Source: an optimization exercise on an open RTL-to-GDS flow (aim: small area). Production flows keep margins and buffers that such runs may drop. At most, simulation tests tie the RTL to the original design; equivalence was not proved. Some runs may be left out. An edit can pass the tests and still lose a function that they never use. Only the layout flow was run in runs 2 and 3; the RTL was not checked for function there.

**flow/design.v**
```verilog
`timescale 1ns / 1ps
module PC(
    input clk,                  
    input rst,                  
    input load,                 
    input [15:0] data,          
    output reg [15:0] count     
);
    always @(posedge clk or posedge rst) begin
        if (rst) begin
            count <= 16'b0;     
        end else if (load) begin
            count <= data;      
        end else begin
            count <= count + 1;  
        end
    end
endmodule
module ControlUnit (
    input [3:0] opcode,       
    output reg mem_read,      
    output reg mem_write,     
    output reg reg_write,     
    output reg [3:0] alu_op,  
    output reg pc_write,      
    output reg branch_eq,     
    output reg branch_ne,     
    output reg imm_load       
);
    always @(*) begin
        mem_read = 0;
        mem_write = 0;
        reg_write = 0;
        alu_op = 4'b0000;
        pc_write = 0;
        branch_eq = 0;
        branch_ne = 0;
        imm_load = 0;
        case (opcode)
            4'b0000: begin  
                alu_op = 4'b0000;  
                reg_write = 1;
            end
            4'b0001: begin  
                alu_op = 4'b0001;  
                reg_write = 1;
            end
            4'b0010: begin  
                alu_op = 4'b0010;  
                reg_write = 1;
            end
            4'b0011: begin  
                alu_op = 4'b0011;  
                reg_write = 1;
            end
            4'b0100: begin  
                alu_op = 4'b0100;  
                reg_write = 1;
            end
            4'b0101: begin  
                alu_op = 4'b0101;  
                reg_write = 1;
            end
            4'b0110: begin  
                alu_op = 4'b0110;  
                reg_write = 1;
            end
            4'b0111: begin  
                alu_op = 4'b0111;  
                reg_write = 1;
            end
            4'b1000: begin  
                alu_op = 4'b1000;  
                mem_read = 1;
                reg_write = 1;
            end
            4'b1001: begin  
                alu_op = 4'b1001;  
                mem_write = 1;
            end
            4'b1010: begin  
                alu_op = 4'b1010;  
                reg_write = 1;
            end
            4'b1011: begin  
                imm_load = 1;
                reg_write = 1;
            end
            4'b1100: begin  
                alu_op = 4'b1100;  
                pc_write = 1;
            end
            4'b1101: begin  
                alu_op = 4'b1101;  
                branch_eq = 1;
            end
            4'b1110: begin  
                alu_op = 4'b1110;  
                branch_ne = 1;
            end
            4'b1111: begin  
            end
            default: begin
                alu_op = 4'b0000;
            end
        endcase
        if (mem_write) begin
            pc_write = 0;  
        end
        if (mem_read) begin
            pc_write = 0;  
        end
    end
endmodule
`timescale 1ns / 1ps
module RegisterFile(
    input clk,                      
    input rst,                      
    input [3:0] read_addr1,         
    input [3:0] read_addr2,         
    input [3:0] write_addr,         
    input [15:0] write_data,        
    input write_enable,             
    output reg [15:0] read_data1,   
    output reg [15:0] read_data2    
);
    reg [15:0] registers [0:15];
    always @(*) begin
        read_data1 = registers[read_addr1];
        read_data2 = registers[read_addr2];
    end
    always @(posedge clk or posedge rst) begin
        if (rst) begin
         integer i;
            for (i = 0; i < 16; i = i + 1) begin
                registers[i] <= 16'b0;
            end
        end else if (write_enable) begin
            registers[write_addr] <= write_data;
        end
    end
endmodule
`timescale 1ns / 1ps
module alu(
    input clk,                
    input rst,                
    input load,               
    input en,                 
    input wr_en,              
    input [3:0] OPsel,        
    input [15:0] A,           
    input [15:0] B,           
    output reg [15:0] result,  
    output reg Z,             
    output reg N,             
    output reg C,             
    output reg V,             
    output [15:0] pc_out,     
    output [15:0] mem_data,   
    output        mem_en,      
    output        mem_wr_en,   
    output [15:0] mem_addr,    
    output [15:0] mem_wr_data, 
    input  [15:0] mem_rd_data  
);
    reg pc_load;  
    PC pc_inst(
        .clk(clk),
        .rst(rst),
        .load(pc_load),
        .data(B),        
        .count(pc_out)   
    );
    reg [15:0] wr_data;  
    assign mem_en      = en;
    assign mem_wr_en   = wr_en;
    assign mem_addr    = B;        
    assign mem_wr_data = wr_data;
    assign mem_data    = mem_rd_data;  
    always @(*) begin
        result = 16'b0;
        wr_data = A;
        pc_load = 0;
        Z = 0;
        N = 0;
        C = 0;
        V = 0;
        case (OPsel)
            4'b0000: begin  
                {C, result} = A + B;                 
                V = (~A[15] & ~B[15] & result[15]) | (A[15] & B[15] & ~result[15]);  
            end
            4'b0001: begin  
                {C, result} = A - B;                 
                V = (A[15] & ~B[15] & ~result[15]) | (~A[15] & B[15] & result[15]);  
            end
            4'b0010: result = A * B;                 
            4'b0011: result = (B != 0) ? A / B : 16'b0;  
            4'b0100: result = A & B;                 
            4'b0101: result = A | B;                 
            4'b0110: result = A ^ B;                 
            4'b0111: result = ~A;                    
            4'b1000: result = mem_data;              
            4'b1001: wr_data = A;                    
            4'b1100: begin                           
                pc_load = 1;                         
            end
            4'b1101: begin                           
                if (!Z)
                    pc_load = 1;                     
            end
            4'b1110: begin                           
                if (Z)
                    pc_load = 1;                     
            end
            4'b1111: ;                               
            default: result = 16'b0;                 
        endcase
        Z = (result == 16'b0) ? 1'b1 : 1'b0;   
        N = result[15];                        
    end
endmodule
`timescale 1ns / 1ps
module Datapath(
    input clk,
    input rst,
    input [15:0] gpio_in,
    output [15:0] gpio_out,
    output [15:0] imem_addr,
    input  [15:0] imem_rdata,
    output        dmem_en,
    output        dmem_we,
    output [15:0] dmem_addr,
    output [15:0] dmem_wdata,
    input  [15:0] dmem_rdata
);
    wire [15:0] instruction;
    wire [3:0] opcode;
    wire [3:0] rs1, rs2, rd;
    wire [15:0] imm;
    wire [15:0] A, B;
    wire [15:0] alu_result;
    wire [15:0] mem_data;
    wire [15:0] pc_out;
    wire mem_read, mem_write, reg_write, pc_write, branch_eq, branch_ne, imm_load;
    wire [3:0] alu_op;
    PC pc_inst (
        .clk(clk),
        .rst(rst),
        .load(pc_write),
        .data(alu_result),    
        .count(pc_out)
    );
    assign imem_addr = pc_out;
    assign instruction = imem_rdata;
    assign opcode = instruction[15:12];
    assign rs1 = instruction[11:8];
    assign rs2 = instruction[7:4];
    assign rd = instruction[3:0];
    assign imm = instruction[7:0];  
    ControlUnit cu (
        .opcode(opcode),
        .mem_read(mem_read),
        .mem_write(mem_write),
        .reg_write(reg_write),
        .alu_op(alu_op),
        .pc_write(pc_write),
        .branch_eq(branch_eq),
        .branch_ne(branch_ne),
        .imm_load(imm_load)
    );
    RegisterFile rf (
        .clk(clk),
        .rst(rst),
        .read_addr1(rs1),
        .read_addr2(rs2),
        .write_addr(rd),
        .write_data(alu_result),    
        .write_enable(reg_write),
        .read_data1(A),
        .read_data2(B)
    );
    alu alu_inst (
        .clk(clk),
        .rst(rst),
        .load(pc_write),
        .en(mem_read | mem_write),
        .wr_en(mem_write),
        .OPsel(alu_op),
        .A(A),
        .B(B),
        .result(alu_result),
        .Z(),
        .N(),
        .C(),
        .V(),
        .pc_out(),      
        .mem_data(mem_data),
        .mem_en(dmem_en),
        .mem_wr_en(dmem_we),
        .mem_addr(dmem_addr),
        .mem_wr_data(dmem_wdata),
        .mem_rd_data(dmem_rdata)
    );
    assign gpio_out = A;   
endmodule
```
**flow/config.mk**
```make
export PLATFORM = sky130hd
export DESIGN_NAME = Datapath
export DESIGN_NICKNAME = Datapath
export VERILOG_FILES = /design/flow/design.v
export SDC_FILE = /design/flow/constraint.sdc
export NUM_CORES = 4
export LEC_CHECK = 0
export CAP_MARGIN = 20
export CORE_MARGIN = 2
export CORE_UTILIZATION = 40
export SLEW_MARGIN = 20
```
**flow/constraint.sdc**
```tcl
create_clock -name core_clock -period 45.0 [get_ports {clk}]
set_input_delay 9.0000 -clock core_clock [delete_from_list [all_inputs] [get_ports {clk}]]
set_output_delay 9.0000 -clock core_clock [all_outputs]
set_load 0.01 [all_outputs]
```
**flow/run.sh**
```bash
#!/bin/bash
# synth_recipe.tcl (not shown) runs the flow's synth.tcl, then flattens the netlist and writes it again
# the make line also repeats each setting of config.mk as NAME=value (left out here)
make -C /OpenROAD-flow-scripts/flow DESIGN_CONFIG=/design/flow/config.mk WORK_HOME=/design/flow/orfs CLKGATE_MAP_FILE= SYNTH_SCRIPT=/design/flow/synth_recipe.tcl finish
```
==> metrics.cfg, run 1 <==
[clock_network]
clkSinkCount=272
h_tree_depth=1
clkTransAtPathRegs_ns=0.07
cts_tree=built
buffer_levels_on_the_longest_clock_path=3
insertion_delay_ns=0.59

[yosys]
synth_edf_count=0
synth.net_count=3816
asyncSetResetFlopFracSynth_pct=100.0
seq_area_frac_synth_pct=24.06
yosysUniqueCellTypes=120
netlist.area_leader.share_pct=24.06

[worst_setup_path]
crit_fanout=60
r2r_setup_slack_ns=11.35
cp.required_ns=45.43
critical_path_arrival_ns=43.05

[min_path]
worstHoldPathType=reg -> reg

[run]
drv_cap=0

[status]
run_status=complete, no violations

[floorplan]
starting_utilization_of_the_core_area_pct=40.40
placementRows=97

[timing]
worst_slew_margin_rel_pct=22.35
achievable-frequency_mhz=23.46

[layout]
area.growth.synth_to_final_pct=11.53

[global_route]
grt_overflow=0

[placed_design]
gpl.final_weighted_congestion=0.9676

[run 1: path summary, 6_finish.rpt]
kind                                          start            endpoint  cells past startpoint
min in group asynchronous                       rst  rf.registers[5][8]                      2
worst min register to register   rf.registers[6][8]  rf.registers[6][8]                      2
worst min-delay path             rf.registers[6][8]  rf.registers[6][8]                      2
max in group asynchronous                       rst  rf.registers[5][9]                      3
worst max register to register  rf.registers[13][5]  rf.registers[7][0]                    143
worst max-delay path                  imem_rdata[7]  rf.registers[7][0]                    148
[run 1: repair_timing]
action                     CTS  global route
setup endpoints to repair    0            16
resized for setup            0            24
buffers inserted             0             5
[run 1: metrics by stage]
step	TNS (ns)	worst slack [ns]	area [µm²]	cells
floorplan	0	5.117	28290	3449
global placement	0	1.374	30380	4391
detailed placement	0	1.208	30380	4391
CTS	0	1.602	31400	4443
global route	-1.217	-0.1197	31550	4449
finish	0	2.374	31560	4453
[run 1: cell usage after synthesis, types with 51 or more instances]
library cell,count
sky130_fd_sc_hd__fa_1,81
sky130_fd_sc_hd__mux2i_1,62
sky130_fd_sc_hd__nand3b_1,52
sky130_fd_sc_hd__xnor2_1,75
sky130_fd_sc_hd__nand3_1,67
sky130_fd_sc_hd__inv_1,199
sky130_fd_sc_hd__nand2_1,400
sky130_fd_sc_hd__clkbuf_1,128
sky130_fd_sc_hd__mux2_2,51
sky130_fd_sc_hd__o21a_1,59
sky130_fd_sc_hd__ha_1,236
sky130_fd_sc_hd__nor3_1,82
sky130_fd_sc_hd__dfrtp_1,272
sky130_fd_sc_hd__a21oi_1,224
sky130_fd_sc_hd__o21ai_0,309
sky130_fd_sc_hd__nor2_1,296
[run 1: state kept, by name, summed over array words and instances (netlist names)]
name           count
rf.registers     256
pc_inst.count     16
[run 1: worst register-to-register path: cells and delay by family (launching register included)]
kind | cells | cell delay (ns)
simple gates | 30 | 6.34
mux | 5 | 1.44
compound gates | 85 | 19.11
fa+ha+maj | 15 | 4.74
buf+inv | 8 | 1.50
flops | 1 | 0.41
[run 1: metal layers]
metal  up-vias  wire length (µm)  global-route usage, %  part of all wire [%]
met5         -                 7                      0                0.0062
met3       297             10740                  5.530                   9.5
met2      1461             48590                  45.89                    43
li1      12490                 -                      -                     -
met1     13360             48590                  42.41                    43
met4         2              4883                  12.02                   4.3
[run 1: final cells by class]
type                    count  area [µm²]  share of cell area (%)
clock buffers              36       802.0                   2.541
inverters                 215       820.8                   2.601
multi-input cells        2732       19660                   62.30
well taps                 940        1176                   3.727
repair buffers            238        2059                   6.526
flip-flops and latches    272        6807                   21.57
diodes                      4       10.01                 0.03172
clock inverters            16       221.5                  0.7018
[run 1: cells by family after synthesis]
logic type / after synthesis
fa+ha+maj: 318
flops: 272
simple gates: 1137
buf+inv: 445
mux: 130
compound gates: 1033
xor+xnor: 114
[run 1: cells in the final DEF (no fill, tap or decap), drive strengths merged, types with 16 or more instances in the layout]
master           n
a211oi          19
a21o            34
a21oi          225
a221oi          35
a22o            20
a22oi           40
a31oi           36
and2            18
and3            23
buf            145
clkbuf          38
clkdlybuf4s50   91
dfrtp          272
fa              81
ha             236
inv            209
mux2            54
mux2i           62
nand2          402
nand2b          27
nand3           69
nand3b          52
nand4           16
nor2           296
nor2b           44
nor3            85
o21a            59
o21ai          323
o22ai           22
or2             23
or3             26
xnor2           76
xor2            33
Figure 1. Signal wires on met1 (run 1).
Supply wires on this layer in grey.
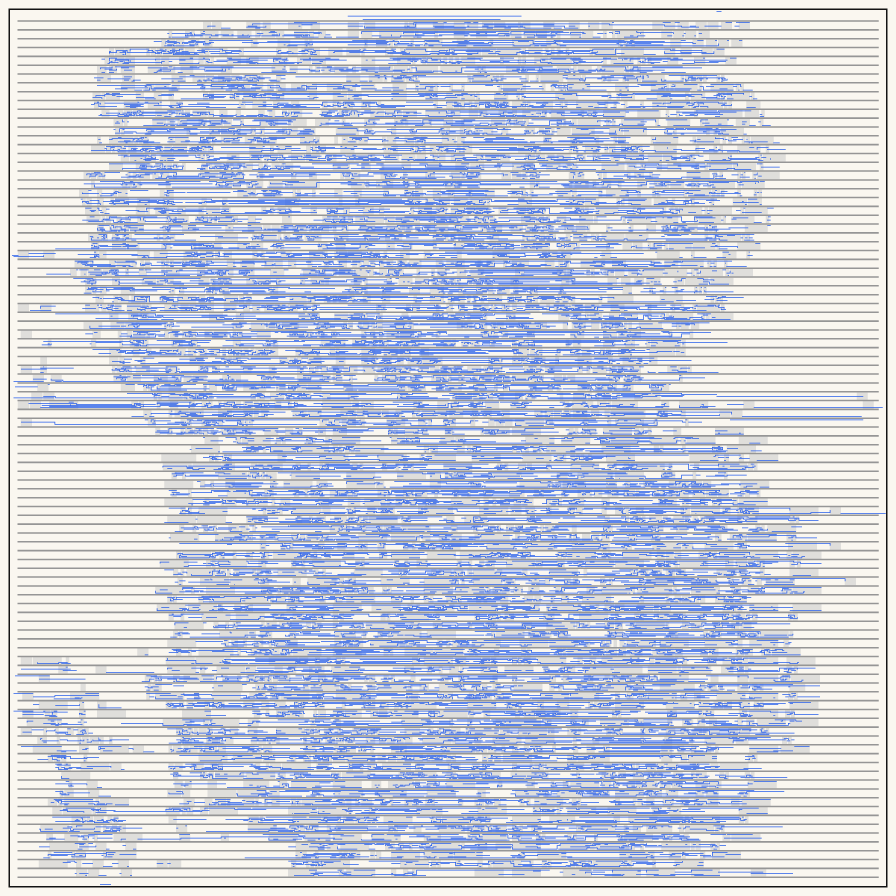
- nets with wire on the layer: 3,594
- longest straight run: 78.2 µm
- main direction: horizontal
- share of all routed wire: 43%
- wire length on this layer: 48.6 mm

Figure 2. Port wiring (run 1).
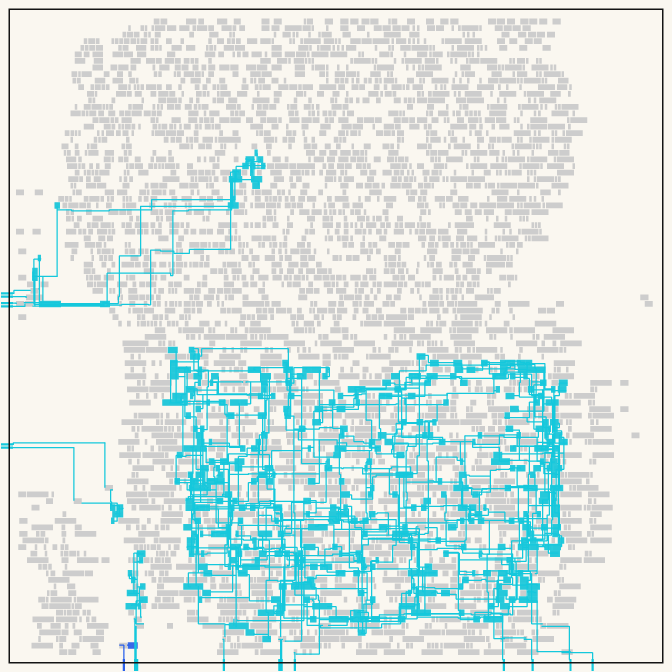
- cyan: imem_rdata (bits 16; direction input; edge 10 bottom, 6 left; end cells 438; buffers 28; wire 9,260 µm)
- blue: rst (bits 1; direction input; edge bottom; end cells 1; buffers 1; wire 9.40 µm)
I/O Pins: 116
port buffer count: 99

Figure 3. Routed metal, one colour a layer (run 1).
Bar = 100 µm.
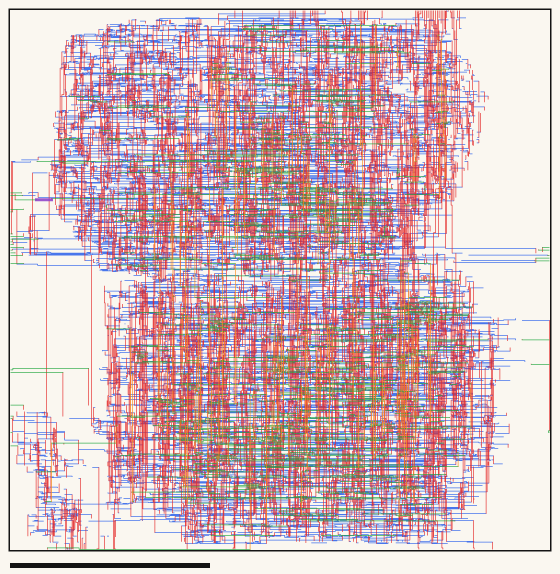
- purple: M5 (wire length 7.40 µm)
- blue: M1 (wire length 48.6 mm)
- green: M3 (wire length 10,700 µm)
- red: M2 (wire length 48.6 mm)
- orange: M4 (wire length 4,880 µm)
final wirelength: 112,800 µm
Overall Global Routing Usage: 30.24%
average detailed-routed wire length per instance: 25.33 µm
number of vias in the routed layout: 27,610

## Run 2: files that changed since run 1, shown whole
==> flow/design.v <==
`timescale 1ns / 1ps
module PC(
    input clk,
    input rst,
    input jmp,
    output reg [15:0] count
);
    always @(posedge clk or posedge rst) begin
        if (rst)
            count <= 16'b0;
        else if (jmp)
            count <= 16'b0;
        else
            count <= count + 16'd1;
    end
endmodule
module ControlUnit (
    input  [3:0] opcode,
    output reg_write,    
    output addsub,       
    output inv,          
    output sel_mul,
    output sel_div,
    output sel_arr,      
    output sel_and,
    output sel_or,
    output sel_xor,
    output sel_not,
    output sel_ld,
    output mem_en,
    output mem_we,
    output jmp
);
    wire [15:0] d = 16'b1 << opcode;
    assign addsub    = d[0] | d[1] | d[11];
    assign inv       = d[1] | d[3];
    assign sel_mul   = d[2];
    assign sel_div   = d[3];
    assign sel_arr   = d[0] | d[1] | d[2] | d[11];
    assign sel_and   = d[4];
    assign sel_or    = d[5];
    assign sel_xor   = d[6];
    assign sel_not   = d[7];
    assign sel_ld    = d[8];
    assign mem_en    = d[8] | d[9];
    assign mem_we    = d[9];
    assign jmp       = d[12];
    assign reg_write = ~(d[9] | d[12] | d[13] | d[14] | d[15]);
endmodule
`timescale 1ns / 1ps
module RegisterFile(
    input clk,
    input rst,
    input [3:0] read_addr1,
    input [3:0] read_addr2,
    input [3:0] write_addr,
    input [15:0] write_data,
    input write_enable,
    output [15:0] read_data1,
    output [15:0] read_data2
);
    reg [15:0] registers [0:15];
    reg [15:0] valid;
    wire [15:0] wsel = write_enable ? (16'b1 << write_addr) : 16'b0;
    wire [15:0] r1sel = (16'b1 << read_addr1) & valid;
    wire [15:0] r2sel = (16'b1 << read_addr2) & valid;
    always @(posedge clk or posedge rst) begin
        if (rst)
            valid <= 16'b0;
        else
            valid <= valid | wsel;
    end
    integer k;
    always @(posedge clk) begin
        for (k = 0; k < 16; k = k + 1)
            if (wsel[k]) registers[k] <= write_data;
    end
    reg [15:0] d1, d2;
    always @(*) begin
        d1 = 16'b0;
        d2 = 16'b0;
        for (k = 0; k < 16; k = k + 1) begin
            d1 = d1 | (registers[k] & {16{r1sel[k]}});
            d2 = d2 | (registers[k] & {16{r2sel[k]}});
        end
    end
    assign read_data1 = d1;
    assign read_data2 = d2;
endmodule
`timescale 1ns / 1ps
module addrow #(parameter W = 16) (
    input  [W-1:0] x,
    input  [W-1:0] y,
    input  cin,
    output [W-1:0] s,
    output cout
);
    localparam integer L = (W <= 1) ? 0 : $clog2(W);
    wire [W-1:0] p = x ^ y;
    wire [W-1:0] g0 = x & y;
    wire [W-1:0] G [0:L];
    wire [W-1:0] P [0:L];
    assign G[0] = {g0[W-1:1], g0[0] | (p[0] & cin)};
    assign P[0] = p;
    genvar l, j;
    generate
        for (l = 0; l < L; l = l + 1) begin : g_lvl
            for (j = 0; j < W; j = j + 1) begin : g_bit
                if (j & (1 << l)) begin : g_comb
                    localparam integer K = ((j >> (l + 1)) << (l + 1)) + (1 << l) - 1;
                    assign G[l+1][j] = G[l][j] | (P[l][j] & G[l][K]);
                    assign P[l+1][j] = P[l][j] & P[l][K];
                end else begin : g_pass
                    assign G[l+1][j] = G[l][j];
                    assign P[l+1][j] = P[l][j];
                end
            end
        end
    endgenerate
    wire [W:0] c = {G[L], cin};
    assign s = p ^ c[W-1:0];
    assign cout = c[W];
endmodule
module muldiv(
    input  [15:0] A,
    input  [15:0] B,
    input  mul,
    input  div,
    input  addsub,
    input  inv,
    output [15:0] v0,    
    output [15:0] q      
);
    wire [15:0] by = B ^ {16{inv}};
    wire [16:0] hz;
    assign hz[16] = 1'b1;
    genvar i, j;
    generate
        for (i = 15; i >= 0; i = i - 1) begin : g_hz
            assign hz[i] = hz[i+1] & ~B[i];
        end
    endgenerate
    wire [15:0] v [0:16];
    assign v[16] = 16'b0;
    wire [15:0] qq;
    generate
        for (i = 15; i >= 0; i = i - 1) begin : g_row
            localparam integer W = 16 - i;
            wire xin = A[i] & ~mul;
            wire [W-1:0] x;
            if (W == 1) begin : g_x1
                assign x = xin;
            end else begin : g_xn
                assign x = {v[i+1][W-2:0], xin};
            end
            wire [W-1:0] s;
            wire co;
            addrow #(.W(W)) u_add(.x(x), .y(by[W-1:0]), .cin(inv), .s(s), .cout(co));
            assign qq[i] = hz[W] & co;
            wire take;
            if (i > 0) begin : g_tk
                assign take = div ? qq[i] : mul ? A[i] : ~addsub;
            end else begin : g_tk0
                assign take = div ? qq[i] : mul ? A[i] : 1'b1;
            end
            wire [W-1:0] r = take ? s : x;
            if (W < 16) begin : g_r
                assign v[i][15:W] = 0;
            end
            assign v[i][W-1:0] = r;
        end
    endgenerate
    assign v0 = v[0];
    assign q = qq & {16{~hz[0]}};
endmodule
module alu(
    input  [15:0] A,
    input  [15:0] B,
    input  [15:0] mem_rd_data,
    input  addsub, inv, sel_mul, sel_div, sel_arr, sel_and, sel_or, sel_xor, sel_not, sel_ld,
    output [15:0] result
);
    wire [15:0] v0, quot;
    muldiv u_md(.A(A), .B(B), .mul(sel_mul), .div(sel_div), .addsub(addsub), .inv(inv),
                .v0(v0), .q(quot));
    assign result = ({16{sel_arr}} & v0)
                  | ({16{sel_div}} & quot)
                  | ({16{sel_and}} & (A & B))
                  | ({16{sel_or}}  & (A | B))
                  | ({16{sel_xor}} & (A ^ B))
                  | ({16{sel_not}} & ~A)
                  | ({16{sel_ld}}  & mem_rd_data);
endmodule
`timescale 1ns / 1ps
module Datapath(
    input clk,
    input rst,
    input [15:0] gpio_in,
    output [15:0] gpio_out,
    output [15:0] imem_addr,
    input  [15:0] imem_rdata,
    output        dmem_en,
    output        dmem_we,
    output [15:0] dmem_addr,
    output [15:0] dmem_wdata,
    input  [15:0] dmem_rdata
);
    wire [3:0] opcode = imem_rdata[15:12];
    wire [3:0] rs1 = imem_rdata[11:8];
    wire [3:0] rs2 = imem_rdata[7:4];
    wire [3:0] rd  = imem_rdata[3:0];
    wire [15:0] A, B, result;
    wire reg_write, addsub, inv, sel_mul, sel_div, sel_arr;
    wire sel_and, sel_or, sel_xor, sel_not, sel_ld, jmp;
    ControlUnit cu(
        .opcode(opcode), .reg_write(reg_write), .addsub(addsub), .inv(inv),
        .sel_mul(sel_mul), .sel_div(sel_div), .sel_arr(sel_arr),
        .sel_and(sel_and), .sel_or(sel_or), .sel_xor(sel_xor), .sel_not(sel_not),
        .sel_ld(sel_ld), .mem_en(dmem_en), .mem_we(dmem_we), .jmp(jmp)
    );
    PC pc_inst(.clk(clk), .rst(rst), .jmp(jmp), .count(imem_addr));
    RegisterFile rf(
        .clk(clk), .rst(rst),
        .read_addr1(rs1), .read_addr2(rs2), .write_addr(rd),
        .write_data(result), .write_enable(reg_write),
        .read_data1(A), .read_data2(B)
    );
    alu alu_inst(
        .A(A), .B(B), .mem_rd_data(dmem_rdata),
        .addsub(addsub), .inv(inv), .sel_mul(sel_mul), .sel_div(sel_div), .sel_arr(sel_arr),
        .sel_and(sel_and), .sel_or(sel_or), .sel_xor(sel_xor), .sel_not(sel_not),
        .sel_ld(sel_ld), .result(result)
    );
    assign gpio_out   = A;
    assign dmem_addr  = B;
    assign dmem_wdata = A;
endmodule
Figure 4. The clock network (run 2).
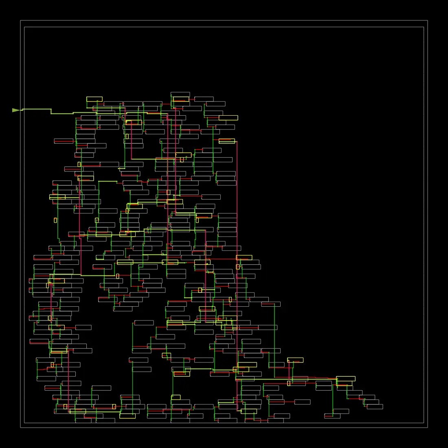
sequential cells: 288
clock tree buffer count of the final layout: 38

Figure 5. The clock tree on the layout (run 2).
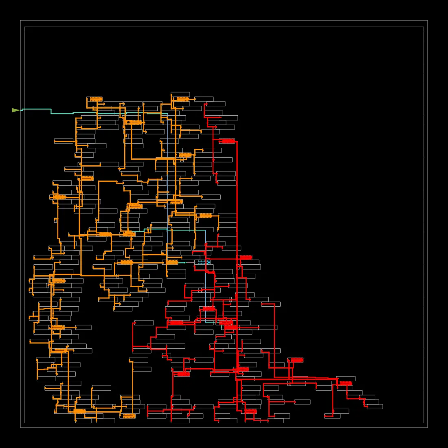
cell at the root of the clock tree: sky130_fd_sc_hd__clkbuf_16
H-tree depth: 1
total clock sinks: 288

Figure 6. Port wiring (run 2).
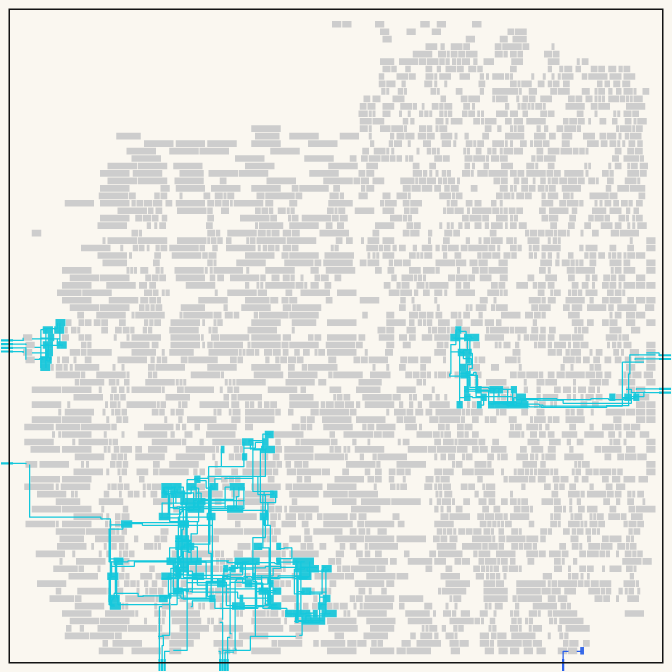

==> run 2 against run 1 <==
  * Hold slack better by 0.0061 ns
  * Cell area decreased by 14%
  * Sequential cell count increased by 16
  * Sequential share of layout area up 9.9 points
  * Area after synthesis decreased by 23%
  * Largest cell class unchanged
==> metrics.cfg, run 2 <==
[timing]
worst_slew_margin_rel_pct=25.89  ; +3.5 points
achievable-frequency_mhz=23.18  ; -1.2%

[worst_setup_path]
critical_path_arrival_ns=43.45  ; +0.40 ns
crit_cells=163  ; +10%
cp.required_ns=45.32  ; -0.11 ns
crit_fanout=18  ; -70%
regToRegStartpoint=rf.valid[11]
critPathLaunch=imem_rdata[7]

[yosys]
netlist.area_leader.share_pct=35.17  ; +11 points
synth_common_cells=sky130_fd_sc_hd__edfxtp_1 (256), sky130_fd_sc_hd__nand2_1 (233), sky130_fd_sc_hd__nor2_1 (161), sky130_fd_sc_hd__ha_1 (135), sky130_fd_sc_hd__a22oi_1 (92)
synth.net_count=2460  ; -36%
asyncSetResetFlopFracSynth_pct=11.11  ; -89 points
seq_area_frac_synth_pct=38.83  ; +15 points

[placed_design]
gpl.final_weighted_congestion=1.007  ; +4.0%
place_inst=3193  ; -27%

[min_path]
worstHoldPathType=reg -> reg
holdPathStages=1  ; -1

[run]
drv_cap=0  ; unchanged

[status]
run_status=complete, no violations

[layout]
register_area_um2=8488  ; +25%
biggestRegsByFlops=rf.registers (256), pc_inst.count (16), rf.valid (16)
multiInputGateArea_um2=12790  ; -35%
final-instance-count-excl-fill=3259  ; -27%

[global_route]
grtUsageTotal_pct=32.27  ; +2.0 points
grt_overflow=0  ; unchanged

[clock_network]
buffer_levels_on_the_longest_clock_path=3  ; unchanged

[routing]
route.detailed.wl_per_inst_um=28.51  ; +13%

[floorplan]
starting_utilization_of_the_core_area_pct=40.54  ; +0.13 points
boundaryPins=116  ; unchanged

-- run 2: changes by cell type after synthesis, moves of 101 or more --
cell | previous run | this run
sky130_fd_sc_hd__nand2_1 | 400 | 233
sky130_fd_sc_hd__o21ai_0 | 309 | 90
sky130_fd_sc_hd__a21oi_1 | 224 | 87
sky130_fd_sc_hd__dfrtp_1 | 272 | 32
sky130_fd_sc_hd__nor2_1 | 296 | 161
sky130_fd_sc_hd__inv_1 | 199 | 85
sky130_fd_sc_hd__edfxtp_1 | 0 | 256
sky130_fd_sc_hd__ha_1 | 236 | 135
-- run 2: routing by layer --
layer  vias to the layer above  routed length, µm  global-route usage (%)
li1                       9082                  -                       -
met1                     10140              34310                   40.30
met2                      1503              41790                   51.79
met3                       338              10850                   7.432
met4                         0               5975                   17.57
met5                         -                  0                       0
-- run 2: stage by stage --
stage / setup TNS (ns) / cell area (µm²) / utilization [%] / setup slack, ns
after global routing: -0.1576 / 26980 / 50.05 / -0.03079
after global placement: -92.44 / 25650 / 47.57 / -0.5246
after floorplan: 0 / 21860 / - / 2.237
after CTS: 0 / 26670 / 49.47 / 0.08088
final: 0 / 26990 / 50.05 / 1.863
after detailed placement: -181.46 / 25650 / 47.58 / -0.8650
-- run 2: layout make-up --
| cell class | instances | area share [%] |
|---|---|---|
| clock buffer | 38 | 2.967 |
| antenna | 2 | 0.01854 |
| timing repair buffer | 417 | 13.10 |
| multi-input combinational | 1716 | 47.40 |
| tap | 696 | 3.227 |
| clock inverter | 16 | 0.6444 |
| sequential | 288 | 31.45 |
| inverter | 86 | 1.196 |
-- run 2: what timing repair did --
item	in CTS	in global routing
setup buffers	0	10
pin swaps	0	6
endpoints found under the setup margin	256	256
resized for setup	9	58
hold endpoints to repair	0	0
hold buffers	0	0
-- run 2: logic make-up after synthesis --
kind of cell	after synthesis	synth area share, %
xor gates and xnor gates	98	3.927
DFF	288	38.83
muxes	32	1.557
buffers and inverters	222	4.333
and+or+nand+nor	776	18.66
AOI/OAI and AO/OA	626	20.47
adders and majority gates	184	12.22
-- run 2: how the worst min path moves through the flow --
stage	slack, ns	to
floorplan	0.50	rf.valid[0]
global placement	0.49	pc_inst.count[0]
detailed placement	0.51	pc_inst.count[0]
CTS	0.51	pc_inst.count[0]
global route	0.54	pc_inst.count[0]
finish	0.51	pc_inst.count[0]
-- run 2: worst register-to-register path: cells and delay by family (launching register included) --
| family | cells | cell delay [ns] |
|---|---|---|
| AO/OA/AOI/OAI | 79 | 15.54 |
| adder cells (fa/ha/maj) | 18 | 6.05 |
| buffers and inverters | 19 | 3.03 |
| flip-flops | 1 | 0.79 |
| multiplexers | 4 | 1.22 |
| AND/OR/NAND/NOR | 42 | 7.98 |
==> run 3, diff against run 2 <==
--- a/flow/config.mk
+++ b/flow/config.mk
@@ -7,2 +7,3 @@
 export LEC_CHECK = 0
+export ABC_AREA = 1
 export CAP_MARGIN = 20
Figure 7. Routed metal, one colour a layer (run 3).
Bar = 50 µm.
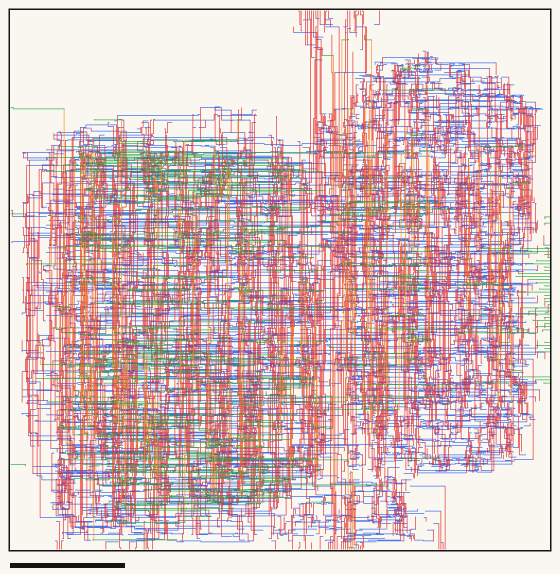
- blue: M1 (wire length 31.3 mm)
- orange: M4 (wire length 5,250 µm)
- green: M3 (wire length 8,680 µm)
- red: M2 (wire length 37.6 mm)

Figure 8. Port wiring (run 3).
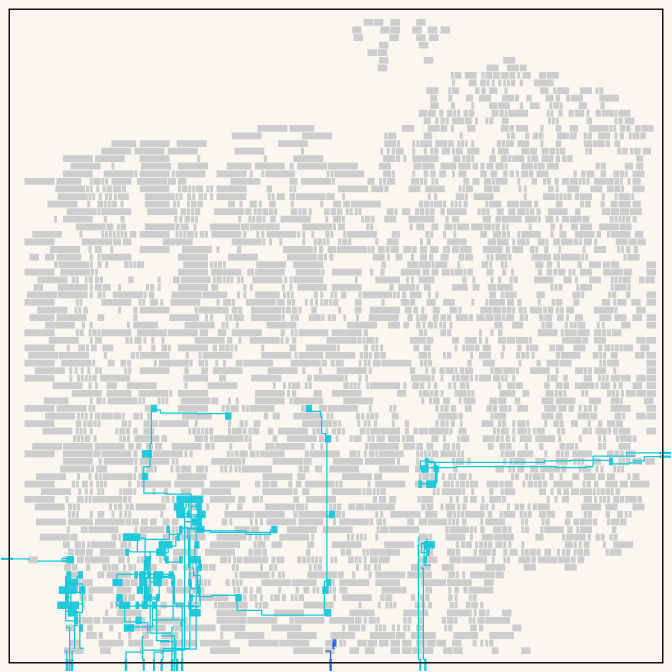
- cyan: imem_rdata (bits 16; direction input; edge 13 bottom, 2 right, 1 left; end cells 101; buffers 19; wire 1,530 µm)
- blue: rst (bits 1; direction input; edge bottom; end cells 1; buffers 1; wire 8.10 µm)

Figure 9. The clock network (run 3).
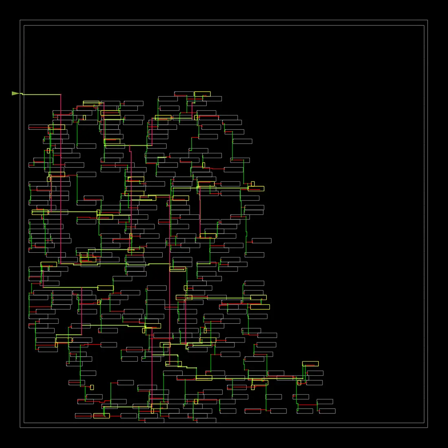
Setup Skew: 0.01546 ns
clock tree buffer count of the final layout: 34
number of buffers created by CTS: 30
Worst-Skew Late Latency: 0.59 ns

==> run 3 against run 2 <==
  * Die area decreased by 2.9%
  * Non-clock buffer count decreased by 176
  * Clock skew decreased by 0.042 ns
==> metrics.cfg, run 3 <==
[yosys]
synth_fa_ha_area_share_pct=12.58  ; +0.37 points
synth-xor-area-share_pct=3.550  ; -0.38 points
yosysUniqueCellTypes=59
asyncSetResetFlopFracSynth_pct=11.11  ; unchanged
post-synth-top-area-cell=sky130_fd_sc_hd__edfxtp_1
synth-compound-area-share_pct=11.31  ; -9.2 points
seq_area_frac_synth_pct=40.01  ; +1.2 points
synth_simple_gate_area_share_pct=25.62  ; +7.0 points
synth_common_cells=sky130_fd_sc_hd__nand2_1 (645), sky130_fd_sc_hd__edfxtp_1 (256), sky130_fd_sc_hd__inv_1 (251), sky130_fd_sc_hd__nor2_1 (177), sky130_fd_sc_hd__nand3_1 (144)
muxShareOfSynthArea_pct=0  ; -1.6 points
synth.net_count=2715  ; +10%
dominant_combinational_cell_family_by_area_after_synthesis=simple AND/OR/NAND/NOR gates
synth_edf_count=256
netlist.area_leader.share_pct=36.23  ; +1.1 points
synth_most_common_cell=sky130_fd_sc_hd__nand2_1

[timing]
achievable-frequency_mhz=23.53  ; +1.5%
worst_slew_margin_rel_pct=17.65  ; -8.2 points
fin_setup_tns_ns=0  ; unchanged
postLayoutSetupSlackWorst_ns=2.494  ; +0.6311 ns

[layout]
final-instance-count-excl-fill=3385  ; +3.9%
multiInputGateArea_um2=11590  ; -9.4%
finalInstanceArea_um2=24970  ; -7.5%
biggestRegsByFlops=rf.registers (256), pc_inst.count (16), rf.valid (16)
register_area_um2=8488  ; unchanged
utilization_pct=47.52  ; -2.5 points

[floorplan]
boundaryPins=116  ; unchanged
die_h_um=234.3
starting_utilization_of_the_core_area_pct=40.37  ; -0.16 points

[min_path]
worst_hold_path.endpoint=pc_inst.count[0]
holdPathStages=1  ; unchanged
worstHoldPathType=reg -> reg

[placed_design]
place_inst=3321  ; +4.0%
gpl.final_weighted_congestion=0.9685  ; -3.8%
dpl_hpwl_um=58640
postPlaceCellArea_um2=23760  ; -7.4%
setup_slack_after_placement_ns=-0.3675  ; +0.4975 ns

[clock_network]
clkSinkCount=288  ; unchanged
root_buffer=sky130_fd_sc_hd__clkbuf_16
buffer_levels_on_the_longest_clock_path=3  ; unchanged
h_tree_depth=1  ; unchanged

[worst_setup_path]
startpoint_kind_of_the_worst_setup_timing_path=primary input
crit_fanout=16  ; -2
critical_path_arrival_ns=42.74  ; -0.71 ns
path_class=in -> reg
cp.required_ns=45.24  ; -0.08 ns
regToRegStartpoint=rf.valid[5]

[global_route]
grt_antenna_before_repair=1
grt_overflow=0  ; unchanged
grtUsageTotal_pct=30.09  ; -2.2 points

[routing]
route.detailed.wl_per_inst_um=24.45  ; -14%

[run]
drv_cap=0  ; unchanged

[status]
run_status=complete, no violations

[run 3: worst max path at each step]
stage                              from              endpoint  slack, ns  cells after the start
after floorplan           imem_rdata[5]    rf.registers[0][5]       4.55                    206
after global placement    imem_rdata[7]   rf.registers[1][10]      -0.09                    215
after detailed placement  imem_rdata[6]    rf.registers[3][5]      -0.37                    213
after CTS                 imem_rdata[6]    rf.registers[3][5]       0.13                    211
after global routing      imem_rdata[5]   rf.registers[12][6]      -0.05                    220
final                     imem_rdata[9]  rf.registers[14][14]       2.49                    209
[run 3: timing repair]
item,CTS,global route
setup endpoints to repair,0,256
resized for setup,0,64
hold buffers,0,0
buffers inserted,0,8
[run 3: final cells by class]
type / count / share of cell area [%]
Clock inverter: 19 / 0.7265
Tap cell: 688 / 3.447
Clock buffer: 34 / 3.066
Sequential cell: 288 / 33.99
Multi-Input combinational cell: 1842 / 46.41
Antenna cell: 1 / 0.01002
Timing Repair Buffer: 241 / 8.262
Inverter: 272 / 4.089
[run 3: metal layers]
metal | share of wire (%) | track usage, %
met1 | 38 | 37.41
met2 | 45 | 48.94
met3 | 10 | 5.691
met4 | 6.3 | 17.43
met5 | 0 | 0
[run 3: cell families (layout without fill, tap and decap cells)]
kind of cell             count (synthesis)  in the layout
AND/OR/NAND/NOR                       1204           1205
adder cells (fa/ha/maj)                184            184
flip-flops                             288            288
buffers and inverters                  352            566
XOR/XNOR                                86             86
AO/OA/AOI/OAI                          367            367
other                                    0              1
[run 3: critical path, delay by kind of cell]
family,cells,cell delay [ns]
and+or+nand+nor,86,10.30
AOI/OAI and AO/OA,81,13.56
xor gates and xnor gates,3,0.48
adders and majority gates,18,6.26
buffers and inverters,21,3.10
==> run 4, diff against run 3 <==
--- a/flow/design.v
+++ b/flow/design.v
@@ -97,3 +97,3 @@
 );
-    localparam integer L = (W <= 1) ? 0 : $clog2(W);
+    localparam integer L = (W > 8) ? 4 : (W > 4) ? 3 : (W > 2) ? 2 : (W > 1) ? 1 : 0;
     wire [W-1:0] p = x ^ y;
Figure 10. The clock tree on the layout (run 4).
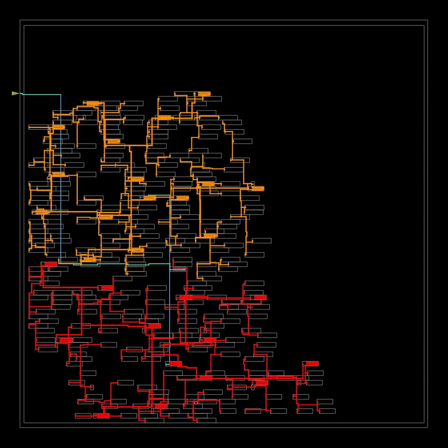

Figure 11. Signal wires on met2 (run 4).
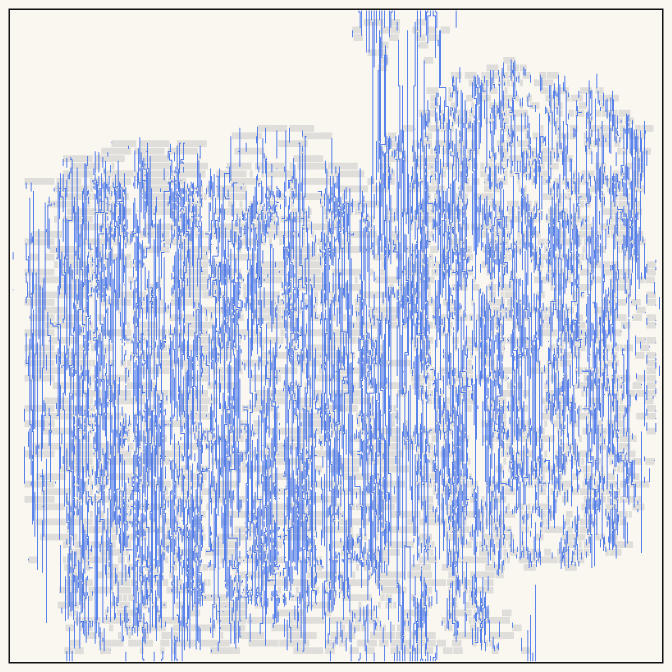
- share of all routed wire: 45%
- wire length on this layer: 37.6 mm
- main direction: vertical

Figure 12. Signal wires on met1 (run 4).
Supply wires on this layer in grey.
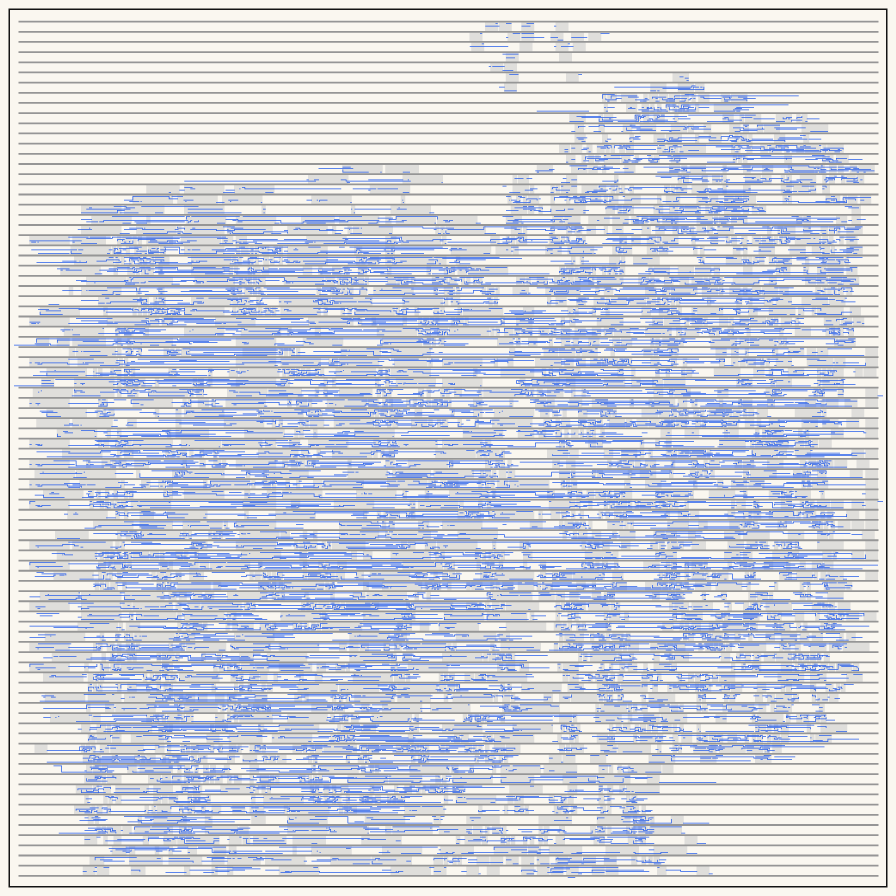
- main direction: horizontal
- longest straight run: 104 µm
final wirelength: 82,780 µm
number of vias in the routed layout: 19,620
met1 track demand over resource: 37.41%

==> run 4 against run 3 <==
  * Critical endpoint unchanged
  * First-iteration DRC count stayed put
  * Via count is the same
  * Non-clock buffer count is the same
==> metrics.cfg, run 4 <==
[status]
run_status=complete, no violations

[floorplan]
die_h_um=234.3  ; unchanged
starting_utilization_of_the_core_area_pct=40.37  ; unchanged
boundaryPins=116  ; unchanged

[min_path]
worstHoldPathType=reg -> reg

[yosys]
asyncSetResetFlopFracSynth_pct=11.11  ; unchanged
post-synth-top-area-cell=sky130_fd_sc_hd__edfxtp_1
synth.net_count=2715  ; unchanged
seq_area_frac_synth_pct=40.01  ; unchanged
synth-compound-area-share_pct=11.31  ; unchanged
dominant_combinational_cell_family_by_area_after_synthesis=simple AND/OR/NAND/NOR gates
muxShareOfSynthArea_pct=0  ; unchanged

[worst_setup_path]
path_class=in -> reg
crit_fanout=16  ; unchanged
cp.required_ns=45.24  ; about the same
critical_path_arrival_ns=42.74  ; about the same
crit_cells=209  ; unchanged
buffers_inverters_on_critical_path=21  ; unchanged

[global_route]
grtUsageTotal_pct=30.09  ; unchanged

[clock_network]
cts_inserted_buffers=30  ; unchanged
clkSinkCount=288  ; unchanged
buffer_levels_on_the_longest_clock_path=3  ; unchanged

[timing]
worst_slew_margin_rel_pct=17.65  ; unchanged
timing.clock.skew_ns=0.01546  ; unchanged
postLayoutSetupSlackWorst_ns=2.494  ; unchanged

[run]
drv_cap=0  ; unchanged

[placed_design]
setup_slack_after_placement_ns=-0.3675  ; unchanged

[run 4: cell counts in the layout (fill, tap and decap cells not counted)]
Identical to the previous run, type by type.
[run 4: worst max path at each step]
stage                  start  slack, ns                    to
6_report       imem_rdata[9]       2.49  rf.registers[14][14]
5_1_grt        imem_rdata[5]      -0.05   rf.registers[12][6]
4_1_cts        imem_rdata[6]       0.13    rf.registers[3][5]
3_5_place_dp   imem_rdata[6]      -0.37    rf.registers[3][5]
3_3_place_gp   imem_rdata[7]      -0.09   rf.registers[1][10]
2_1_floorplan  imem_rdata[5]       4.55    rf.registers[0][5]
[run 4: final cells by class]
type,instances,area [µm²]
clock inverter,19,181.4
multi-input combinational,1842,11590
timing repair buffer,241,2063
sequential,288,8488
inverter,272,1021
clock buffer,34,765.7
antenna,1,2.502
fill,5017,27580
tap,688,860.8
[run 4: kinds of logic (layout without fill, tap and decap cells)]
family                     Yosys count  in the layout
AOI/OAI and AO/OA                  367            367
adders and majority gates          184            184
other                                0              1
and+or+nand+nor                   1204           1205
DFF                                288            288
buffers and inverters              352            566
xor gates and xnor gates            86             86
[run 4: repair_timing]
item,in CTS,in global routing
resized for setup,0,64
setup endpoints to repair,0,256
buffers inserted,0,8
[run 4: layer usage]
metal	track usage, %	routed length [µm]
met1	37.41	31290
met2	48.94	37550
met3	5.691	8683
met4	17.43	5253
met5	0	0
[run 4: through the flow]
step / setup TNS (ns) / cells / cell area [µm²]
floorplan: 0 / 2481 / 21220
global placement: -1.431 / 3321 / 23750
detailed placement: -27.94 / 3321 / 23760
CTS: 0 / 3374 / 24700
global route: -0.7497 / 3384 / 24970
finish: 0 / 3385 / 24970
[run 4: worst register-to-register path, delay by kind of cell (launching register included)]
kind | cells | cell delay [ns]
AOI/OAI and AO/OA | 78 | 13.21
and+or+nand+nor | 93 | 11.11
adders and majority gates | 18 | 6.31
buffers and inverters | 19 | 2.29
xor gates and xnor gates | 3 | 0.48
DFF | 1 | 0.42
==> run 5, diff against run 4 <==
--- a/flow/config.mk
+++ b/flow/config.mk
@@ -10,3 +10,4 @@
 export CORE_MARGIN = 2
-export CORE_UTILIZATION = 40
+export CORE_UTILIZATION = 55
+export CTS_BUF_LIST = sky130_fd_sc_hd__clkbuf_8
 export SLEW_MARGIN = 20
Figure 13. Port wiring (run 5).
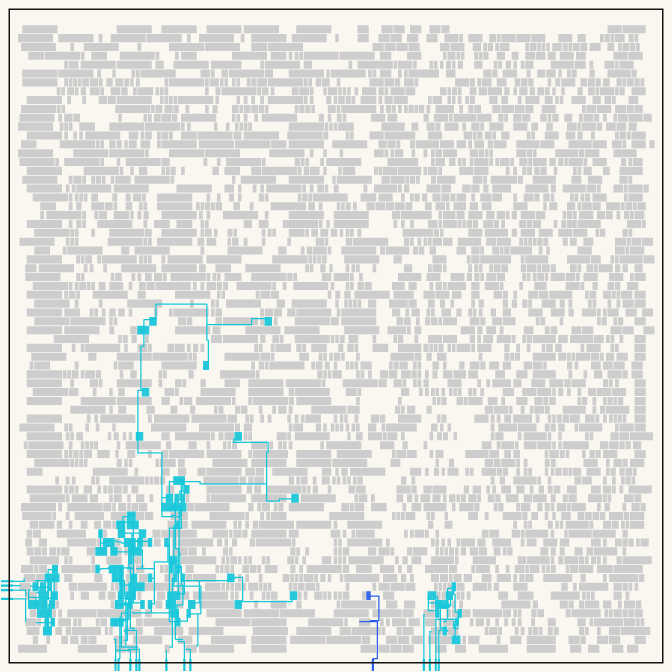
- cyan: imem_rdata (bits 16; direction input; edge 12 bottom, 4 left; end cells 100; buffers 20; wire 1,120 µm)
- blue: rst (bits 1; direction input; edge bottom; end cells 1; buffers 1; wire 32.6 µm)

Figure 14. Signal wires on met2 (run 5).
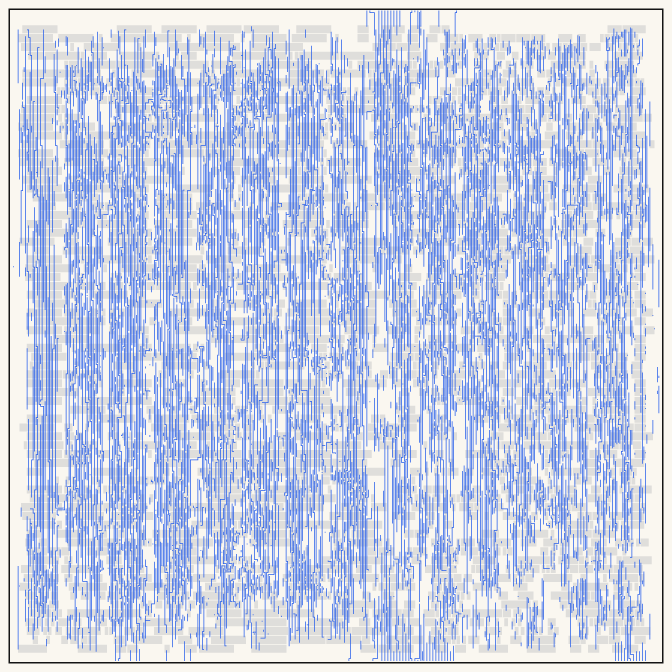
- nets with wire on the layer: 2,375
- share of all routed wire: 45%
- main direction: vertical
- longest straight run: 87.0 µm

Figure 15. The clock tree on the layout (run 5).
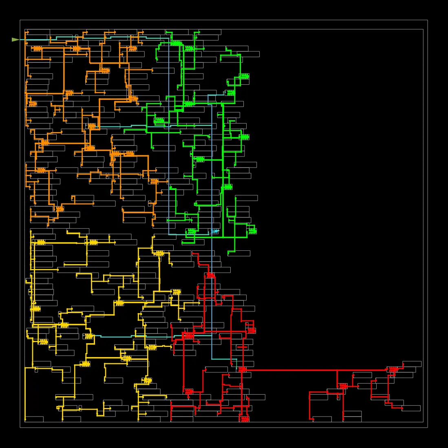
number of buffers created by CTS: 48
cell at the root of the clock tree: sky130_fd_sc_hd__clkbuf_8
H-tree depth: 2

==> run 5 against run 4 <==
  * Still clean
  * Sequential share of layout area about the same
  * Critical path depth increased by 11
  * Area after synthesis unchanged
  * Die area decreased by 27%
  * Sequential cell count unchanged
  * Worst setup slack got worse by 0.017 ns
  * Synthesized cell count unchanged
  * First-iteration DRC count increased by 17%
  * Utilization increased by 18 points
  * Highest routed layer is now met5
==> metrics.cfg, run 5 <==
[layout]
final-instance-count-excl-fill=3256  ; -3.8%
antenna_diode_instance_count=0  ; -1
register_area_um2=8488  ; unchanged
layout.cells.most_common_list=sky130_fd_sc_hd__nand2_1 (638), sky130_fd_sc_hd__inv_1 (265), sky130_fd_sc_hd__edfxtp_1 (256)
fill_cells=3260  ; -35%
multiInputGateArea_um2=11720  ; +1.2%
biggestRegsByFlops=rf.registers (256), pc_inst.count (16), rf.valid (16)

[yosys]
seq_area_frac_synth_pct=40.01  ; unchanged
post_synth_instance_area_um2=21220
synth.net_count=2715  ; unchanged
muxShareOfSynthArea_pct=0  ; unchanged
synth-compound-area-share_pct=11.31  ; unchanged
post-synth-top-area-cell=sky130_fd_sc_hd__edfxtp_1
yosysUniqueCellTypes=59
asyncSetResetFlopFracSynth_pct=11.11  ; unchanged
synth_edf_count=256
post_synth.cell_area_avg_um2=8.552
synth_seq_cells=288
synth.area.top_cells=sky130_fd_sc_hd__edfxtp_1 (36%), sky130_fd_sc_hd__nand2_1 (11%), sky130_fd_sc_hd__ha_1 (8.0%)
synth_fa_ha_area_share_pct=12.58
synth-xor-area-share_pct=3.550
dominant_combinational_cell_family_by_area_after_synthesis=simple AND/OR/NAND/NOR gates

[timing]
postLayoutSetupSlackWorst_ns=2.477  ; -0.01737 ns
worst_slew_margin_rel_pct=12.58  ; -5.1 points
timing.clock.skew_ns=0.02913  ; +0.01367 ns
final-setup-viol-count=0
post-route-period-util_pct=94.50

[clock_network]
clkTransAtPathRegs_ns=0.06
insertion_delay_ns=0.64
buffer_levels_on_the_longest_clock_path=3  ; unchanged
clkSinkCount=288  ; unchanged

[global_route]
top_usage_layer=met2
grt_use_met1_pct=48.90  ; +11 points
grt_use_met3_pct=8.689  ; +3.0 points
grt_antenna_before_repair=3
grtUsageTotal_pct=40.01  ; +9.9 points
grt_first_pass_wirelength_um=118900
pin_count_of_the_biggest_net_entering_global_routing=33
use_met2_pct=65.17  ; +16 points

[floorplan]
placementRows=71
boundaryPins=116  ; unchanged
starting_utilization_of_the_core_area_pct=56.06  ; +16 points
die_h_um=200.4  ; -14%
die_x_um=200.4

[run]
drv_cap=0  ; unchanged

[worst_setup_path]
cp.required_ns=45.48  ; +0.24 ns
path_class=in -> reg
crit_fanout=18  ; +2
critical_path_arrival_ns=43.01  ; +0.27 ns
worst_path_largest_cell_delay_ns=0.55

[min_path]
worstHoldStart=pc_inst.count[0]
worstHoldPathType=reg -> reg
worst_hold_path.endpoint=pc_inst.count[0]

[placed_design]
place_inst=3157  ; -4.9%
setup_slack_after_placement_ns=-0.8216  ; -0.4541 ns

[routing]
drt_pass1_iterations=7
finalWirelength_um=82010  ; -0.93%
num_vias=19940  ; +1.7%

[status]
run_status=complete, no violations

-- run 5: area by class of cell --
| type | instances | share of cell area [%] |
|---|---|---|
| Clock buffer | 48 | 2.647 |
| Clock inverter | 33 | 0.7018 |
| Inverter | 272 | 4.115 |
| Multi-Input combinational cell | 1844 | 46.96 |
| Sequential cell | 288 | 34.01 |
| Tap cell | 511 | 2.561 |
| Timing Repair Buffer | 258 | 8.947 |
| Timing Repair inverter | 2 | 0.06015 |
-- run 5: worst max path at each step --
stage	from	slack, ns	end	cells after the start
final	imem_rdata[4]	2.48	rf.registers[8][7]	220
after global routing	imem_rdata[4]	-0.23	rf.registers[14][3]	225
after CTS	imem_rdata[6]	0.02	rf.registers[13][3]	214
after detailed placement	imem_rdata[6]	-0.82	rf.registers[3][10]	217
after global placement	imem_rdata[6]	0.06	rf.registers[10][6]	215
after floorplan	imem_rdata[5]	4.55	rf.registers[0][5]	206
-- run 5: cells by family (layout without fill, tap and decap cells) --
logic type                 Yosys count  after routing
and+or+nand+nor                   1204           1204
AOI/OAI and AO/OA                  367            370
buffers and inverters              352            613
DFF                                288            288
adders and majority gates          184            184
xor gates and xnor gates            86             86
-- run 5: stage by stage --
stage	util (%)	TNS (ns)	instance area, µm²
2_1_floorplan	-	0	21220
3_3_place_gp	62.41	0	23620
3_5_place_dp	62.45	-116.14	23630
4_1_cts	64.68	0	24480
5_1_grt	65.96	-28.75	24960
6_report	65.96	0	24960
-- run 5: repair_timing --
action / in CTS / in global routing
cloned: 0 / 6
setup endpoints to repair: 96 / 256
buffers inserted: 0 / 12
pin swaps: 0 / 17
hold buffers: 0 / 0
gates resized for setup: 2 / 85
-- run 5: routing by layer --
layer	wire length [µm]	vias to the layer above	part of all wire, %
li1	-	8908	-
met1	29470	9311	36
met2	37150	1358	45
met3	9522	363	12
met4	5846	2	7.1
met5	13	-	0.016
-- run 5: worst max-delay path: cells and delay by family --
family                   cells  cell delay [ns]
AND/OR/NAND/NOR             93            10.23
adder cells (fa/ha/maj)     18             6.38
XOR/XNOR                     1             0.12
AO/OA/AOI/OAI               82            13.25
buffers and inverters       26             3.93
==> run 6, diff against run 5 <==
==> flow/flow/run.sh (new file) <==
#!/bin/bash
# The standard layout, except that ports are buffered with
# sky130_fd_sc_hd__buf_1 instead of ORFS's default buffer choice.
# The make/ORFS output goes to standard.log here (and ORFS's own logs/).
set -euo pipefail
W=$(pwd)
bash "$W/standard.sh" "BUFFER_PORTS_ARGS=-buffer_cell sky130_fd_sc_hd__buf_1" finish > "$W/standard.log" 2>&1
==> flow/standard.sh (new file) <==
#!/bin/bash
# synth_recipe.tcl (not shown) runs the flow's synth.tcl, then flattens the netlist and writes it again
# the make line also repeats each setting of config.mk as NAME=value (left out here)
make -C /OpenROAD-flow-scripts/flow DESIGN_CONFIG=/design/flow/config.mk WORK_HOME=/design/flow/orfs CLKGATE_MAP_FILE= SYNTH_SCRIPT=/design/flow/synth_recipe.tcl "${@:-finish}"
removed: flow/run.sh
Figure 16. The clock tree on the layout (run 6).
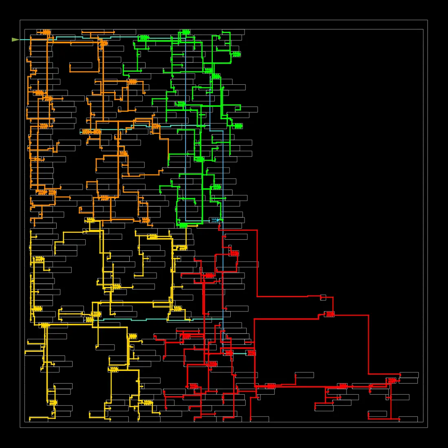
number of buffers created by CTS: 50

Figure 17. Port wiring (run 6).
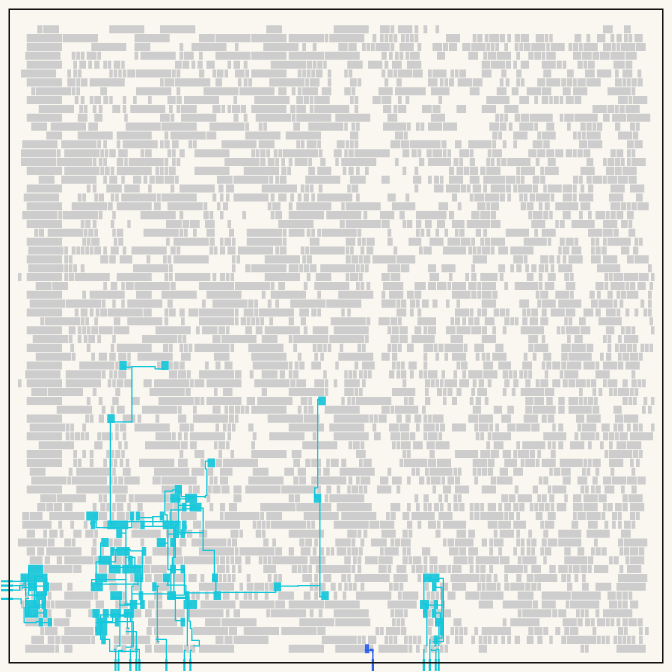
- blue: rst (bits 1; direction input; edge bottom; end cells 1; buffers 1; wire 7.60 µm)
- cyan: imem_rdata (bits 16; direction input; edge 12 bottom, 4 left; end cells 100; buffers 19; wire 1,100 µm)

Figure 18. Signal wires on met1 (run 6).
Supply wires on this layer in grey.
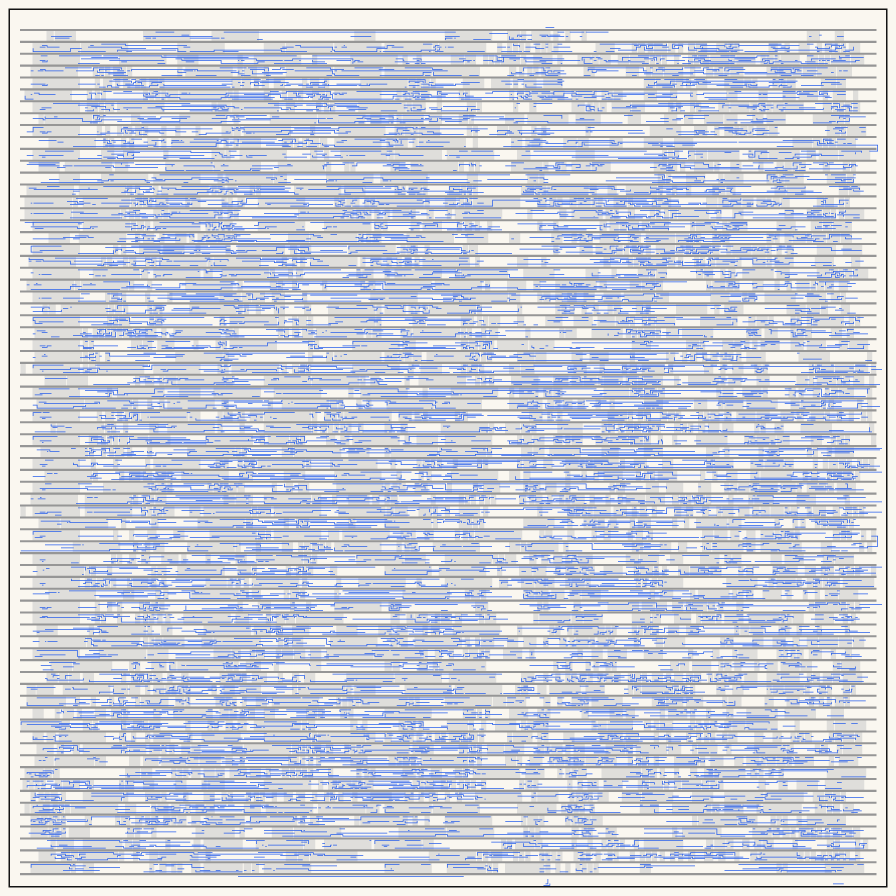
- nets with wire on the layer: 2,730
- wire length on this layer: 29.3 mm
- main direction: horizontal
- longest straight run: 80.0 µm
- share of all routed wire: 36%

==> run 6 against run 5 <==
  * Still clean on timing, DRC and antenna
  * Register-to-register slack worse by 0.51 ns
  * Clock skew is 0.018 ns higher
  * Sequential share of layout area is 1.2 points higher
  * Sequential cell count stayed put
  * Die area stayed put
  * Largest cell class unchanged
==> metrics.cfg, run 6 <==
[status]
run_status=complete, no violations

[floorplan]
die_x_um=200.4  ; unchanged
starting_utilization_of_the_core_area_pct=56.06  ; unchanged
placementRows=71  ; unchanged

[timing]
final-setup-viol-count=0  ; unchanged
worst_slew_margin_rel_pct=23.21  ; +11 points
fin_setup_tns_ns=0  ; unchanged

[clock_network]
insertion_delay_ns=0.66  ; +0.02 ns
root_buffer=sky130_fd_sc_hd__clkbuf_8
h_tree_depth=2  ; unchanged
clkSinkCount=288  ; unchanged
clkTransAtPathRegs_ns=0.06  ; about the same
buffer_levels_on_the_longest_clock_path=3  ; unchanged

[routing]
top_layer_used=met4
finalWirelength_um=81550  ; -0.55%
num_vias=19880  ; -0.31%
met3_wirelength_um=9016  ; -5.3%
drt-met1-wl_um=29310  ; -0.54%
met2RoutedLength_um=37150  ; about the same

[yosys]
yosysUniqueCellTypes=59  ; unchanged
synth_edf_count=256  ; unchanged
post_synth.cell_area_avg_um2=8.552  ; unchanged
synth.net_count=2715  ; unchanged
synth_seq_cells=288  ; unchanged
post_synth_instance_area_um2=21220  ; unchanged
seq_area_frac_synth_pct=40.01  ; unchanged
asyncSetResetFlopFracSynth_pct=11.11  ; unchanged
synth.area.top_cells=sky130_fd_sc_hd__edfxtp_1 (36%), sky130_fd_sc_hd__nand2_1 (11%), sky130_fd_sc_hd__ha_1 (8.0%)
post-synth-top-area-cell=sky130_fd_sc_hd__edfxtp_1

[placed_design]
place_inst=3136  ; -0.67%

[worst_setup_path]
critPathLaunch=imem_rdata[5]
worst_path_largest_cell_delay_ns=0.47  ; -0.08 ns
cp.required_ns=45.31  ; -0.17 ns

[run]
drv_cap=0  ; unchanged

[global_route]
grt_antenna_before_repair=0  ; -3
pin_count_of_the_biggest_net_entering_global_routing=33  ; unchanged
grt_first_pass_wirelength_um=118600  ; -0.21%

[layout]
fill_cells=3396  ; +4.2%
antenna_diode_instance_count=0  ; unchanged
final-instance-count-excl-fill=3240  ; -0.49%

run 6: cell count changes in the layout (fill, tap and decap cells not counted), sizes merged, moves of 3 or more:
cell           previous run  this run
clkdlybuf4s50            96         0
clkbuf                   50        53
buf                     158       234
clkinvlp                  4         1
clkinv                   15        22
run 6: stage by stage:
step	worst slack (ns)	area (µm²)	hold slack, ns	utilization (%)
floorplan	4.547	21220	0.4332	-
global placement	-0.006150	22850	0.4706	60.37
detailed placement	-0.5999	22850	0.4843	60.39
CTS	0.2157	23810	0.4958	62.90
global route	0.03154	24130	0.5214	63.77
finish	2.500	24130	0.4998	63.77
run 6: cell families (layout without fill, tap and decap cells):
logic type,Yosys count,after routing,synth area share (%)
AO/OA/AOI/OAI,367,367,11.31
XOR/XNOR,86,86,3.550
adder cells (fa/ha/maj),184,184,12.58
buffers and inverters,352,600,6.929
flip-flops,288,288,40.01
AND/OR/NAND/NOR,1204,1204,25.62
run 6: timing repair:
item,CTS,global route
endpoints found under the setup margin,32,256
buffers inserted,0,13
gates cloned,0,0
resized for setup,1,59
pin swaps,0,6
run 6: path summary, 6_finish.rpt:
kind / endpoint
worst max-delay path: rf.registers[13][14]
max in group asynchronous: pc_inst.count[8]
worst min-delay path: pc_inst.count[0]
worst min register to register: pc_inst.count[0]
min in group asynchronous: pc_inst.count[14]
worst max register to register: rf.registers[13][14]
run 6: worst max-delay path, delay by kind of cell:
family | cells | cell delay, ns
AND/OR/NAND/NOR | 85 | 10.07
buffers and inverters | 16 | 2.00
adder cells (fa/ha/maj) | 18 | 7.09
XOR/XNOR | 7 | 1.12
AO/OA/AOI/OAI | 78 | 13.40
run 6: area by class of cell:
class	instances	area (µm²)	share of cell area (%)
clock buffer	50	688.2	2.851
clock inverter	41	262.8	1.089
inverter	272	1021	4.230
multi-input combinational	1841	11620	48.13
sequential	288	8488	35.17
tap	511	639.4	2.649
timing repair buffer	237	1419	5.879
run 6: routing by layer:
layer / vias up / track usage, %
met5: - / 0
met1: 9361 / 50.07
met4: 0 / 25.19
li1: 8865 / -
met2: 1279 / 64.74
met3: 375 / 7.371
==> run 7, diff against run 6 <==
--- a/flow/design.v
+++ b/flow/design.v
@@ -95,3 +95,5 @@
     output [W-1:0] s,
-    output cout
+    output cout,
+    output [W-1:0] pp,    
+    output [W-1:0] gg     
 );
@@ -119,2 +121,4 @@
     endgenerate
+    assign pp = p;
+    assign gg = g0;
     wire [W:0] c = {G[L], cin};
@@ -128,6 +132,8 @@
     input  div,
-    input  addsub,
     input  inv,
     output [15:0] v0,    
-    output [15:0] q      
+    output [15:0] q,     
+    output [15:0] px,    
+    output [15:0] gx,    
+    output bnz           
 );
@@ -155,5 +161,6 @@
             end
-            wire [W-1:0] s;
+            wire [W-1:0] s, rp, rg;
             wire co;
-            addrow #(.W(W)) u_add(.x(x), .y(by[W-1:0]), .cin(inv), .s(s), .cout(co));
+            addrow #(.W(W)) u_add(.x(x), .y(by[W-1:0]), .cin(inv), .s(s), .cout(co),
+                                  .pp(rp), .gg(rg));
             assign qq[i] = hz[W] & co;
@@ -161,5 +168,7 @@
             if (i > 0) begin : g_tk
-                assign take = div ? qq[i] : mul ? A[i] : ~addsub;
+                assign take = (div & qq[i]) | (mul & A[i]);
             end else begin : g_tk0
-                assign take = div ? qq[i] : mul ? A[i] : 1'b1;
+                assign take = ~mul | A[i];
+                assign px = rp;
+                assign gx = rg;
             end
@@ -173,3 +182,4 @@
     assign v0 = v[0];
-    assign q = qq & {16{~hz[0]}};
+    assign q = qq;
+    assign bnz = ~hz[0];
 endmodule
@@ -182,10 +192,11 @@
 );
-    wire [15:0] v0, quot;
-    muldiv u_md(.A(A), .B(B), .mul(sel_mul), .div(sel_div), .addsub(addsub), .inv(inv),
-                .v0(v0), .q(quot));
+    wire [15:0] v0, quot, px, gx;
+    wire bnz;
+    muldiv u_md(.A(A), .B(B), .mul(sel_mul), .div(sel_div), .inv(inv),
+                .v0(v0), .q(quot), .px(px), .gx(gx), .bnz(bnz));
     assign result = ({16{sel_arr}} & v0)
-                  | ({16{sel_div}} & quot)
-                  | ({16{sel_and}} & (A & B))
-                  | ({16{sel_or}}  & (A | B))
-                  | ({16{sel_xor}} & (A ^ B))
+                  | ({16{sel_div & bnz}} & quot)
+                  | ({16{sel_and}} & gx)
+                  | ({16{sel_or}}  & (px | gx))
+                  | ({16{sel_xor}} & px)
                   | ({16{sel_not}} & ~A)
--- a/flow/config.mk
+++ b/flow/config.mk
@@ -11,3 +11,4 @@
 export CORE_UTILIZATION = 55
-export CTS_BUF_LIST = sky130_fd_sc_hd__clkbuf_8
+export CTS_BUF_LIST = sky130_fd_sc_hd__clkbuf_16
+export CTS_CLUSTER_SIZE = 30
 export SLEW_MARGIN = 20
Figure 19. Port wiring (run 7).
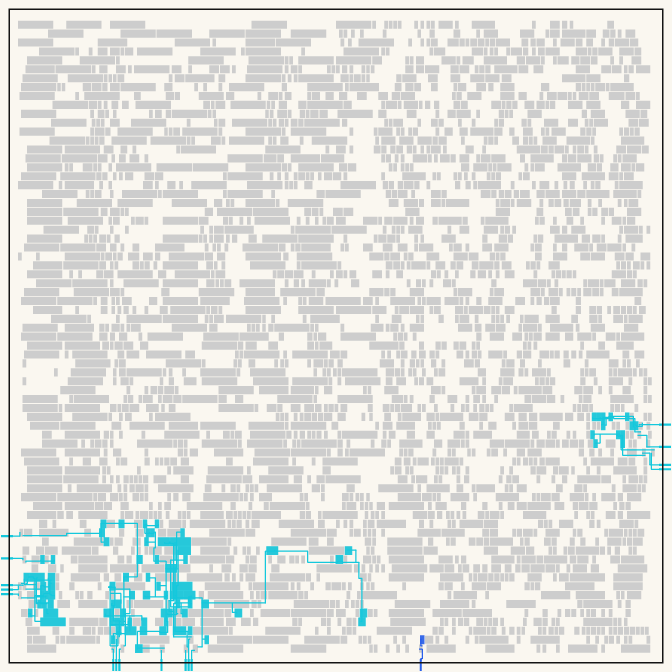
- blue: rst (bits 1; direction input; edge bottom; end cells 1; buffers 1; wire 7.60 µm)
- cyan: imem_rdata (bits 16; direction input; edge 7 bottom, 5 left, 4 right; end cells 87; buffers 17; wire 821 µm)

Figure 20. The clock tree on the layout (run 7).
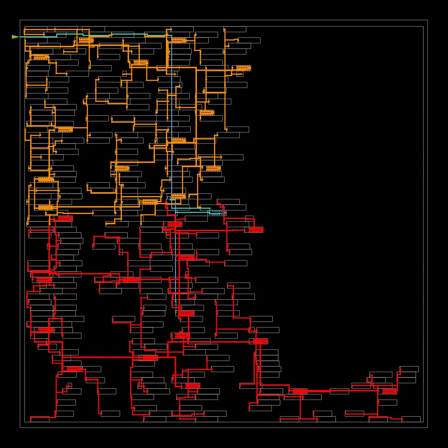
H-tree depth: 1
cell at the root of the clock tree: sky130_fd_sc_hd__clkbuf_16
number of buffers created by CTS: 30

Figure 21. Signal wires on met1 (run 7).
Supply wires on this layer in grey.
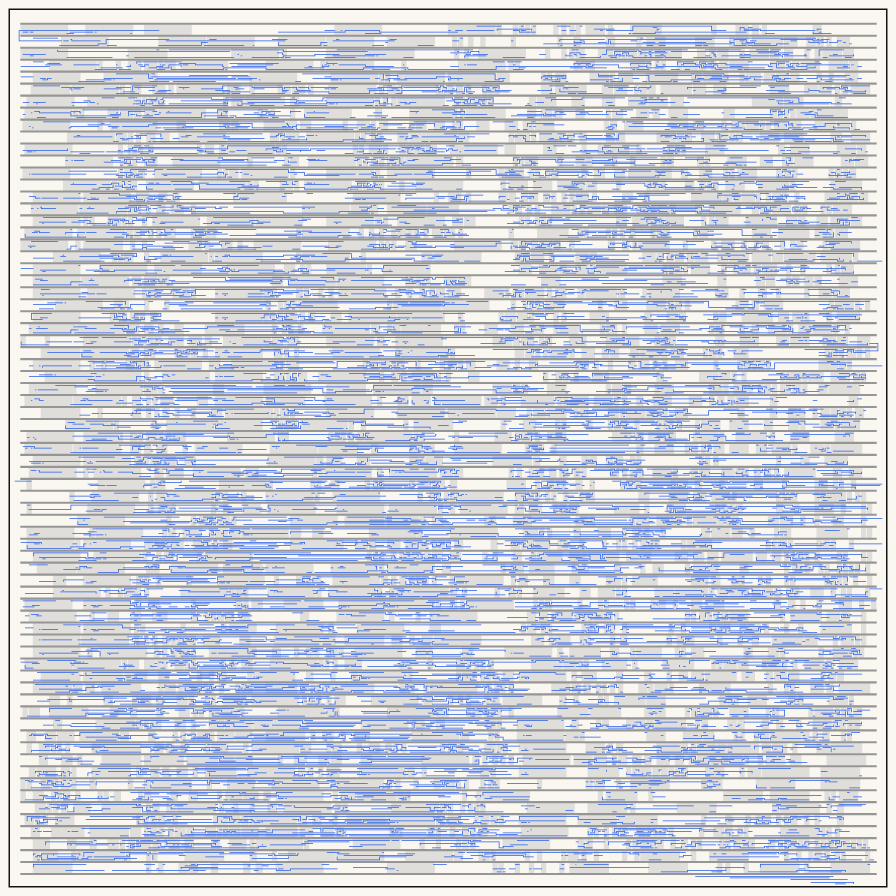
- wire length on this layer: 28.6 mm
- main direction: horizontal
- nets with wire on the layer: 2,557
- share of all routed wire: 37%
- longest straight run: 54.7 µm
number of vias in the routed layout: 18,700
met1 track demand over resource: 50.02%

==> run 7 against run 6 <==
  * Highest routed layer unchanged
  * Register-to-register slack better by 0.59 ns
  * Hold slack worse by 0.036 ns
  * Still clean
  * Final cell count is 5.6% lower
  * Critical path type unchanged
  * Critical path depth is 6 higher
  * First-iteration DRC count is 11% lower
  * Count of clock-buffer cells in the layout is 17 lower
  * Worst setup slack better by 0.30 ns
  * Largest cell class unchanged
==> metrics.cfg, run 7 <==
[timing]
postLayoutSetupSlackWorst_ns=2.805  ; +0.3046 ns
final-setup-viol-count=0  ; unchanged
whs_ns=0.4634  ; -0.03643 ns
worst_slew_margin_rel_pct=18.75  ; -4.5 points
fin_setup_tns_ns=0  ; unchanged

[routing]
finalWirelength_um=76450  ; -6.3%

[floorplan]
die_x_um=199.0  ; -0.72%
placementRows=71  ; unchanged
starting_utilization_of_the_core_area_pct=55.64  ; -0.42 points

[yosys]
post-synth-top-area-cell=sky130_fd_sc_hd__edfxtp_1
asyncSetResetFlopFracSynth_pct=11.11  ; unchanged
post_synth.cell_area_avg_um2=8.855  ; +3.6%
synth.net_count=2581  ; -4.9%
synth_edf_count=256  ; unchanged
synth.area.top_cells=sky130_fd_sc_hd__edfxtp_1 (37%), sky130_fd_sc_hd__nand2_1 (9.6%), sky130_fd_sc_hd__ha_1 (7.2%)
synth_seq_cells=288  ; unchanged
seq_area_frac_synth_pct=40.60  ; +0.59 points
yosysUniqueCellTypes=69  ; +17%
post_synth_instance_area_um2=20910  ; -1.5%

[layout]
antenna_diode_instance_count=0  ; unchanged
finalInstanceArea_um2=23610  ; -2.2%
final-instance-count-excl-fill=3057  ; -5.6%

[placed_design]
setup_slack_after_placement_ns=0.4400  ; +1.040 ns
place_inst=2982  ; -4.9%
postPlaceCellArea_um2=22180  ; -3.0%

[status]
run_status=complete, no violations

[clock_network]
buffer_levels_on_the_longest_clock_path=3  ; unchanged
insertion_delay_ns=0.58  ; -0.08 ns
clkSinkCount=288  ; unchanged

[worst_setup_path]
worst_path_largest_cell_delay_ns=0.48  ; about the same
cp.required_ns=45.23  ; -0.08 ns

[global_route]
grt_antenna_before_repair=0  ; unchanged
grt_first_pass_wirelength_um=111000  ; -6.4%
pin_count_of_the_biggest_net_entering_global_routing=33  ; unchanged

-- run 7: changes by cell type after synthesis, moves of 12 or more --
cell	previous run	this run
sky130_fd_sc_hd__a21oi_1	45	62
sky130_fd_sc_hd__buf_2	26	8
sky130_fd_sc_hd__ha_1	135	121
sky130_fd_sc_hd__inv_1	251	282
sky130_fd_sc_hd__nand2_1	645	537
sky130_fd_sc_hd__nand3_1	144	120
sky130_fd_sc_hd__nand3_2	12	24
sky130_fd_sc_hd__nand4_1	60	36
sky130_fd_sc_hd__nor2_1	177	154
sky130_fd_sc_hd__o2111ai_1	10	23
sky130_fd_sc_hd__o21ai_0	113	92
sky130_fd_sc_hd__o22ai_1	20	35
sky130_fd_sc_hd__xor2_1	52	35
-- run 7: layout make-up --
class                           instances  area [µm²]  share of cell area (%)
Clock buffer                           33       825.8                   3.498
Clock inverter                         20       209.0                  0.8852
Inverter                              312        1200                   5.083
Multi-Input combinational cell       1695       11040                   46.79
Sequential cell                       288        8488                   35.96
Tap cell                              511       639.4                   2.709
Timing Repair Buffer                  198        1199                   5.078
-- run 7: worst paths after layout --
path | start | endpoint | depth (start not counted)
worst max-delay path | imem_rdata[5] | rf.registers[13][15] | 210
min in group asynchronous | rst | pc_inst.count[15] | 3
worst min-delay path | pc_inst.count[15] | pc_inst.count[15] | 1
worst min register to register | pc_inst.count[15] | pc_inst.count[15] | 1
max in group asynchronous | rst | rf.valid[13] | 3
worst max register to register | rf.valid[0] | rf.registers[13][15] | 208
-- run 7: metal layers --
metal | GRT usage [%] | part of all wire, % | vias up
li1 | - | - | 8446
met1 | 50.02 | 37 | 8784
met2 | 62.90 | 45 | 1150
met3 | 6.494 | 11 | 320
met4 | 21.81 | 7.0 | 0
met5 | 0 | 0 | -
-- run 7: kinds of logic (layout without fill, tap and decap cells) --
family | count (synthesis) | after routing | share of synthesized area (%)
AOI/OAI and AO/OA | 419 | 419 | 13.72
buffers and inverters | 378 | 563 | 7.654
muxes | 1 | 1 | 0.06581
DFF | 288 | 288 | 40.60
xor gates and xnor gates | 70 | 70 | 3.004
and+or+nand+nor | 1035 | 1035 | 23.03
adders and majority gates | 170 | 170 | 11.93
-- run 7: worst max-delay path: cells and delay by family --
family / cells / cell delay [ns]
buffers and inverters: 23 / 2.74
AO/OA/AOI/OAI: 70 / 11.33
adder cells (fa/ha/maj): 18 / 7.29
XOR/XNOR: 3 / 0.56
AND/OR/NAND/NOR: 96 / 11.44
-- run 7: repair_timing --
| item | 4_1_cts | 5_1_grt |
|---|---|---|
| hold buffers | 0 | 0 |
| resized for setup | 0 | 47 |
| hold endpoints to repair | 0 | 0 |
| endpoints found under the setup margin | 0 | 240 |
| setup buffers | 0 | 22 |
==> run 8, diff against run 7 <==
==> flow/flow/run.sh (replaced) <==
#!/bin/bash
# The standard layout with two changes:
#  - synthesis is the standard flow's own script (synth_recipe.tcl and ORFS's synth.tcl),
#    except that ABC maps the logic with flow/area.script (area-oriented
#    mapping, then ABC's buffering and sizing) instead of ORFS's script;
#  - ports are buffered with sky130_fd_sc_hd__buf_1.
# make/ORFS output goes to standard.log here (and to ORFS's logs/).
set -euo pipefail
W=$(pwd)
F=$W/flow
sed "s|log_cmd abc {\*}\$abc_args|log_cmd abc {*}[lreplace \$abc_args 1 1 $F/area.script]|" \
    "$FLOW_HOME/scripts/synth.tcl" > "$W/synth_custom.tcl"
grep -q "$F/area.script" "$W/synth_custom.tcl"
sed "s|\$::env(SCRIPTS_DIR)/synth.tcl|$W/synth_custom.tcl|" "$W/synth_recipe.tcl" > "$W/my_synth.tcl"
grep -q "synth_custom.tcl" "$W/my_synth.tcl"
bash "$W/standard.sh" SYNTH_SCRIPT="$W/my_synth.tcl" \
    "BUFFER_PORTS_ARGS=-buffer_cell sky130_fd_sc_hd__buf_1" finish > "$W/standard.log" 2>&1
==> flow/flow/area.script (new file) <==
strash
dch
map -a
topo
buffer -c
upsize -c
dnsize -c
stime -c
Figure 22. The clock tree on the layout (run 8).
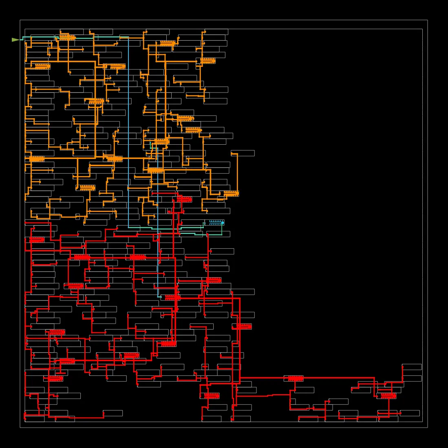
number of buffers created by CTS: 31

Figure 23. Routed metal, one colour a layer (run 8).
Bar = 50 µm.
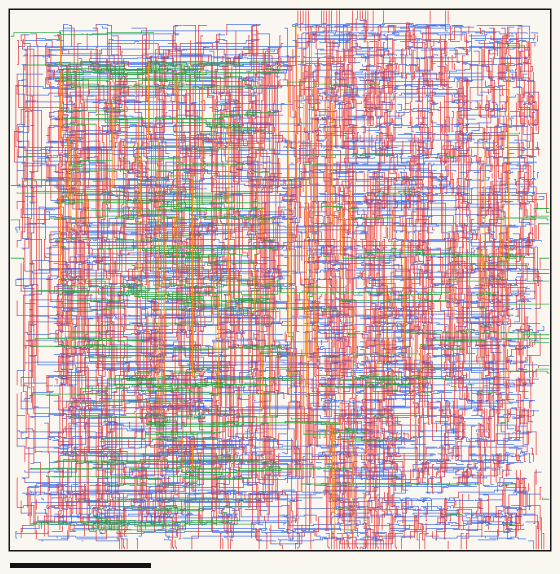
Overall Global Routing Usage: 38.33%
final wirelength: 71,130 µm
number of vias in the routed layout: 18,680
average detailed-routed wire length per instance: 23.37 µm

Figure 24. The clock network (run 8).
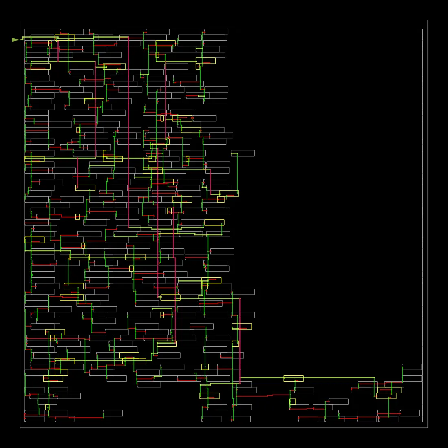
clock tree buffer count of the final layout: 31
Setup Skew: 0.02540 ns

==> run 8 against run 7 <==
  * Still clean
  * Wire length is 6.9% lower
  * Cell area up 8.2%
  * Hold slack improved by 0.029 ns
  * Worst setup slack worse by 0.83 ns
  * Area after synthesis down 7.1%
  * First-iteration DRC count shrank 13%
  * Synthesized cell count shrank 14%
  * Count of clock-buffer cells in the layout shrank 2
  * Critical path depth grew 29
  * Largest cell class unchanged
==> metrics.cfg, run 8 <==
[status]
run_status=complete, no violations

[yosys]
seq_area_frac_synth_pct=43.71  ; +3.1 points
muxShareOfSynthArea_pct=0.6958  ; +0.63 points
synth_edf_count=256  ; unchanged
synth_fa_ha_area_share_pct=12.85  ; +0.91 points
asyncSetResetFlopFracSynth_pct=11.11  ; unchanged
synth-xor-area-share_pct=3.382  ; +0.38 points
post_synth_instance_area_um2=19420  ; -7.1%
synth.net_count=2254  ; -13%
synth.area.top_cells=sky130_fd_sc_hd__edfxtp_1 (40%), sky130_fd_sc_hd__ha_1 (7.8%), sky130_fd_sc_hd__nand2_1 (6.3%)
post-synth-top-area-cell=sky130_fd_sc_hd__edfxtp_1
synth_simple_gate_area_share_pct=14.49  ; -8.5 points
post_synth.cell_area_avg_um2=9.548  ; +7.8%
yosysUniqueCellTypes=62  ; -10%
dominant_combinational_cell_family_by_area_after_synthesis=compound AO/OA/AOI/OAI gates
synth-compound-area-share_pct=18.37  ; +4.7 points

[floorplan]
placementRows=68  ; -4.2%
starting_utilization_of_the_core_area_pct=56.08  ; +0.45 points

[clock_network]
ctsHoldBuffers=0  ; unchanged
h_tree_depth=1  ; unchanged
root_buffer=sky130_fd_sc_hd__clkbuf_16
buffer_levels_on_the_longest_clock_path=3  ; unchanged
clkSinkCount=288  ; unchanged

[worst_setup_path]
cp.required_ns=45.32  ; +0.09 ns
worst_path_largest_cell_delay_ns=0.39  ; -0.09 ns
dominant_delay_contributor_by_cell_family_on_the_critical_path=compound AO/OA/AOI/OAI gates

[placed_design]
postPlaceCellArea_um2=23470  ; +5.8%

[timing]
final-setup-viol-count=0  ; unchanged
worst_slew_margin_rel_pct=20.78  ; +2.0 points

[global_route]
grt_antenna_before_repair=0  ; unchanged
grt_first_pass_wirelength_um=104900  ; -5.5%
pin_count_of_the_biggest_net_entering_global_routing=33  ; unchanged

[layout]
finalInstanceArea_um2=25530  ; +8.2%
antenna_diode_instance_count=0  ; unchanged

[run 8: cell types whose count changed after synthesis, sizes merged, moves of 22 or more]
cell / delta
a22oi: +81
inv: -76
a221oi: +27
or2: -31
nand2: -236
nand3: -111
xor2: +22
clkbuf: +30
nor3: +44
[run 8: worst paths after layout]
kind / start / end / slack [ns] / depth (start not counted)
worst max-delay path: imem_rdata[6] / rf.registers[6][14] / 1.97 / 239
worst min register to register: rf.valid[12] / rf.valid[12] / 0.49 / 2
worst min-delay path: rf.valid[12] / rf.valid[12] / 0.49 / 2
max in group asynchronous: rst / pc_inst.count[10] / 36.20 / 3
worst max register to register: rf.valid[1] / rf.registers[6][14] / 10.27 / 237
min in group asynchronous: rst / rf.valid[7] / 8.48 / 3
[run 8: metrics by stage]
step                TNS [ns]  setup slack, ns  hold slack (ns)  cells  utilization [%]
floorplan                  0           0.6665           0.4390   2034                -
global placement      -99.49           -1.199           0.4764   2934            67.74
detailed placement   -238.92           -2.028           0.4844   2935            67.77
CTS                        0         0.005471           0.4956   2996            71.05
global route          -22.64          -0.4597           0.5467   3044            73.74
finish                     0            1.973           0.4927   3044            73.74
[run 8: kinds of logic after synthesis]
kind of cell / after synthesis
buf+inv: 315
flops: 288
simple gates: 653
mux: 11
xor+xnor: 75
compound gates: 522
fa+ha+maj: 170
[run 8: layer usage]
| metal | vias up | wire, µm | global-route usage [%] |
|---|---|---|---|
| li1 | 8366 | - | - |
| met1 | 8982 | 26720 | 48.17 |
| met2 | 1101 | 33640 | 63.57 |
| met3 | 234 | 7222 | 8.167 |
| met4 | 0 | 3544 | 17.49 |
| met5 | - | 0 | 0 |
[run 8: worst register-to-register path, delay by kind of cell, from the launching register on]
family,cells,cell delay [ns]
AOI/OAI and AO/OA,91,14.68
and+or+nand+nor,94,9.36
adders and majority gates,18,5.33
buffers and inverters,27,3.08
muxes,3,0.94
xor gates and xnor gates,4,0.68
DFF,1,0.36
[run 8: layout make-up]
cell class	count	area (µm²)	share of cell area, %
Multi-Input combinational cell	1431	10460	40.96
Sequential cell	288	8488	33.24
Timing Repair Buffer	578	4101	16.06
Inverter	235	890.9	3.489
Clock buffer	31	775.7	3.038
Tap cell	455	569.3	2.230
Clock inverter	26	250.2	0.9801
[run 8: repair_timing]
| item | CTS | global route |
|---|---|---|
| buffers inserted | 4 | 47 |
| pin swaps | 6 | 72 |
| gates resized for setup | 24 | 166 |
| cloned | 0 | 1 |
| setup endpoints to repair | 192 | 256 |
| hold endpoints to repair | 0 | 0 |
==> run 9, diff against run 8 <==
--- a/flow/flow/run.sh
+++ b/flow/flow/run.sh
@@ -1,6 +1,7 @@
 #!/bin/bash
-# The standard layout with two changes:
+# The standard layout with these changes:
 #  - synthesis is the standard flow's own script (synth_recipe.tcl and ORFS's synth.tcl),
 #    except that ABC maps the logic with flow/area.script (area-oriented
-#    mapping, then ABC's buffering and sizing) instead of ORFS's script;
+#    mapping) instead of ORFS's script, and ORFS's full-adder extraction is
+#    off (ADDER_MAP_FILE empty), so ABC maps the adders too;
 #  - ports are buffered with sky130_fd_sc_hd__buf_1.
@@ -15,3 +16,3 @@
 grep -q "synth_custom.tcl" "$W/my_synth.tcl"
-bash "$W/standard.sh" SYNTH_SCRIPT="$W/my_synth.tcl" \
+bash "$W/standard.sh" SYNTH_SCRIPT="$W/my_synth.tcl" ADDER_MAP_FILE= \
     "BUFFER_PORTS_ARGS=-buffer_cell sky130_fd_sc_hd__buf_1" finish > "$W/standard.log" 2>&1
==> flow/flow/area.script (replaced) <==
strash
dch
map -a
topo
stime -c
Figure 25. The clock network (run 9).
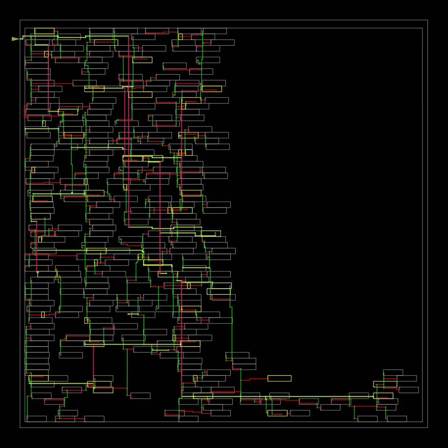
Worst-Skew Late Latency: 0.56 ns
number of buffers created by CTS: 29
Setup Skew: 0.02026 ns
clock tree buffer count of the final layout: 29

Figure 26. Port wiring (run 9).
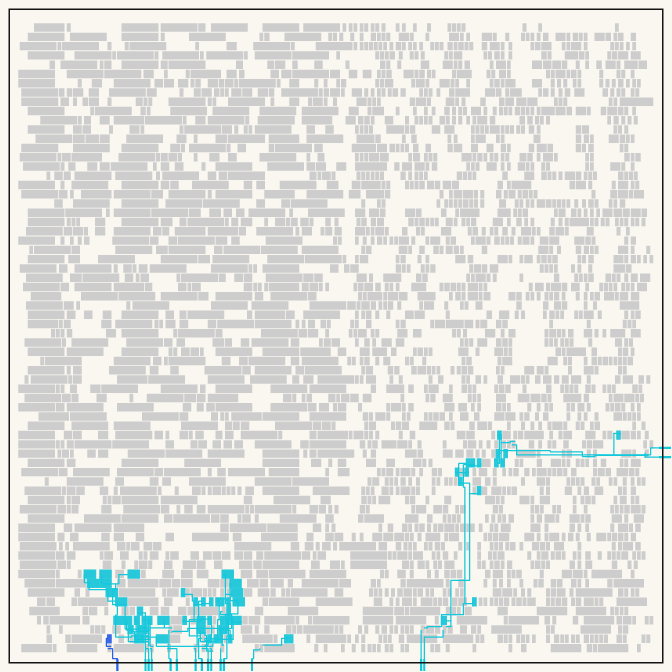

Figure 27. Signal wires on met1 (run 9).
Supply wires on this layer in grey.
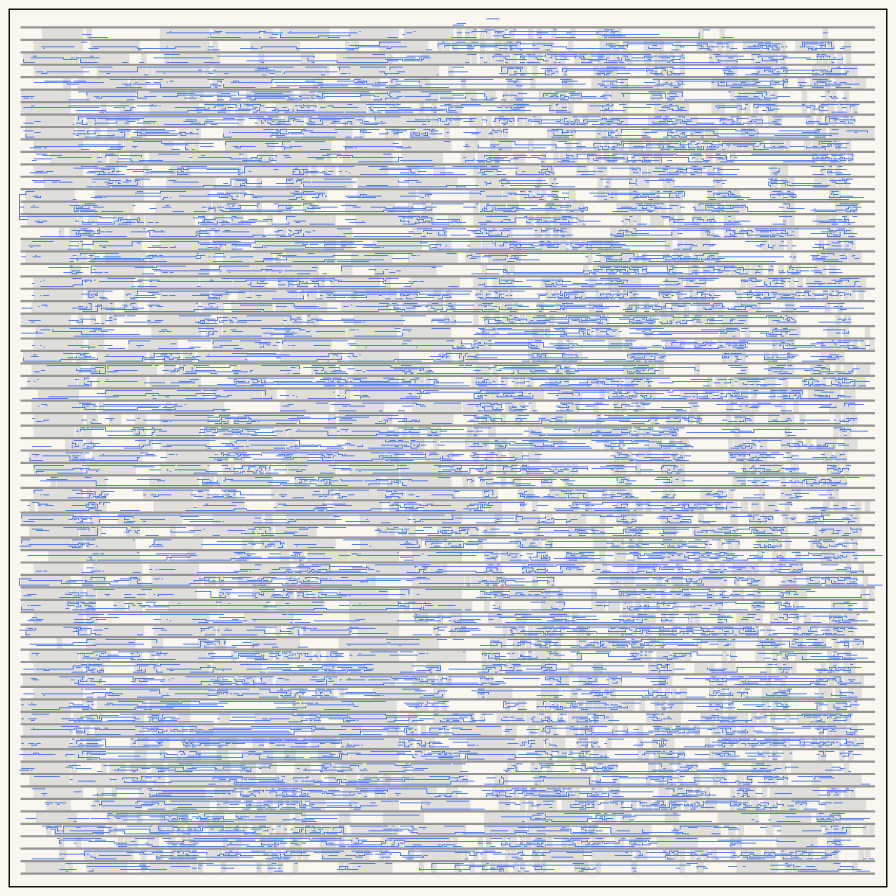
- nets with wire on the layer: 2,491
- wire length on this layer: 26.0 mm
- longest straight run: 71.3 µm
number of vias in the routed layout: 19,700
final wirelength: 70,850 µm
met1 track demand over resource: 46.28%

==> run 9 against run 8 <==
  * Largest cell class unchanged
  * First-iteration DRC count up 11%
  * Synthesized cell count up 20%
  * Maximum frequency up 3.9%
  * Cell area down 13%
  * Worst setup slack better by 1.6 ns
  * Critical path type unchanged
  * Sequential share of layout area up 4.8 points
  * Via count up 5.5%
  * Critical path depth down 52
  * Still clean on timing, DRC and antenna
  * Highest routed layer unchanged
==> metrics.cfg, run 9 <==
[layout]
post_route_cells_drive_above_1_share_pct=10.17
antenna_diode_instance_count=0  ; unchanged
utilization_pct=64.62  ; -9.1 points
fill_cells=2958
layout.cells.most_common_list=sky130_fd_sc_hd__nand2_1 (510), sky130_fd_sc_hd__nor2_1 (368), sky130_fd_sc_hd__clkinv_1 (318)
nNetsFinal=2694
final-instance-count-excl-fill=3121  ; +2.5%

[placed_design]
place_inst=3063  ; +4.4%

[yosys]
post-synth-top-area-cell=sky130_fd_sc_hd__edfxtp_1
synth_ff_type=sky130_fd_sc_hd__edfxtp_1
seq_area_frac_synth_pct=43.90  ; +0.20 points
synth.area.top_cells=sky130_fd_sc_hd__edfxtp_1 (40%), sky130_fd_sc_hd__nand2_1 (9.9%), sky130_fd_sc_hd__nor2_1 (7.3%)
synth_edf_count=256  ; unchanged
asyncSetResetFlopFracSynth_pct=11.11  ; unchanged
yosysUniqueCellTypes=43  ; -31%
post_synth.cell_area_avg_um2=7.943  ; -17%
post_synth_instance_area_um2=19330  ; -0.45%
synth.net_count=2484  ; +10%

[floorplan]
starting_utilization_of_the_core_area_pct=55.97  ; -0.12 points
boundaryPins=116
die_x_um=191.5
placementRows=68  ; unchanged

[clock_network]
clkSinkCount=288  ; unchanged
h_tree_depth=1  ; unchanged
ctsHoldBuffers=0  ; unchanged
buffer_levels_on_the_longest_clock_path=3  ; unchanged
root_buffer=sky130_fd_sc_hd__clkbuf_16
clkTransAtPathRegs_ns=0.06

[worst_setup_path]
path_class=in -> reg
critical_path_arrival_ns=41.71
crit_fanout=21
cp.required_ns=45.29  ; -0.03 ns
worst_path_largest_cell_delay_ns=0.51  ; +0.12 ns
critical_path.slowest_cell=sky130_fd_sc_hd__o41ai_4
timing.critical_path.to_type=flop

[global_route]
grtUsageTotal_pct=38.30  ; about the same
grt_first_pass_wirelength_um=104600  ; -0.30%
grt_pass1_vias=18320
pin_count_of_the_biggest_net_entering_global_routing=33  ; unchanged
grt_antenna_before_repair=0  ; unchanged

[routing]
route.detailed.wl_per_inst_um=22.70  ; -2.9%
drt_pass1_iterations=7

[timing]
fin_crit_ns=41.42
fin_setup_tns_ns=0  ; unchanged
slew_violations=0
worst_slew_margin_rel_pct=25.59  ; +4.8 points
whs_ns=0.4834  ; -0.009339 ns
final-setup-viol-count=0  ; unchanged

[status]
run_status=complete, no violations

[run 9: what timing repair did]
item,4_1_cts,5_1_grt
buffers inserted,0,5
setup endpoints to repair,0,256
hold endpoints to repair,0,0
resized for setup,0,70
[run 9: logic make-up after synthesis]
group / Yosys count / synth area share, %
buffers and inverters: 332 / 6.756
AND/OR/NAND/NOR: 1079 / 22.74
adder cells (fa/ha/maj): 2 / 0.1036
XOR/XNOR: 126 / 5.708
flip-flops: 288 / 43.90
multiplexers: 1 / 0.05178
AO/OA/AOI/OAI: 606 / 20.74
[run 9: final timing paths]
check / slack, ns / depth (start not counted) / end / start
max in group asynchronous: 36.17 / 3 / pc_inst.count[9] / rst
worst min register to register: 0.48 / 1 / pc_inst.count[0] / pc_inst.count[0]
min in group asynchronous: 8.49 / 3 / rf.valid[3] / rst
worst max register to register: 12.17 / 187 / rf.registers[7][14] / rf.valid[0]
worst max-delay path: 3.58 / 187 / rf.registers[7][14] / imem_rdata[7]
worst min-delay path: 0.48 / 1 / pc_inst.count[0] / pc_inst.count[0]
[run 9: area by class of cell]
class / count / area, µm² / share of cell area [%]
multi-input cells: 1814 / 9980 / 44.71
clock inverters: 24 / 260.3 / 1.166
repair buffers: 195 / 1105 / 4.950
clock buffers: 29 / 725.7 / 3.251
flip-flops and latches: 288 / 8488 / 38.03
inverters: 316 / 1194 / 5.348
well taps: 455 / 569.3 / 2.550
[run 9: metal layers]
metal / up-vias / track usage, % / routed length, µm
met4: 0 / 25.18 / 4877
met1: 9240 / 46.28 / 25980
met2: 1154 / 63.41 / 33110
li1: 9021 / - / -
met3: 288 / 6.132 / 6877
met5: - / 0 / 0
[run 9: through the flow]
step                worst slack, ns  instance area (µm²)
CTS                          0.3353                22040
detailed placement         -0.02213                21060
floorplan                     4.828                19330
finish                        3.580                22320
global placement             0.2254                21020
global route              -0.005727                22320
[run 9: critical path, delay by kind of cell]
kind / cells / cell delay, ns
XOR/XNOR: 3 / 0.85
adder cells (fa/ha/maj): 1 / 0.42
AO/OA/AOI/OAI: 64 / 13.49
buffers and inverters: 40 / 6.42
AND/OR/NAND/NOR: 79 / 11.42
==> run 10, diff against run 9 <==
==> flow/flow/area.script (replaced) <==
strash
dch
map -a
topo
buffer -c
upsize -c
dnsize -c
stime -c
Figure 28. The clock network (run 10).
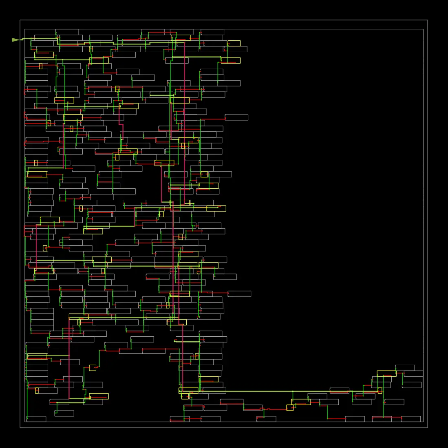
Setup Skew: 0.01902 ns
number of buffers created by CTS: 30
clock tree buffer count of the final layout: 31
Worst-Skew Late Latency: 0.57 ns

Figure 29. The clock tree on the layout (run 10).
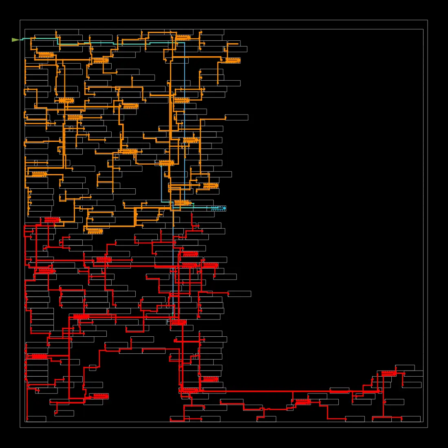

Figure 30. Port wiring (run 10).
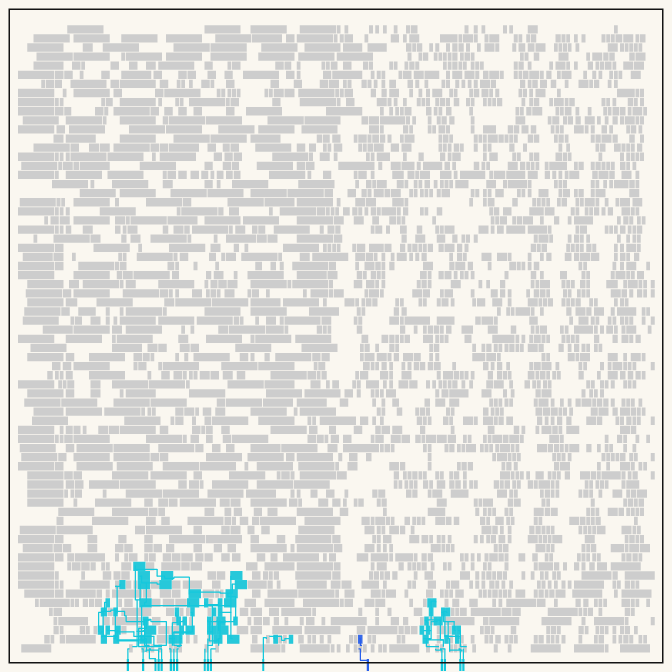

==> run 10 against run 9 <==
  * Still clean
  * Die area is 3.5% higher
  * Clock skew shrank 0.0012 ns
  * Highest routed layer unchanged
  * Critical endpoint is now rf.registers[10][0]
==> metrics.cfg, run 10 <==
[clock_network]
ctsHoldBuffers=0  ; unchanged
root_buffer=sky130_fd_sc_hd__clkbuf_16
clkTransAtPathRegs_ns=0.06  ; about the same
h_tree_depth=1  ; unchanged
postCtsResizedCells=0  ; unchanged

[yosys]
synth.net_count=2562  ; +3.1%
seq_area_frac_synth_pct=42.39  ; -1.5 points

[worst_setup_path]
critical_path.slowest_cell=sky130_fd_sc_hd__o41ai_2
worst_path_largest_cell_delay_ns=0.62  ; +0.11 ns
dominant_delay_contributor_by_cell_family_on_the_critical_path=compound AO/OA/AOI/OAI gates
buffers_inverters_on_critical_path=26  ; -35%
critical_path_arrival_ns=41.98  ; +0.27 ns
timing.critical_path.to_type=flop

[status]
run_status=complete, no violations

[floorplan]
boundaryPins=116  ; unchanged
starting_utilization_of_the_core_area_pct=56.02  ; about the same

[layout]
fill_cells=3199  ; +8.1%
multiInputGateArea_um2=10130  ; +1.5%
register_area_um2=8488  ; unchanged

[global_route]
grt_antenna_before_repair=0  ; unchanged
pin_count_of_the_biggest_net_entering_global_routing=33  ; unchanged

[timing]
fin_crit_ns=41.83  ; +0.4149 ns
worst_slew_margin_rel_pct=22.60  ; -3.0 points

==> run 10: cell count changes in the layout (fill, tap and decap cells not counted), moves of 20 or more <==
cell / before / now
sky130_fd_sc_hd__buf_4: 95 / 75
sky130_fd_sc_hd__clkinv_1: 318 / 20
sky130_fd_sc_hd__inv_1: 6 / 278
sky130_fd_sc_hd__inv_2: 1 / 30
sky130_fd_sc_hd__o21ai_0: 138 / 82
sky130_fd_sc_hd__o21ai_1: 31 / 79
==> run 10: layer usage <==
layer / vias up / part of all wire (%) / track usage [%]
met3: 261 / 9.7 / 5.761
li1: 8985 / - / -
met5: - / 0 / 0
met4: 0 / 6.3 / 20.89
met1: 9108 / 38 / 45.92
met2: 1095 / 46 / 61.32
==> run 10: area by class of cell <==
type                    instances  area share (%)
repair buffers                174           4.206
clock inverters                24          0.5856
inverters                     316           5.349
clock buffers                  31           3.491
flip-flops and latches        288           38.20
multi-input cells            1814           45.57
well taps                     461           2.596
==> run 10: cells by family after synthesis <==
logic type	after synthesis	share of synthesized area, %
XOR/XNOR	126	5.511
adder cells (fa/ha/maj)	2	0.1062
AO/OA/AOI/OAI	606	21.27
multiplexers	1	0.04999
AND/OR/NAND/NOR	1079	22.44
flip-flops	288	42.39
buffers and inverters	410	8.235
==> run 10: path summary, 6_finish.rpt <==
path	depth (start not counted)	endpoint	slack, ns	start
max	177	rf.registers[10][0]	3.17	imem_rdata[7]
min	1	pc_inst.count[0]	0.49	pc_inst.count[0]
min reg2reg	1	pc_inst.count[0]	0.49	pc_inst.count[0]
max in group asynchronous	3	rf.valid[9]	36.15	rst
min in group asynchronous	3	pc_inst.count[15]	8.51	rst
max reg2reg	177	rf.registers[10][0]	11.64	rf.valid[0]
==> run 10: metrics by stage <==
stage               std cells  hold slack (ns)  instance area, µm²  util, %
floorplan                2512           0.4390               20020        -
global placement         3052           0.4728               21280    59.53
detailed placement       3052           0.4812               21290    59.56
CTS                      3107           0.4898               22200    62.10
global route             3108           0.5098               22220    62.17
finish                   3108           0.4869               22220    62.17
==> run 11, diff against run 10 <==
--- a/flow/design.v
+++ b/flow/design.v
@@ -7,2 +7,11 @@
 );
+    wire [16:0] c;
+    assign c[0] = 1'b1;
+    genvar i;
+    generate
+        for (i = 0; i < 16; i = i + 1) begin : g_inc
+            assign c[i+1] = c[i] & count[i];
+        end
+    endgenerate
+    wire [15:0] next = count ^ c[15:0];
     always @(posedge clk or posedge rst) begin
@@ -13,3 +22,3 @@
         else
-            count <= count + 16'd1;
+            count <= next;
     end
@@ -104,3 +113,4 @@
     wire [W-1:0] P [0:L];
-    assign G[0] = {g0[W-1:1], g0[0] | (p[0] & cin)};
+    wire [W-1:0] cinv = cin;
+    assign G[0] = g0 | (p & cinv);
     assign P[0] = p;
==> flow/flow/area.script (replaced) <==
strash
dch
map -a
topo
stime -c
--- a/flow/config.mk
+++ b/flow/config.mk
@@ -11,4 +11,5 @@
 export CORE_UTILIZATION = 55
-export CTS_BUF_LIST = sky130_fd_sc_hd__clkbuf_16
-export CTS_CLUSTER_SIZE = 30
+export CTS_BUF_LIST = sky130_fd_sc_hd__clkbuf_8
+export CTS_CLUSTER_DIAMETER = 200
+export CTS_CLUSTER_SIZE = 12
 export SLEW_MARGIN = 20
Figure 31. Port wiring (run 11).
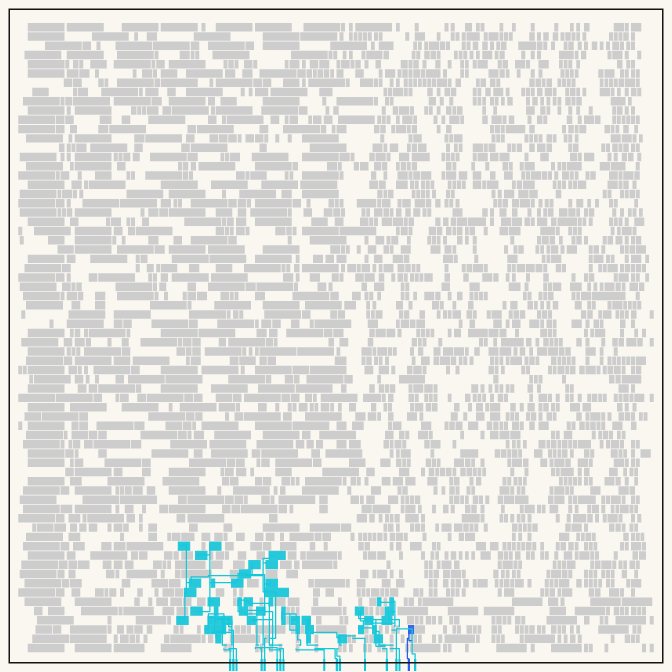
- blue: rst (bits 1; direction input; edge bottom; end cells 1; buffers 1; wire 11.5 µm)
- cyan: imem_rdata (bits 16; direction input; edge bottom; end cells 64; buffers 16; wire 551 µm)

Figure 32. Routed metal, one colour a layer (run 11).
Bar = 50 µm.
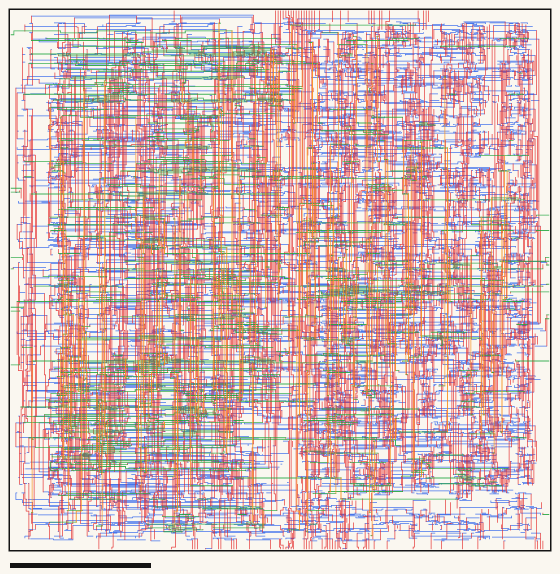
- red: M2 (wire length 33.4 mm)
- blue: M1 (wire length 26.2 mm)
- green: M3 (wire length 8,260 µm)
- orange: M4 (wire length 6,000 µm)

Figure 33. The clock tree on the layout (run 11).
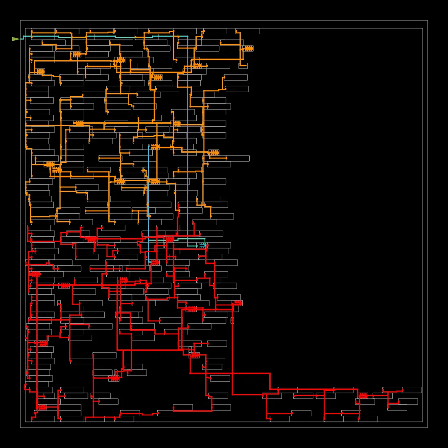
number of buffers created by CTS: 28
cell at the root of the clock tree: sky130_fd_sc_hd__clkbuf_8

==> run 11 against run 10 <==
  * Still clean on timing, DRC and antenna
  * Count of clock-buffer cells in the layout is 1 lower
  * Final cell count is 1.3% higher
  * Non-clock buffer count grew 41
  * Largest cell class unchanged
  * Highest routed layer unchanged
==> metrics.cfg, run 11 <==
[status]
run_status=complete, no violations

[yosys]
synth_ff_type=sky130_fd_sc_hd__edfxtp_1
muxShareOfSynthArea_pct=0  ; -0.050 points
synth_common_cells=sky130_fd_sc_hd__nand2_1 (524), sky130_fd_sc_hd__nor2_1 (399), sky130_fd_sc_hd__clkinv_1 (315), sky130_fd_sc_hd__edfxtp_1 (256), sky130_fd_sc_hd__o21ai_0 (175)
synth-compound-area-share_pct=20.63  ; -0.64 points
synth.net_count=2501  ; -2.4%
post_synth.cell_area_avg_um2=7.877
synth_fa_ha_area_share_pct=0.2074  ; +0.10 points
synth_simple_gate_area_share_pct=23.14  ; +0.70 points
seq_area_frac_synth_pct=43.96  ; +1.6 points
synth-xor-area-share_pct=5.307  ; -0.20 points
dominant_combinational_cell_family_by_area_after_synthesis=simple AND/OR/NAND/NOR gates

[worst_setup_path]
timing.critical_path.to_type=flop
cp.required_ns=45.32
crit_fanout=17
worst_path_largest_cell_delay_ns=0.63  ; about the same
critical_path.slowest_cell=sky130_fd_sc_hd__nand4_1
path_class=in -> reg
buffers_inverters_on_critical_path=38  ; +46%
critical_path_arrival_ns=42.67  ; +0.69 ns
dominant_delay_contributor_by_cell_family_on_the_critical_path=simple AND/OR/NAND/NOR gates

[floorplan]
die_h_um=191.4
boundaryPins=116  ; unchanged
starting_utilization_of_the_core_area_pct=55.89  ; -0.13 points

[placed_design]
io_buffers=99
postPlaceCellArea_um2=21140  ; -0.71%

[routing]
drc=0
drt-initial-drc-count=1873
drt_pass1_iterations=5
num_vias=19790
postRouteAntennaNets=0

[min_path]
worstHoldPathType=reg -> reg

[layout]
largest_register=rf.registers
finalInstanceArea_um2=21910  ; -1.4%
biggestRegsByFlops=rf.registers (256), pc_inst.count (16), rf.valid (16)
fill_cells=3003  ; -6.1%

[timing]
fin_crit_ns=42.34  ; +0.5079 ns
timing.clock.skew_ns=0.06573  ; +0.04672 ns
worst_slew_margin_rel_pct=21.58  ; -1.0 points
slew_violations=0
finalHoldViolations=0

[clock_network]
h_tree_depth=1  ; unchanged
insertion_delay_ns=0.64  ; +0.07 ns
clkTransAtPathRegs_ns=0.08  ; +0.02 ns

[global_route]
grt_antenna_before_repair=0  ; unchanged
grt_pass1_vias=18310
pin_count_of_the_biggest_net_entering_global_routing=33  ; unchanged

==> run 11: cell count changes after synthesis, moves of 20 or more <==
cell	change
sky130_fd_sc_hd__a21oi_1	+20
sky130_fd_sc_hd__o21ai_0	+93
sky130_fd_sc_hd__clkinv_1	+301
sky130_fd_sc_hd__o21ai_1	-79
sky130_fd_sc_hd__clkbuf_1	-58
sky130_fd_sc_hd__nor2_1	+33
sky130_fd_sc_hd__inv_2	-30
sky130_fd_sc_hd__inv_1	-271
==> run 11: timing repair <==
action | in CTS | in global routing
endpoints found under the setup margin | 32 | 256
gates resized for setup | 3 | 82
hold buffers | 0 | 0
pin swaps | 2 | 2
buffers inserted | 2 | 7
cloned | 0 | 1
==> run 11: final cells by class <==
type	count	area, µm²	share of cell area, %
Clock buffer	30	412.9	1.885
Inverter	315	1195	5.454
Timing Repair Buffer	215	1250	5.705
Clock inverter	11	48.80	0.2227
Sequential cell	288	8488	38.74
Tap cell	455	569.3	2.599
Multi-Input combinational cell	1833	9945	45.39
==> run 11: per-layer routing <==
layer	routed length, µm	share of wire, %	up-vias	global-route usage [%]
met5	0	0	-	0
met4	5996	8.1	0	27.81
met3	8257	11	338	8.206
met2	33440	45	1240	63.84
met1	26190	35	9122	47.77
li1	-	-	9089	-
==> run 11: path summary, 6_finish.rpt <==
path	end	startpoint	slack [ns]	cells after the start
worst max-delay path	rf.registers[1][14]	imem_rdata[6]	2.66	188
worst min-delay path	pc_inst.count[0]	pc_inst.count[0]	0.48	1
worst max register to register	rf.registers[1][14]	rf.valid[0]	11.12	186
worst min register to register	pc_inst.count[0]	pc_inst.count[0]	0.48	1
max in group asynchronous	pc_inst.count[0]	rst	36.23	2
min in group asynchronous	pc_inst.count[15]	rst	8.38	2
==> run 11: cell families after synthesis <==
logic type | after synthesis
and+or+nand+nor | 1105
AOI/OAI and AO/OA | 606
adders and majority gates | 4
xor gates and xnor gates | 117
buffers and inverters | 331
DFF | 288
==> run 11: metrics by stage <==
| stage | hold slack [ns] | utilization (%) | worst slack (ns) | std cells |
|---|---|---|---|---|
| after global routing | 0.5093 | 63.42 | -0.3416 | 3147 |
| after detailed placement | 0.4677 | 61.20 | -1.198 | 3094 |
| final | 0.4777 | 63.42 | 2.658 | 3147 |
| after floorplan | 0.4813 | - | 4.674 | 2451 |
| after CTS | 0.4812 | 62.58 | 0.04154 | 3137 |
| after global placement | 0.4617 | 61.11 | -0.2863 | 3094 |
==> run 12, diff against run 11 <==
--- a/flow/config.mk
+++ b/flow/config.mk
@@ -14,2 +14,3 @@
 export CTS_CLUSTER_SIZE = 12
+export GPL_TIMING_DRIVEN = 0
 export SLEW_MARGIN = 20
Figure 34. The clock network (run 12).
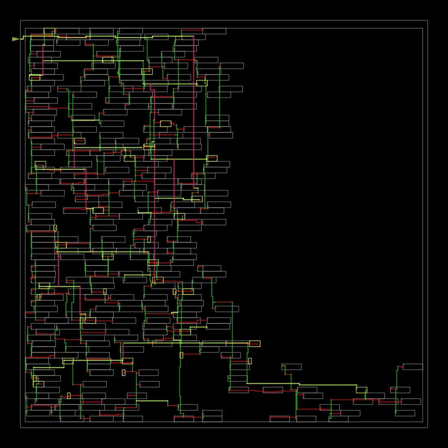
clock tree buffer count of the final layout: 27
Worst-Skew Late Latency: 0.62 ns
Setup Skew: 0.05530 ns
number of buffers created by CTS: 27

Figure 35. Signal wires on met1 (run 12).
Supply wires on this layer in grey.
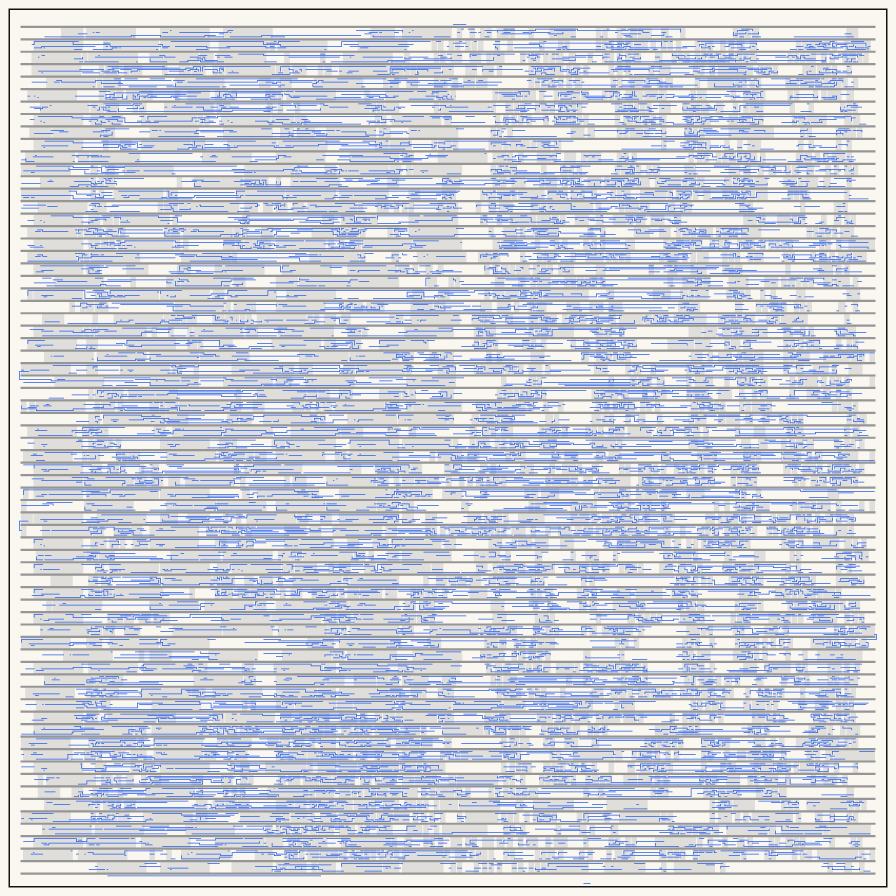
final wirelength: 73,020 µm
number of vias in the routed layout: 19,900
met1 track demand over resource: 47.59%

Figure 36. Signal wires on met2 (run 12).
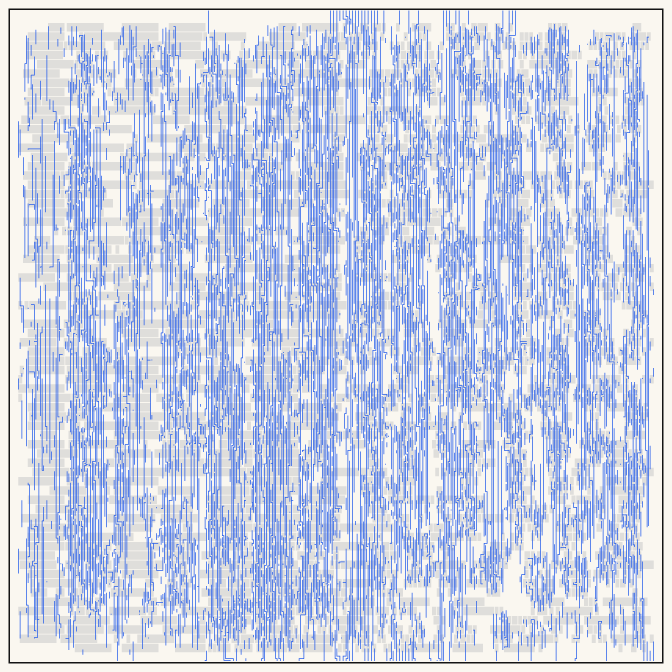
- longest straight run: 86.0 µm
- nets with wire on the layer: 2,298
- wire length on this layer: 33.3 mm

==> run 12 against run 11 <==
  * Cell area increased by 1.8%
  * Critical path depth decreased by 3
  * Clock skew is 0.010 ns lower
  * Count of clock-buffer cells in the layout down 3
  * Sequential cell count did not move
  * Largest cell class unchanged
  * Highest routed layer unchanged
==> metrics.cfg, run 12 <==
[status]
run_status=complete, no violations

[worst_setup_path]
path_class=in -> reg
critical_path_arrival_ns=42.97  ; +0.30 ns
r2r_setup_slack_ns=10.78  ; -0.34 ns
worst_path_largest_cell_delay_ns=0.52  ; -0.11 ns
crit_fanout=22  ; +5
cp.required_ns=45.33  ; about the same

[timing]
finalHoldViolations=0  ; unchanged
slew_violations=0  ; unchanged
postLayoutSetupSlackWorst_ns=2.355  ; -0.3021 ns
fin_crit_ns=42.64  ; +0.3021 ns
worst_slew_margin_rel_pct=13.66  ; -7.9 points

[clock_network]
ctsHoldBuffers=0  ; unchanged
h_tree_depth=1  ; unchanged
clkTransAtPathRegs_ns=0.09  ; about the same
root_buffer=sky130_fd_sc_hd__clkbuf_8

[placed_design]
place_inst=3080  ; -0.45%
io_buffers=99  ; unchanged
setup_slack_after_placement_ns=-7.214  ; -6.016 ns

[layout]
fill_cells=2970  ; -1.1%
register_area_um2=8488  ; unchanged
biggestRegsByFlops=rf.registers (256), pc_inst.count (16), rf.valid (16)
multiInputGateArea_um2=10340  ; +4.0%
largest_register=rf.registers
final-instance-count-excl-fill=3139  ; -0.25%

[floorplan]
starting_utilization_of_the_core_area_pct=55.89  ; unchanged
boundaryPins=116  ; unchanged
die_h_um=191.4  ; unchanged

[yosys]
synth_ff_type=sky130_fd_sc_hd__edfxtp_1
synth_common_cells=sky130_fd_sc_hd__nand2_1 (524), sky130_fd_sc_hd__nor2_1 (399), sky130_fd_sc_hd__clkinv_1 (315), sky130_fd_sc_hd__edfxtp_1 (256), sky130_fd_sc_hd__o21ai_0 (175)
seq_area_frac_synth_pct=43.96  ; unchanged
post_synth.cell_area_avg_um2=7.877  ; unchanged
synth.net_count=2501  ; unchanged
post_synth_inst_count=2451

[routing]
drt_pass1_iterations=6  ; +1
drc=0  ; unchanged
postRouteAntennaNets=0  ; unchanged
drt-initial-drc-count=1979  ; +5.7%

[global_route]
grt_antenna_before_repair=0  ; unchanged
pin_count_of_the_biggest_net_entering_global_routing=33  ; unchanged
grt_pass1_vias=18500  ; +1.1%

[min_path]
worstHoldPathType=reg -> reg

[run 12: cell counts after synthesis]
Identical to the previous run, type by type.
[run 12: area by class of cell]
type / instances / share of cell area [%]
multi-input combinational: 1834 / 46.39
clock inverter: 11 / 0.1851
tap: 455 / 2.553
inverter: 315 / 5.358
buffer: 16 / 0.5386
timing repair buffer: 193 / 5.251
clock buffer: 27 / 1.666
sequential: 288 / 38.06
[run 12: cell families (layout without fill, tap and decap cells)]
| family | after synthesis | in the layout | share of synthesized area, % |
|---|---|---|---|
| simple gates | 1105 | 1106 | 23.14 |
| compound gates | 606 | 607 | 20.63 |
| buf+inv | 331 | 562 | 6.746 |
| flops | 288 | 288 | 43.96 |
| xor+xnor | 117 | 117 | 5.307 |
| fa+ha+maj | 4 | 4 | 0.2074 |
[run 12: routing by layer]
metal / GRT usage (%) / routed length, µm / vias up
met5: 0 / 0 / -
met4: 25.30 / 5587 / 0
met3: 7.160 / 7764 / 329
met2: 64.37 / 33280 / 1186
met1: 47.59 / 26390 / 9304
li1: - / - / 9081
[run 12: stage by stage]
stage | hold WS, ns | area (µm²) | util [%]
2_1_floorplan | 0.4813 | 19310 | -
3_3_place_gp | 0.4583 | 20250 | 58.62
4_1_cts | 0.4907 | 21900 | 63.39
6_report | 0.4858 | 22300 | 64.56
5_1_grt | 0.5107 | 22300 | 64.56
3_5_place_dp | 0.4791 | 21270 | 61.58
[run 12: repair_timing]
action / CTS / global route
resized for setup: 46 / 86
endpoints found under the setup margin: 256 / 256
buffers inserted: 4 / 15
pin swaps: 2 / 11
gates cloned: 0 / 2
[run 12: final timing paths]
check,startpoint,to,cells past startpoint
max,imem_rdata[6],rf.registers[8][14],185
min,pc_inst.count[0],pc_inst.count[0],1
max reg2reg,rf.valid[0],rf.registers[8][14],183
min reg2reg,pc_inst.count[0],pc_inst.count[0],1
max in group asynchronous,rst,pc_inst.count[0],2
min in group asynchronous,rst,pc_inst.count[15],2
[run 12: critical path, delay by kind of cell]
family | cells | cell delay [ns]
simple gates | 88 | 14.32
compound gates | 62 | 13.28
buf+inv | 30 | 4.56
fa+ha+maj | 2 | 0.90
xor+xnor | 3 | 0.88

re-timing with driven ports:
The results above use ideal ports. As a check the final layouts listed here were re-extracted and re-timed, cells and wires unchanged. Step 1 (the two cells are an assumption about what drives the block):
set clk [get_ports {clk}]
set_driving_cell -lib_cell sky130_fd_sc_hd__clkbuf_16 $clk
set_driving_cell -lib_cell sky130_fd_sc_hd__buf_2 [delete_from_list [all_inputs] $clk]
Step 2 moves the port delays by t, midway between the first and last clock arrival at a register: inputs arrive t later, outputs are due t later. That takes back most of the time a late clock gives input paths. Three values: no drivers, after step 1, after step 2; two values: the first two.
run	t, ns	setup slack, ns	worst data-port slew with drivers (ns)
run 1	0.628	2.374 / 2.384 / 1.756	0.07
run 2	0.647	1.863 / 1.900 / 1.252	0.04
run 3	0.641	2.494 / 2.519 / 1.878	0.05
run 4	0.641	2.494 / 2.519 / 1.878	0.05
run 5	0.680	2.477 / 2.509 / 1.828	0.04
run 6	0.688	2.500 / 2.530 / 1.843	0.05
run 7	0.622	2.805 / 2.836 / 2.214	0.04
run 8	0.629	1.973 / 2.004 / 1.375	0.04
run 9	0.601	3.580 / 3.610 / 3.010	0.06
run 10	0.617	3.165 / 3.196 / 2.578	0.04
run 11	0.654	2.658 / 2.681 / 2.027	0.03
run 12	0.643	2.355 / 2.378 / 1.736	0.05
After both steps setup and hold are still met in every run listed. For run 6, which loses most, drivers alone change the setup slack by +0.030 ns; drivers and shift together by -0.657 ns.
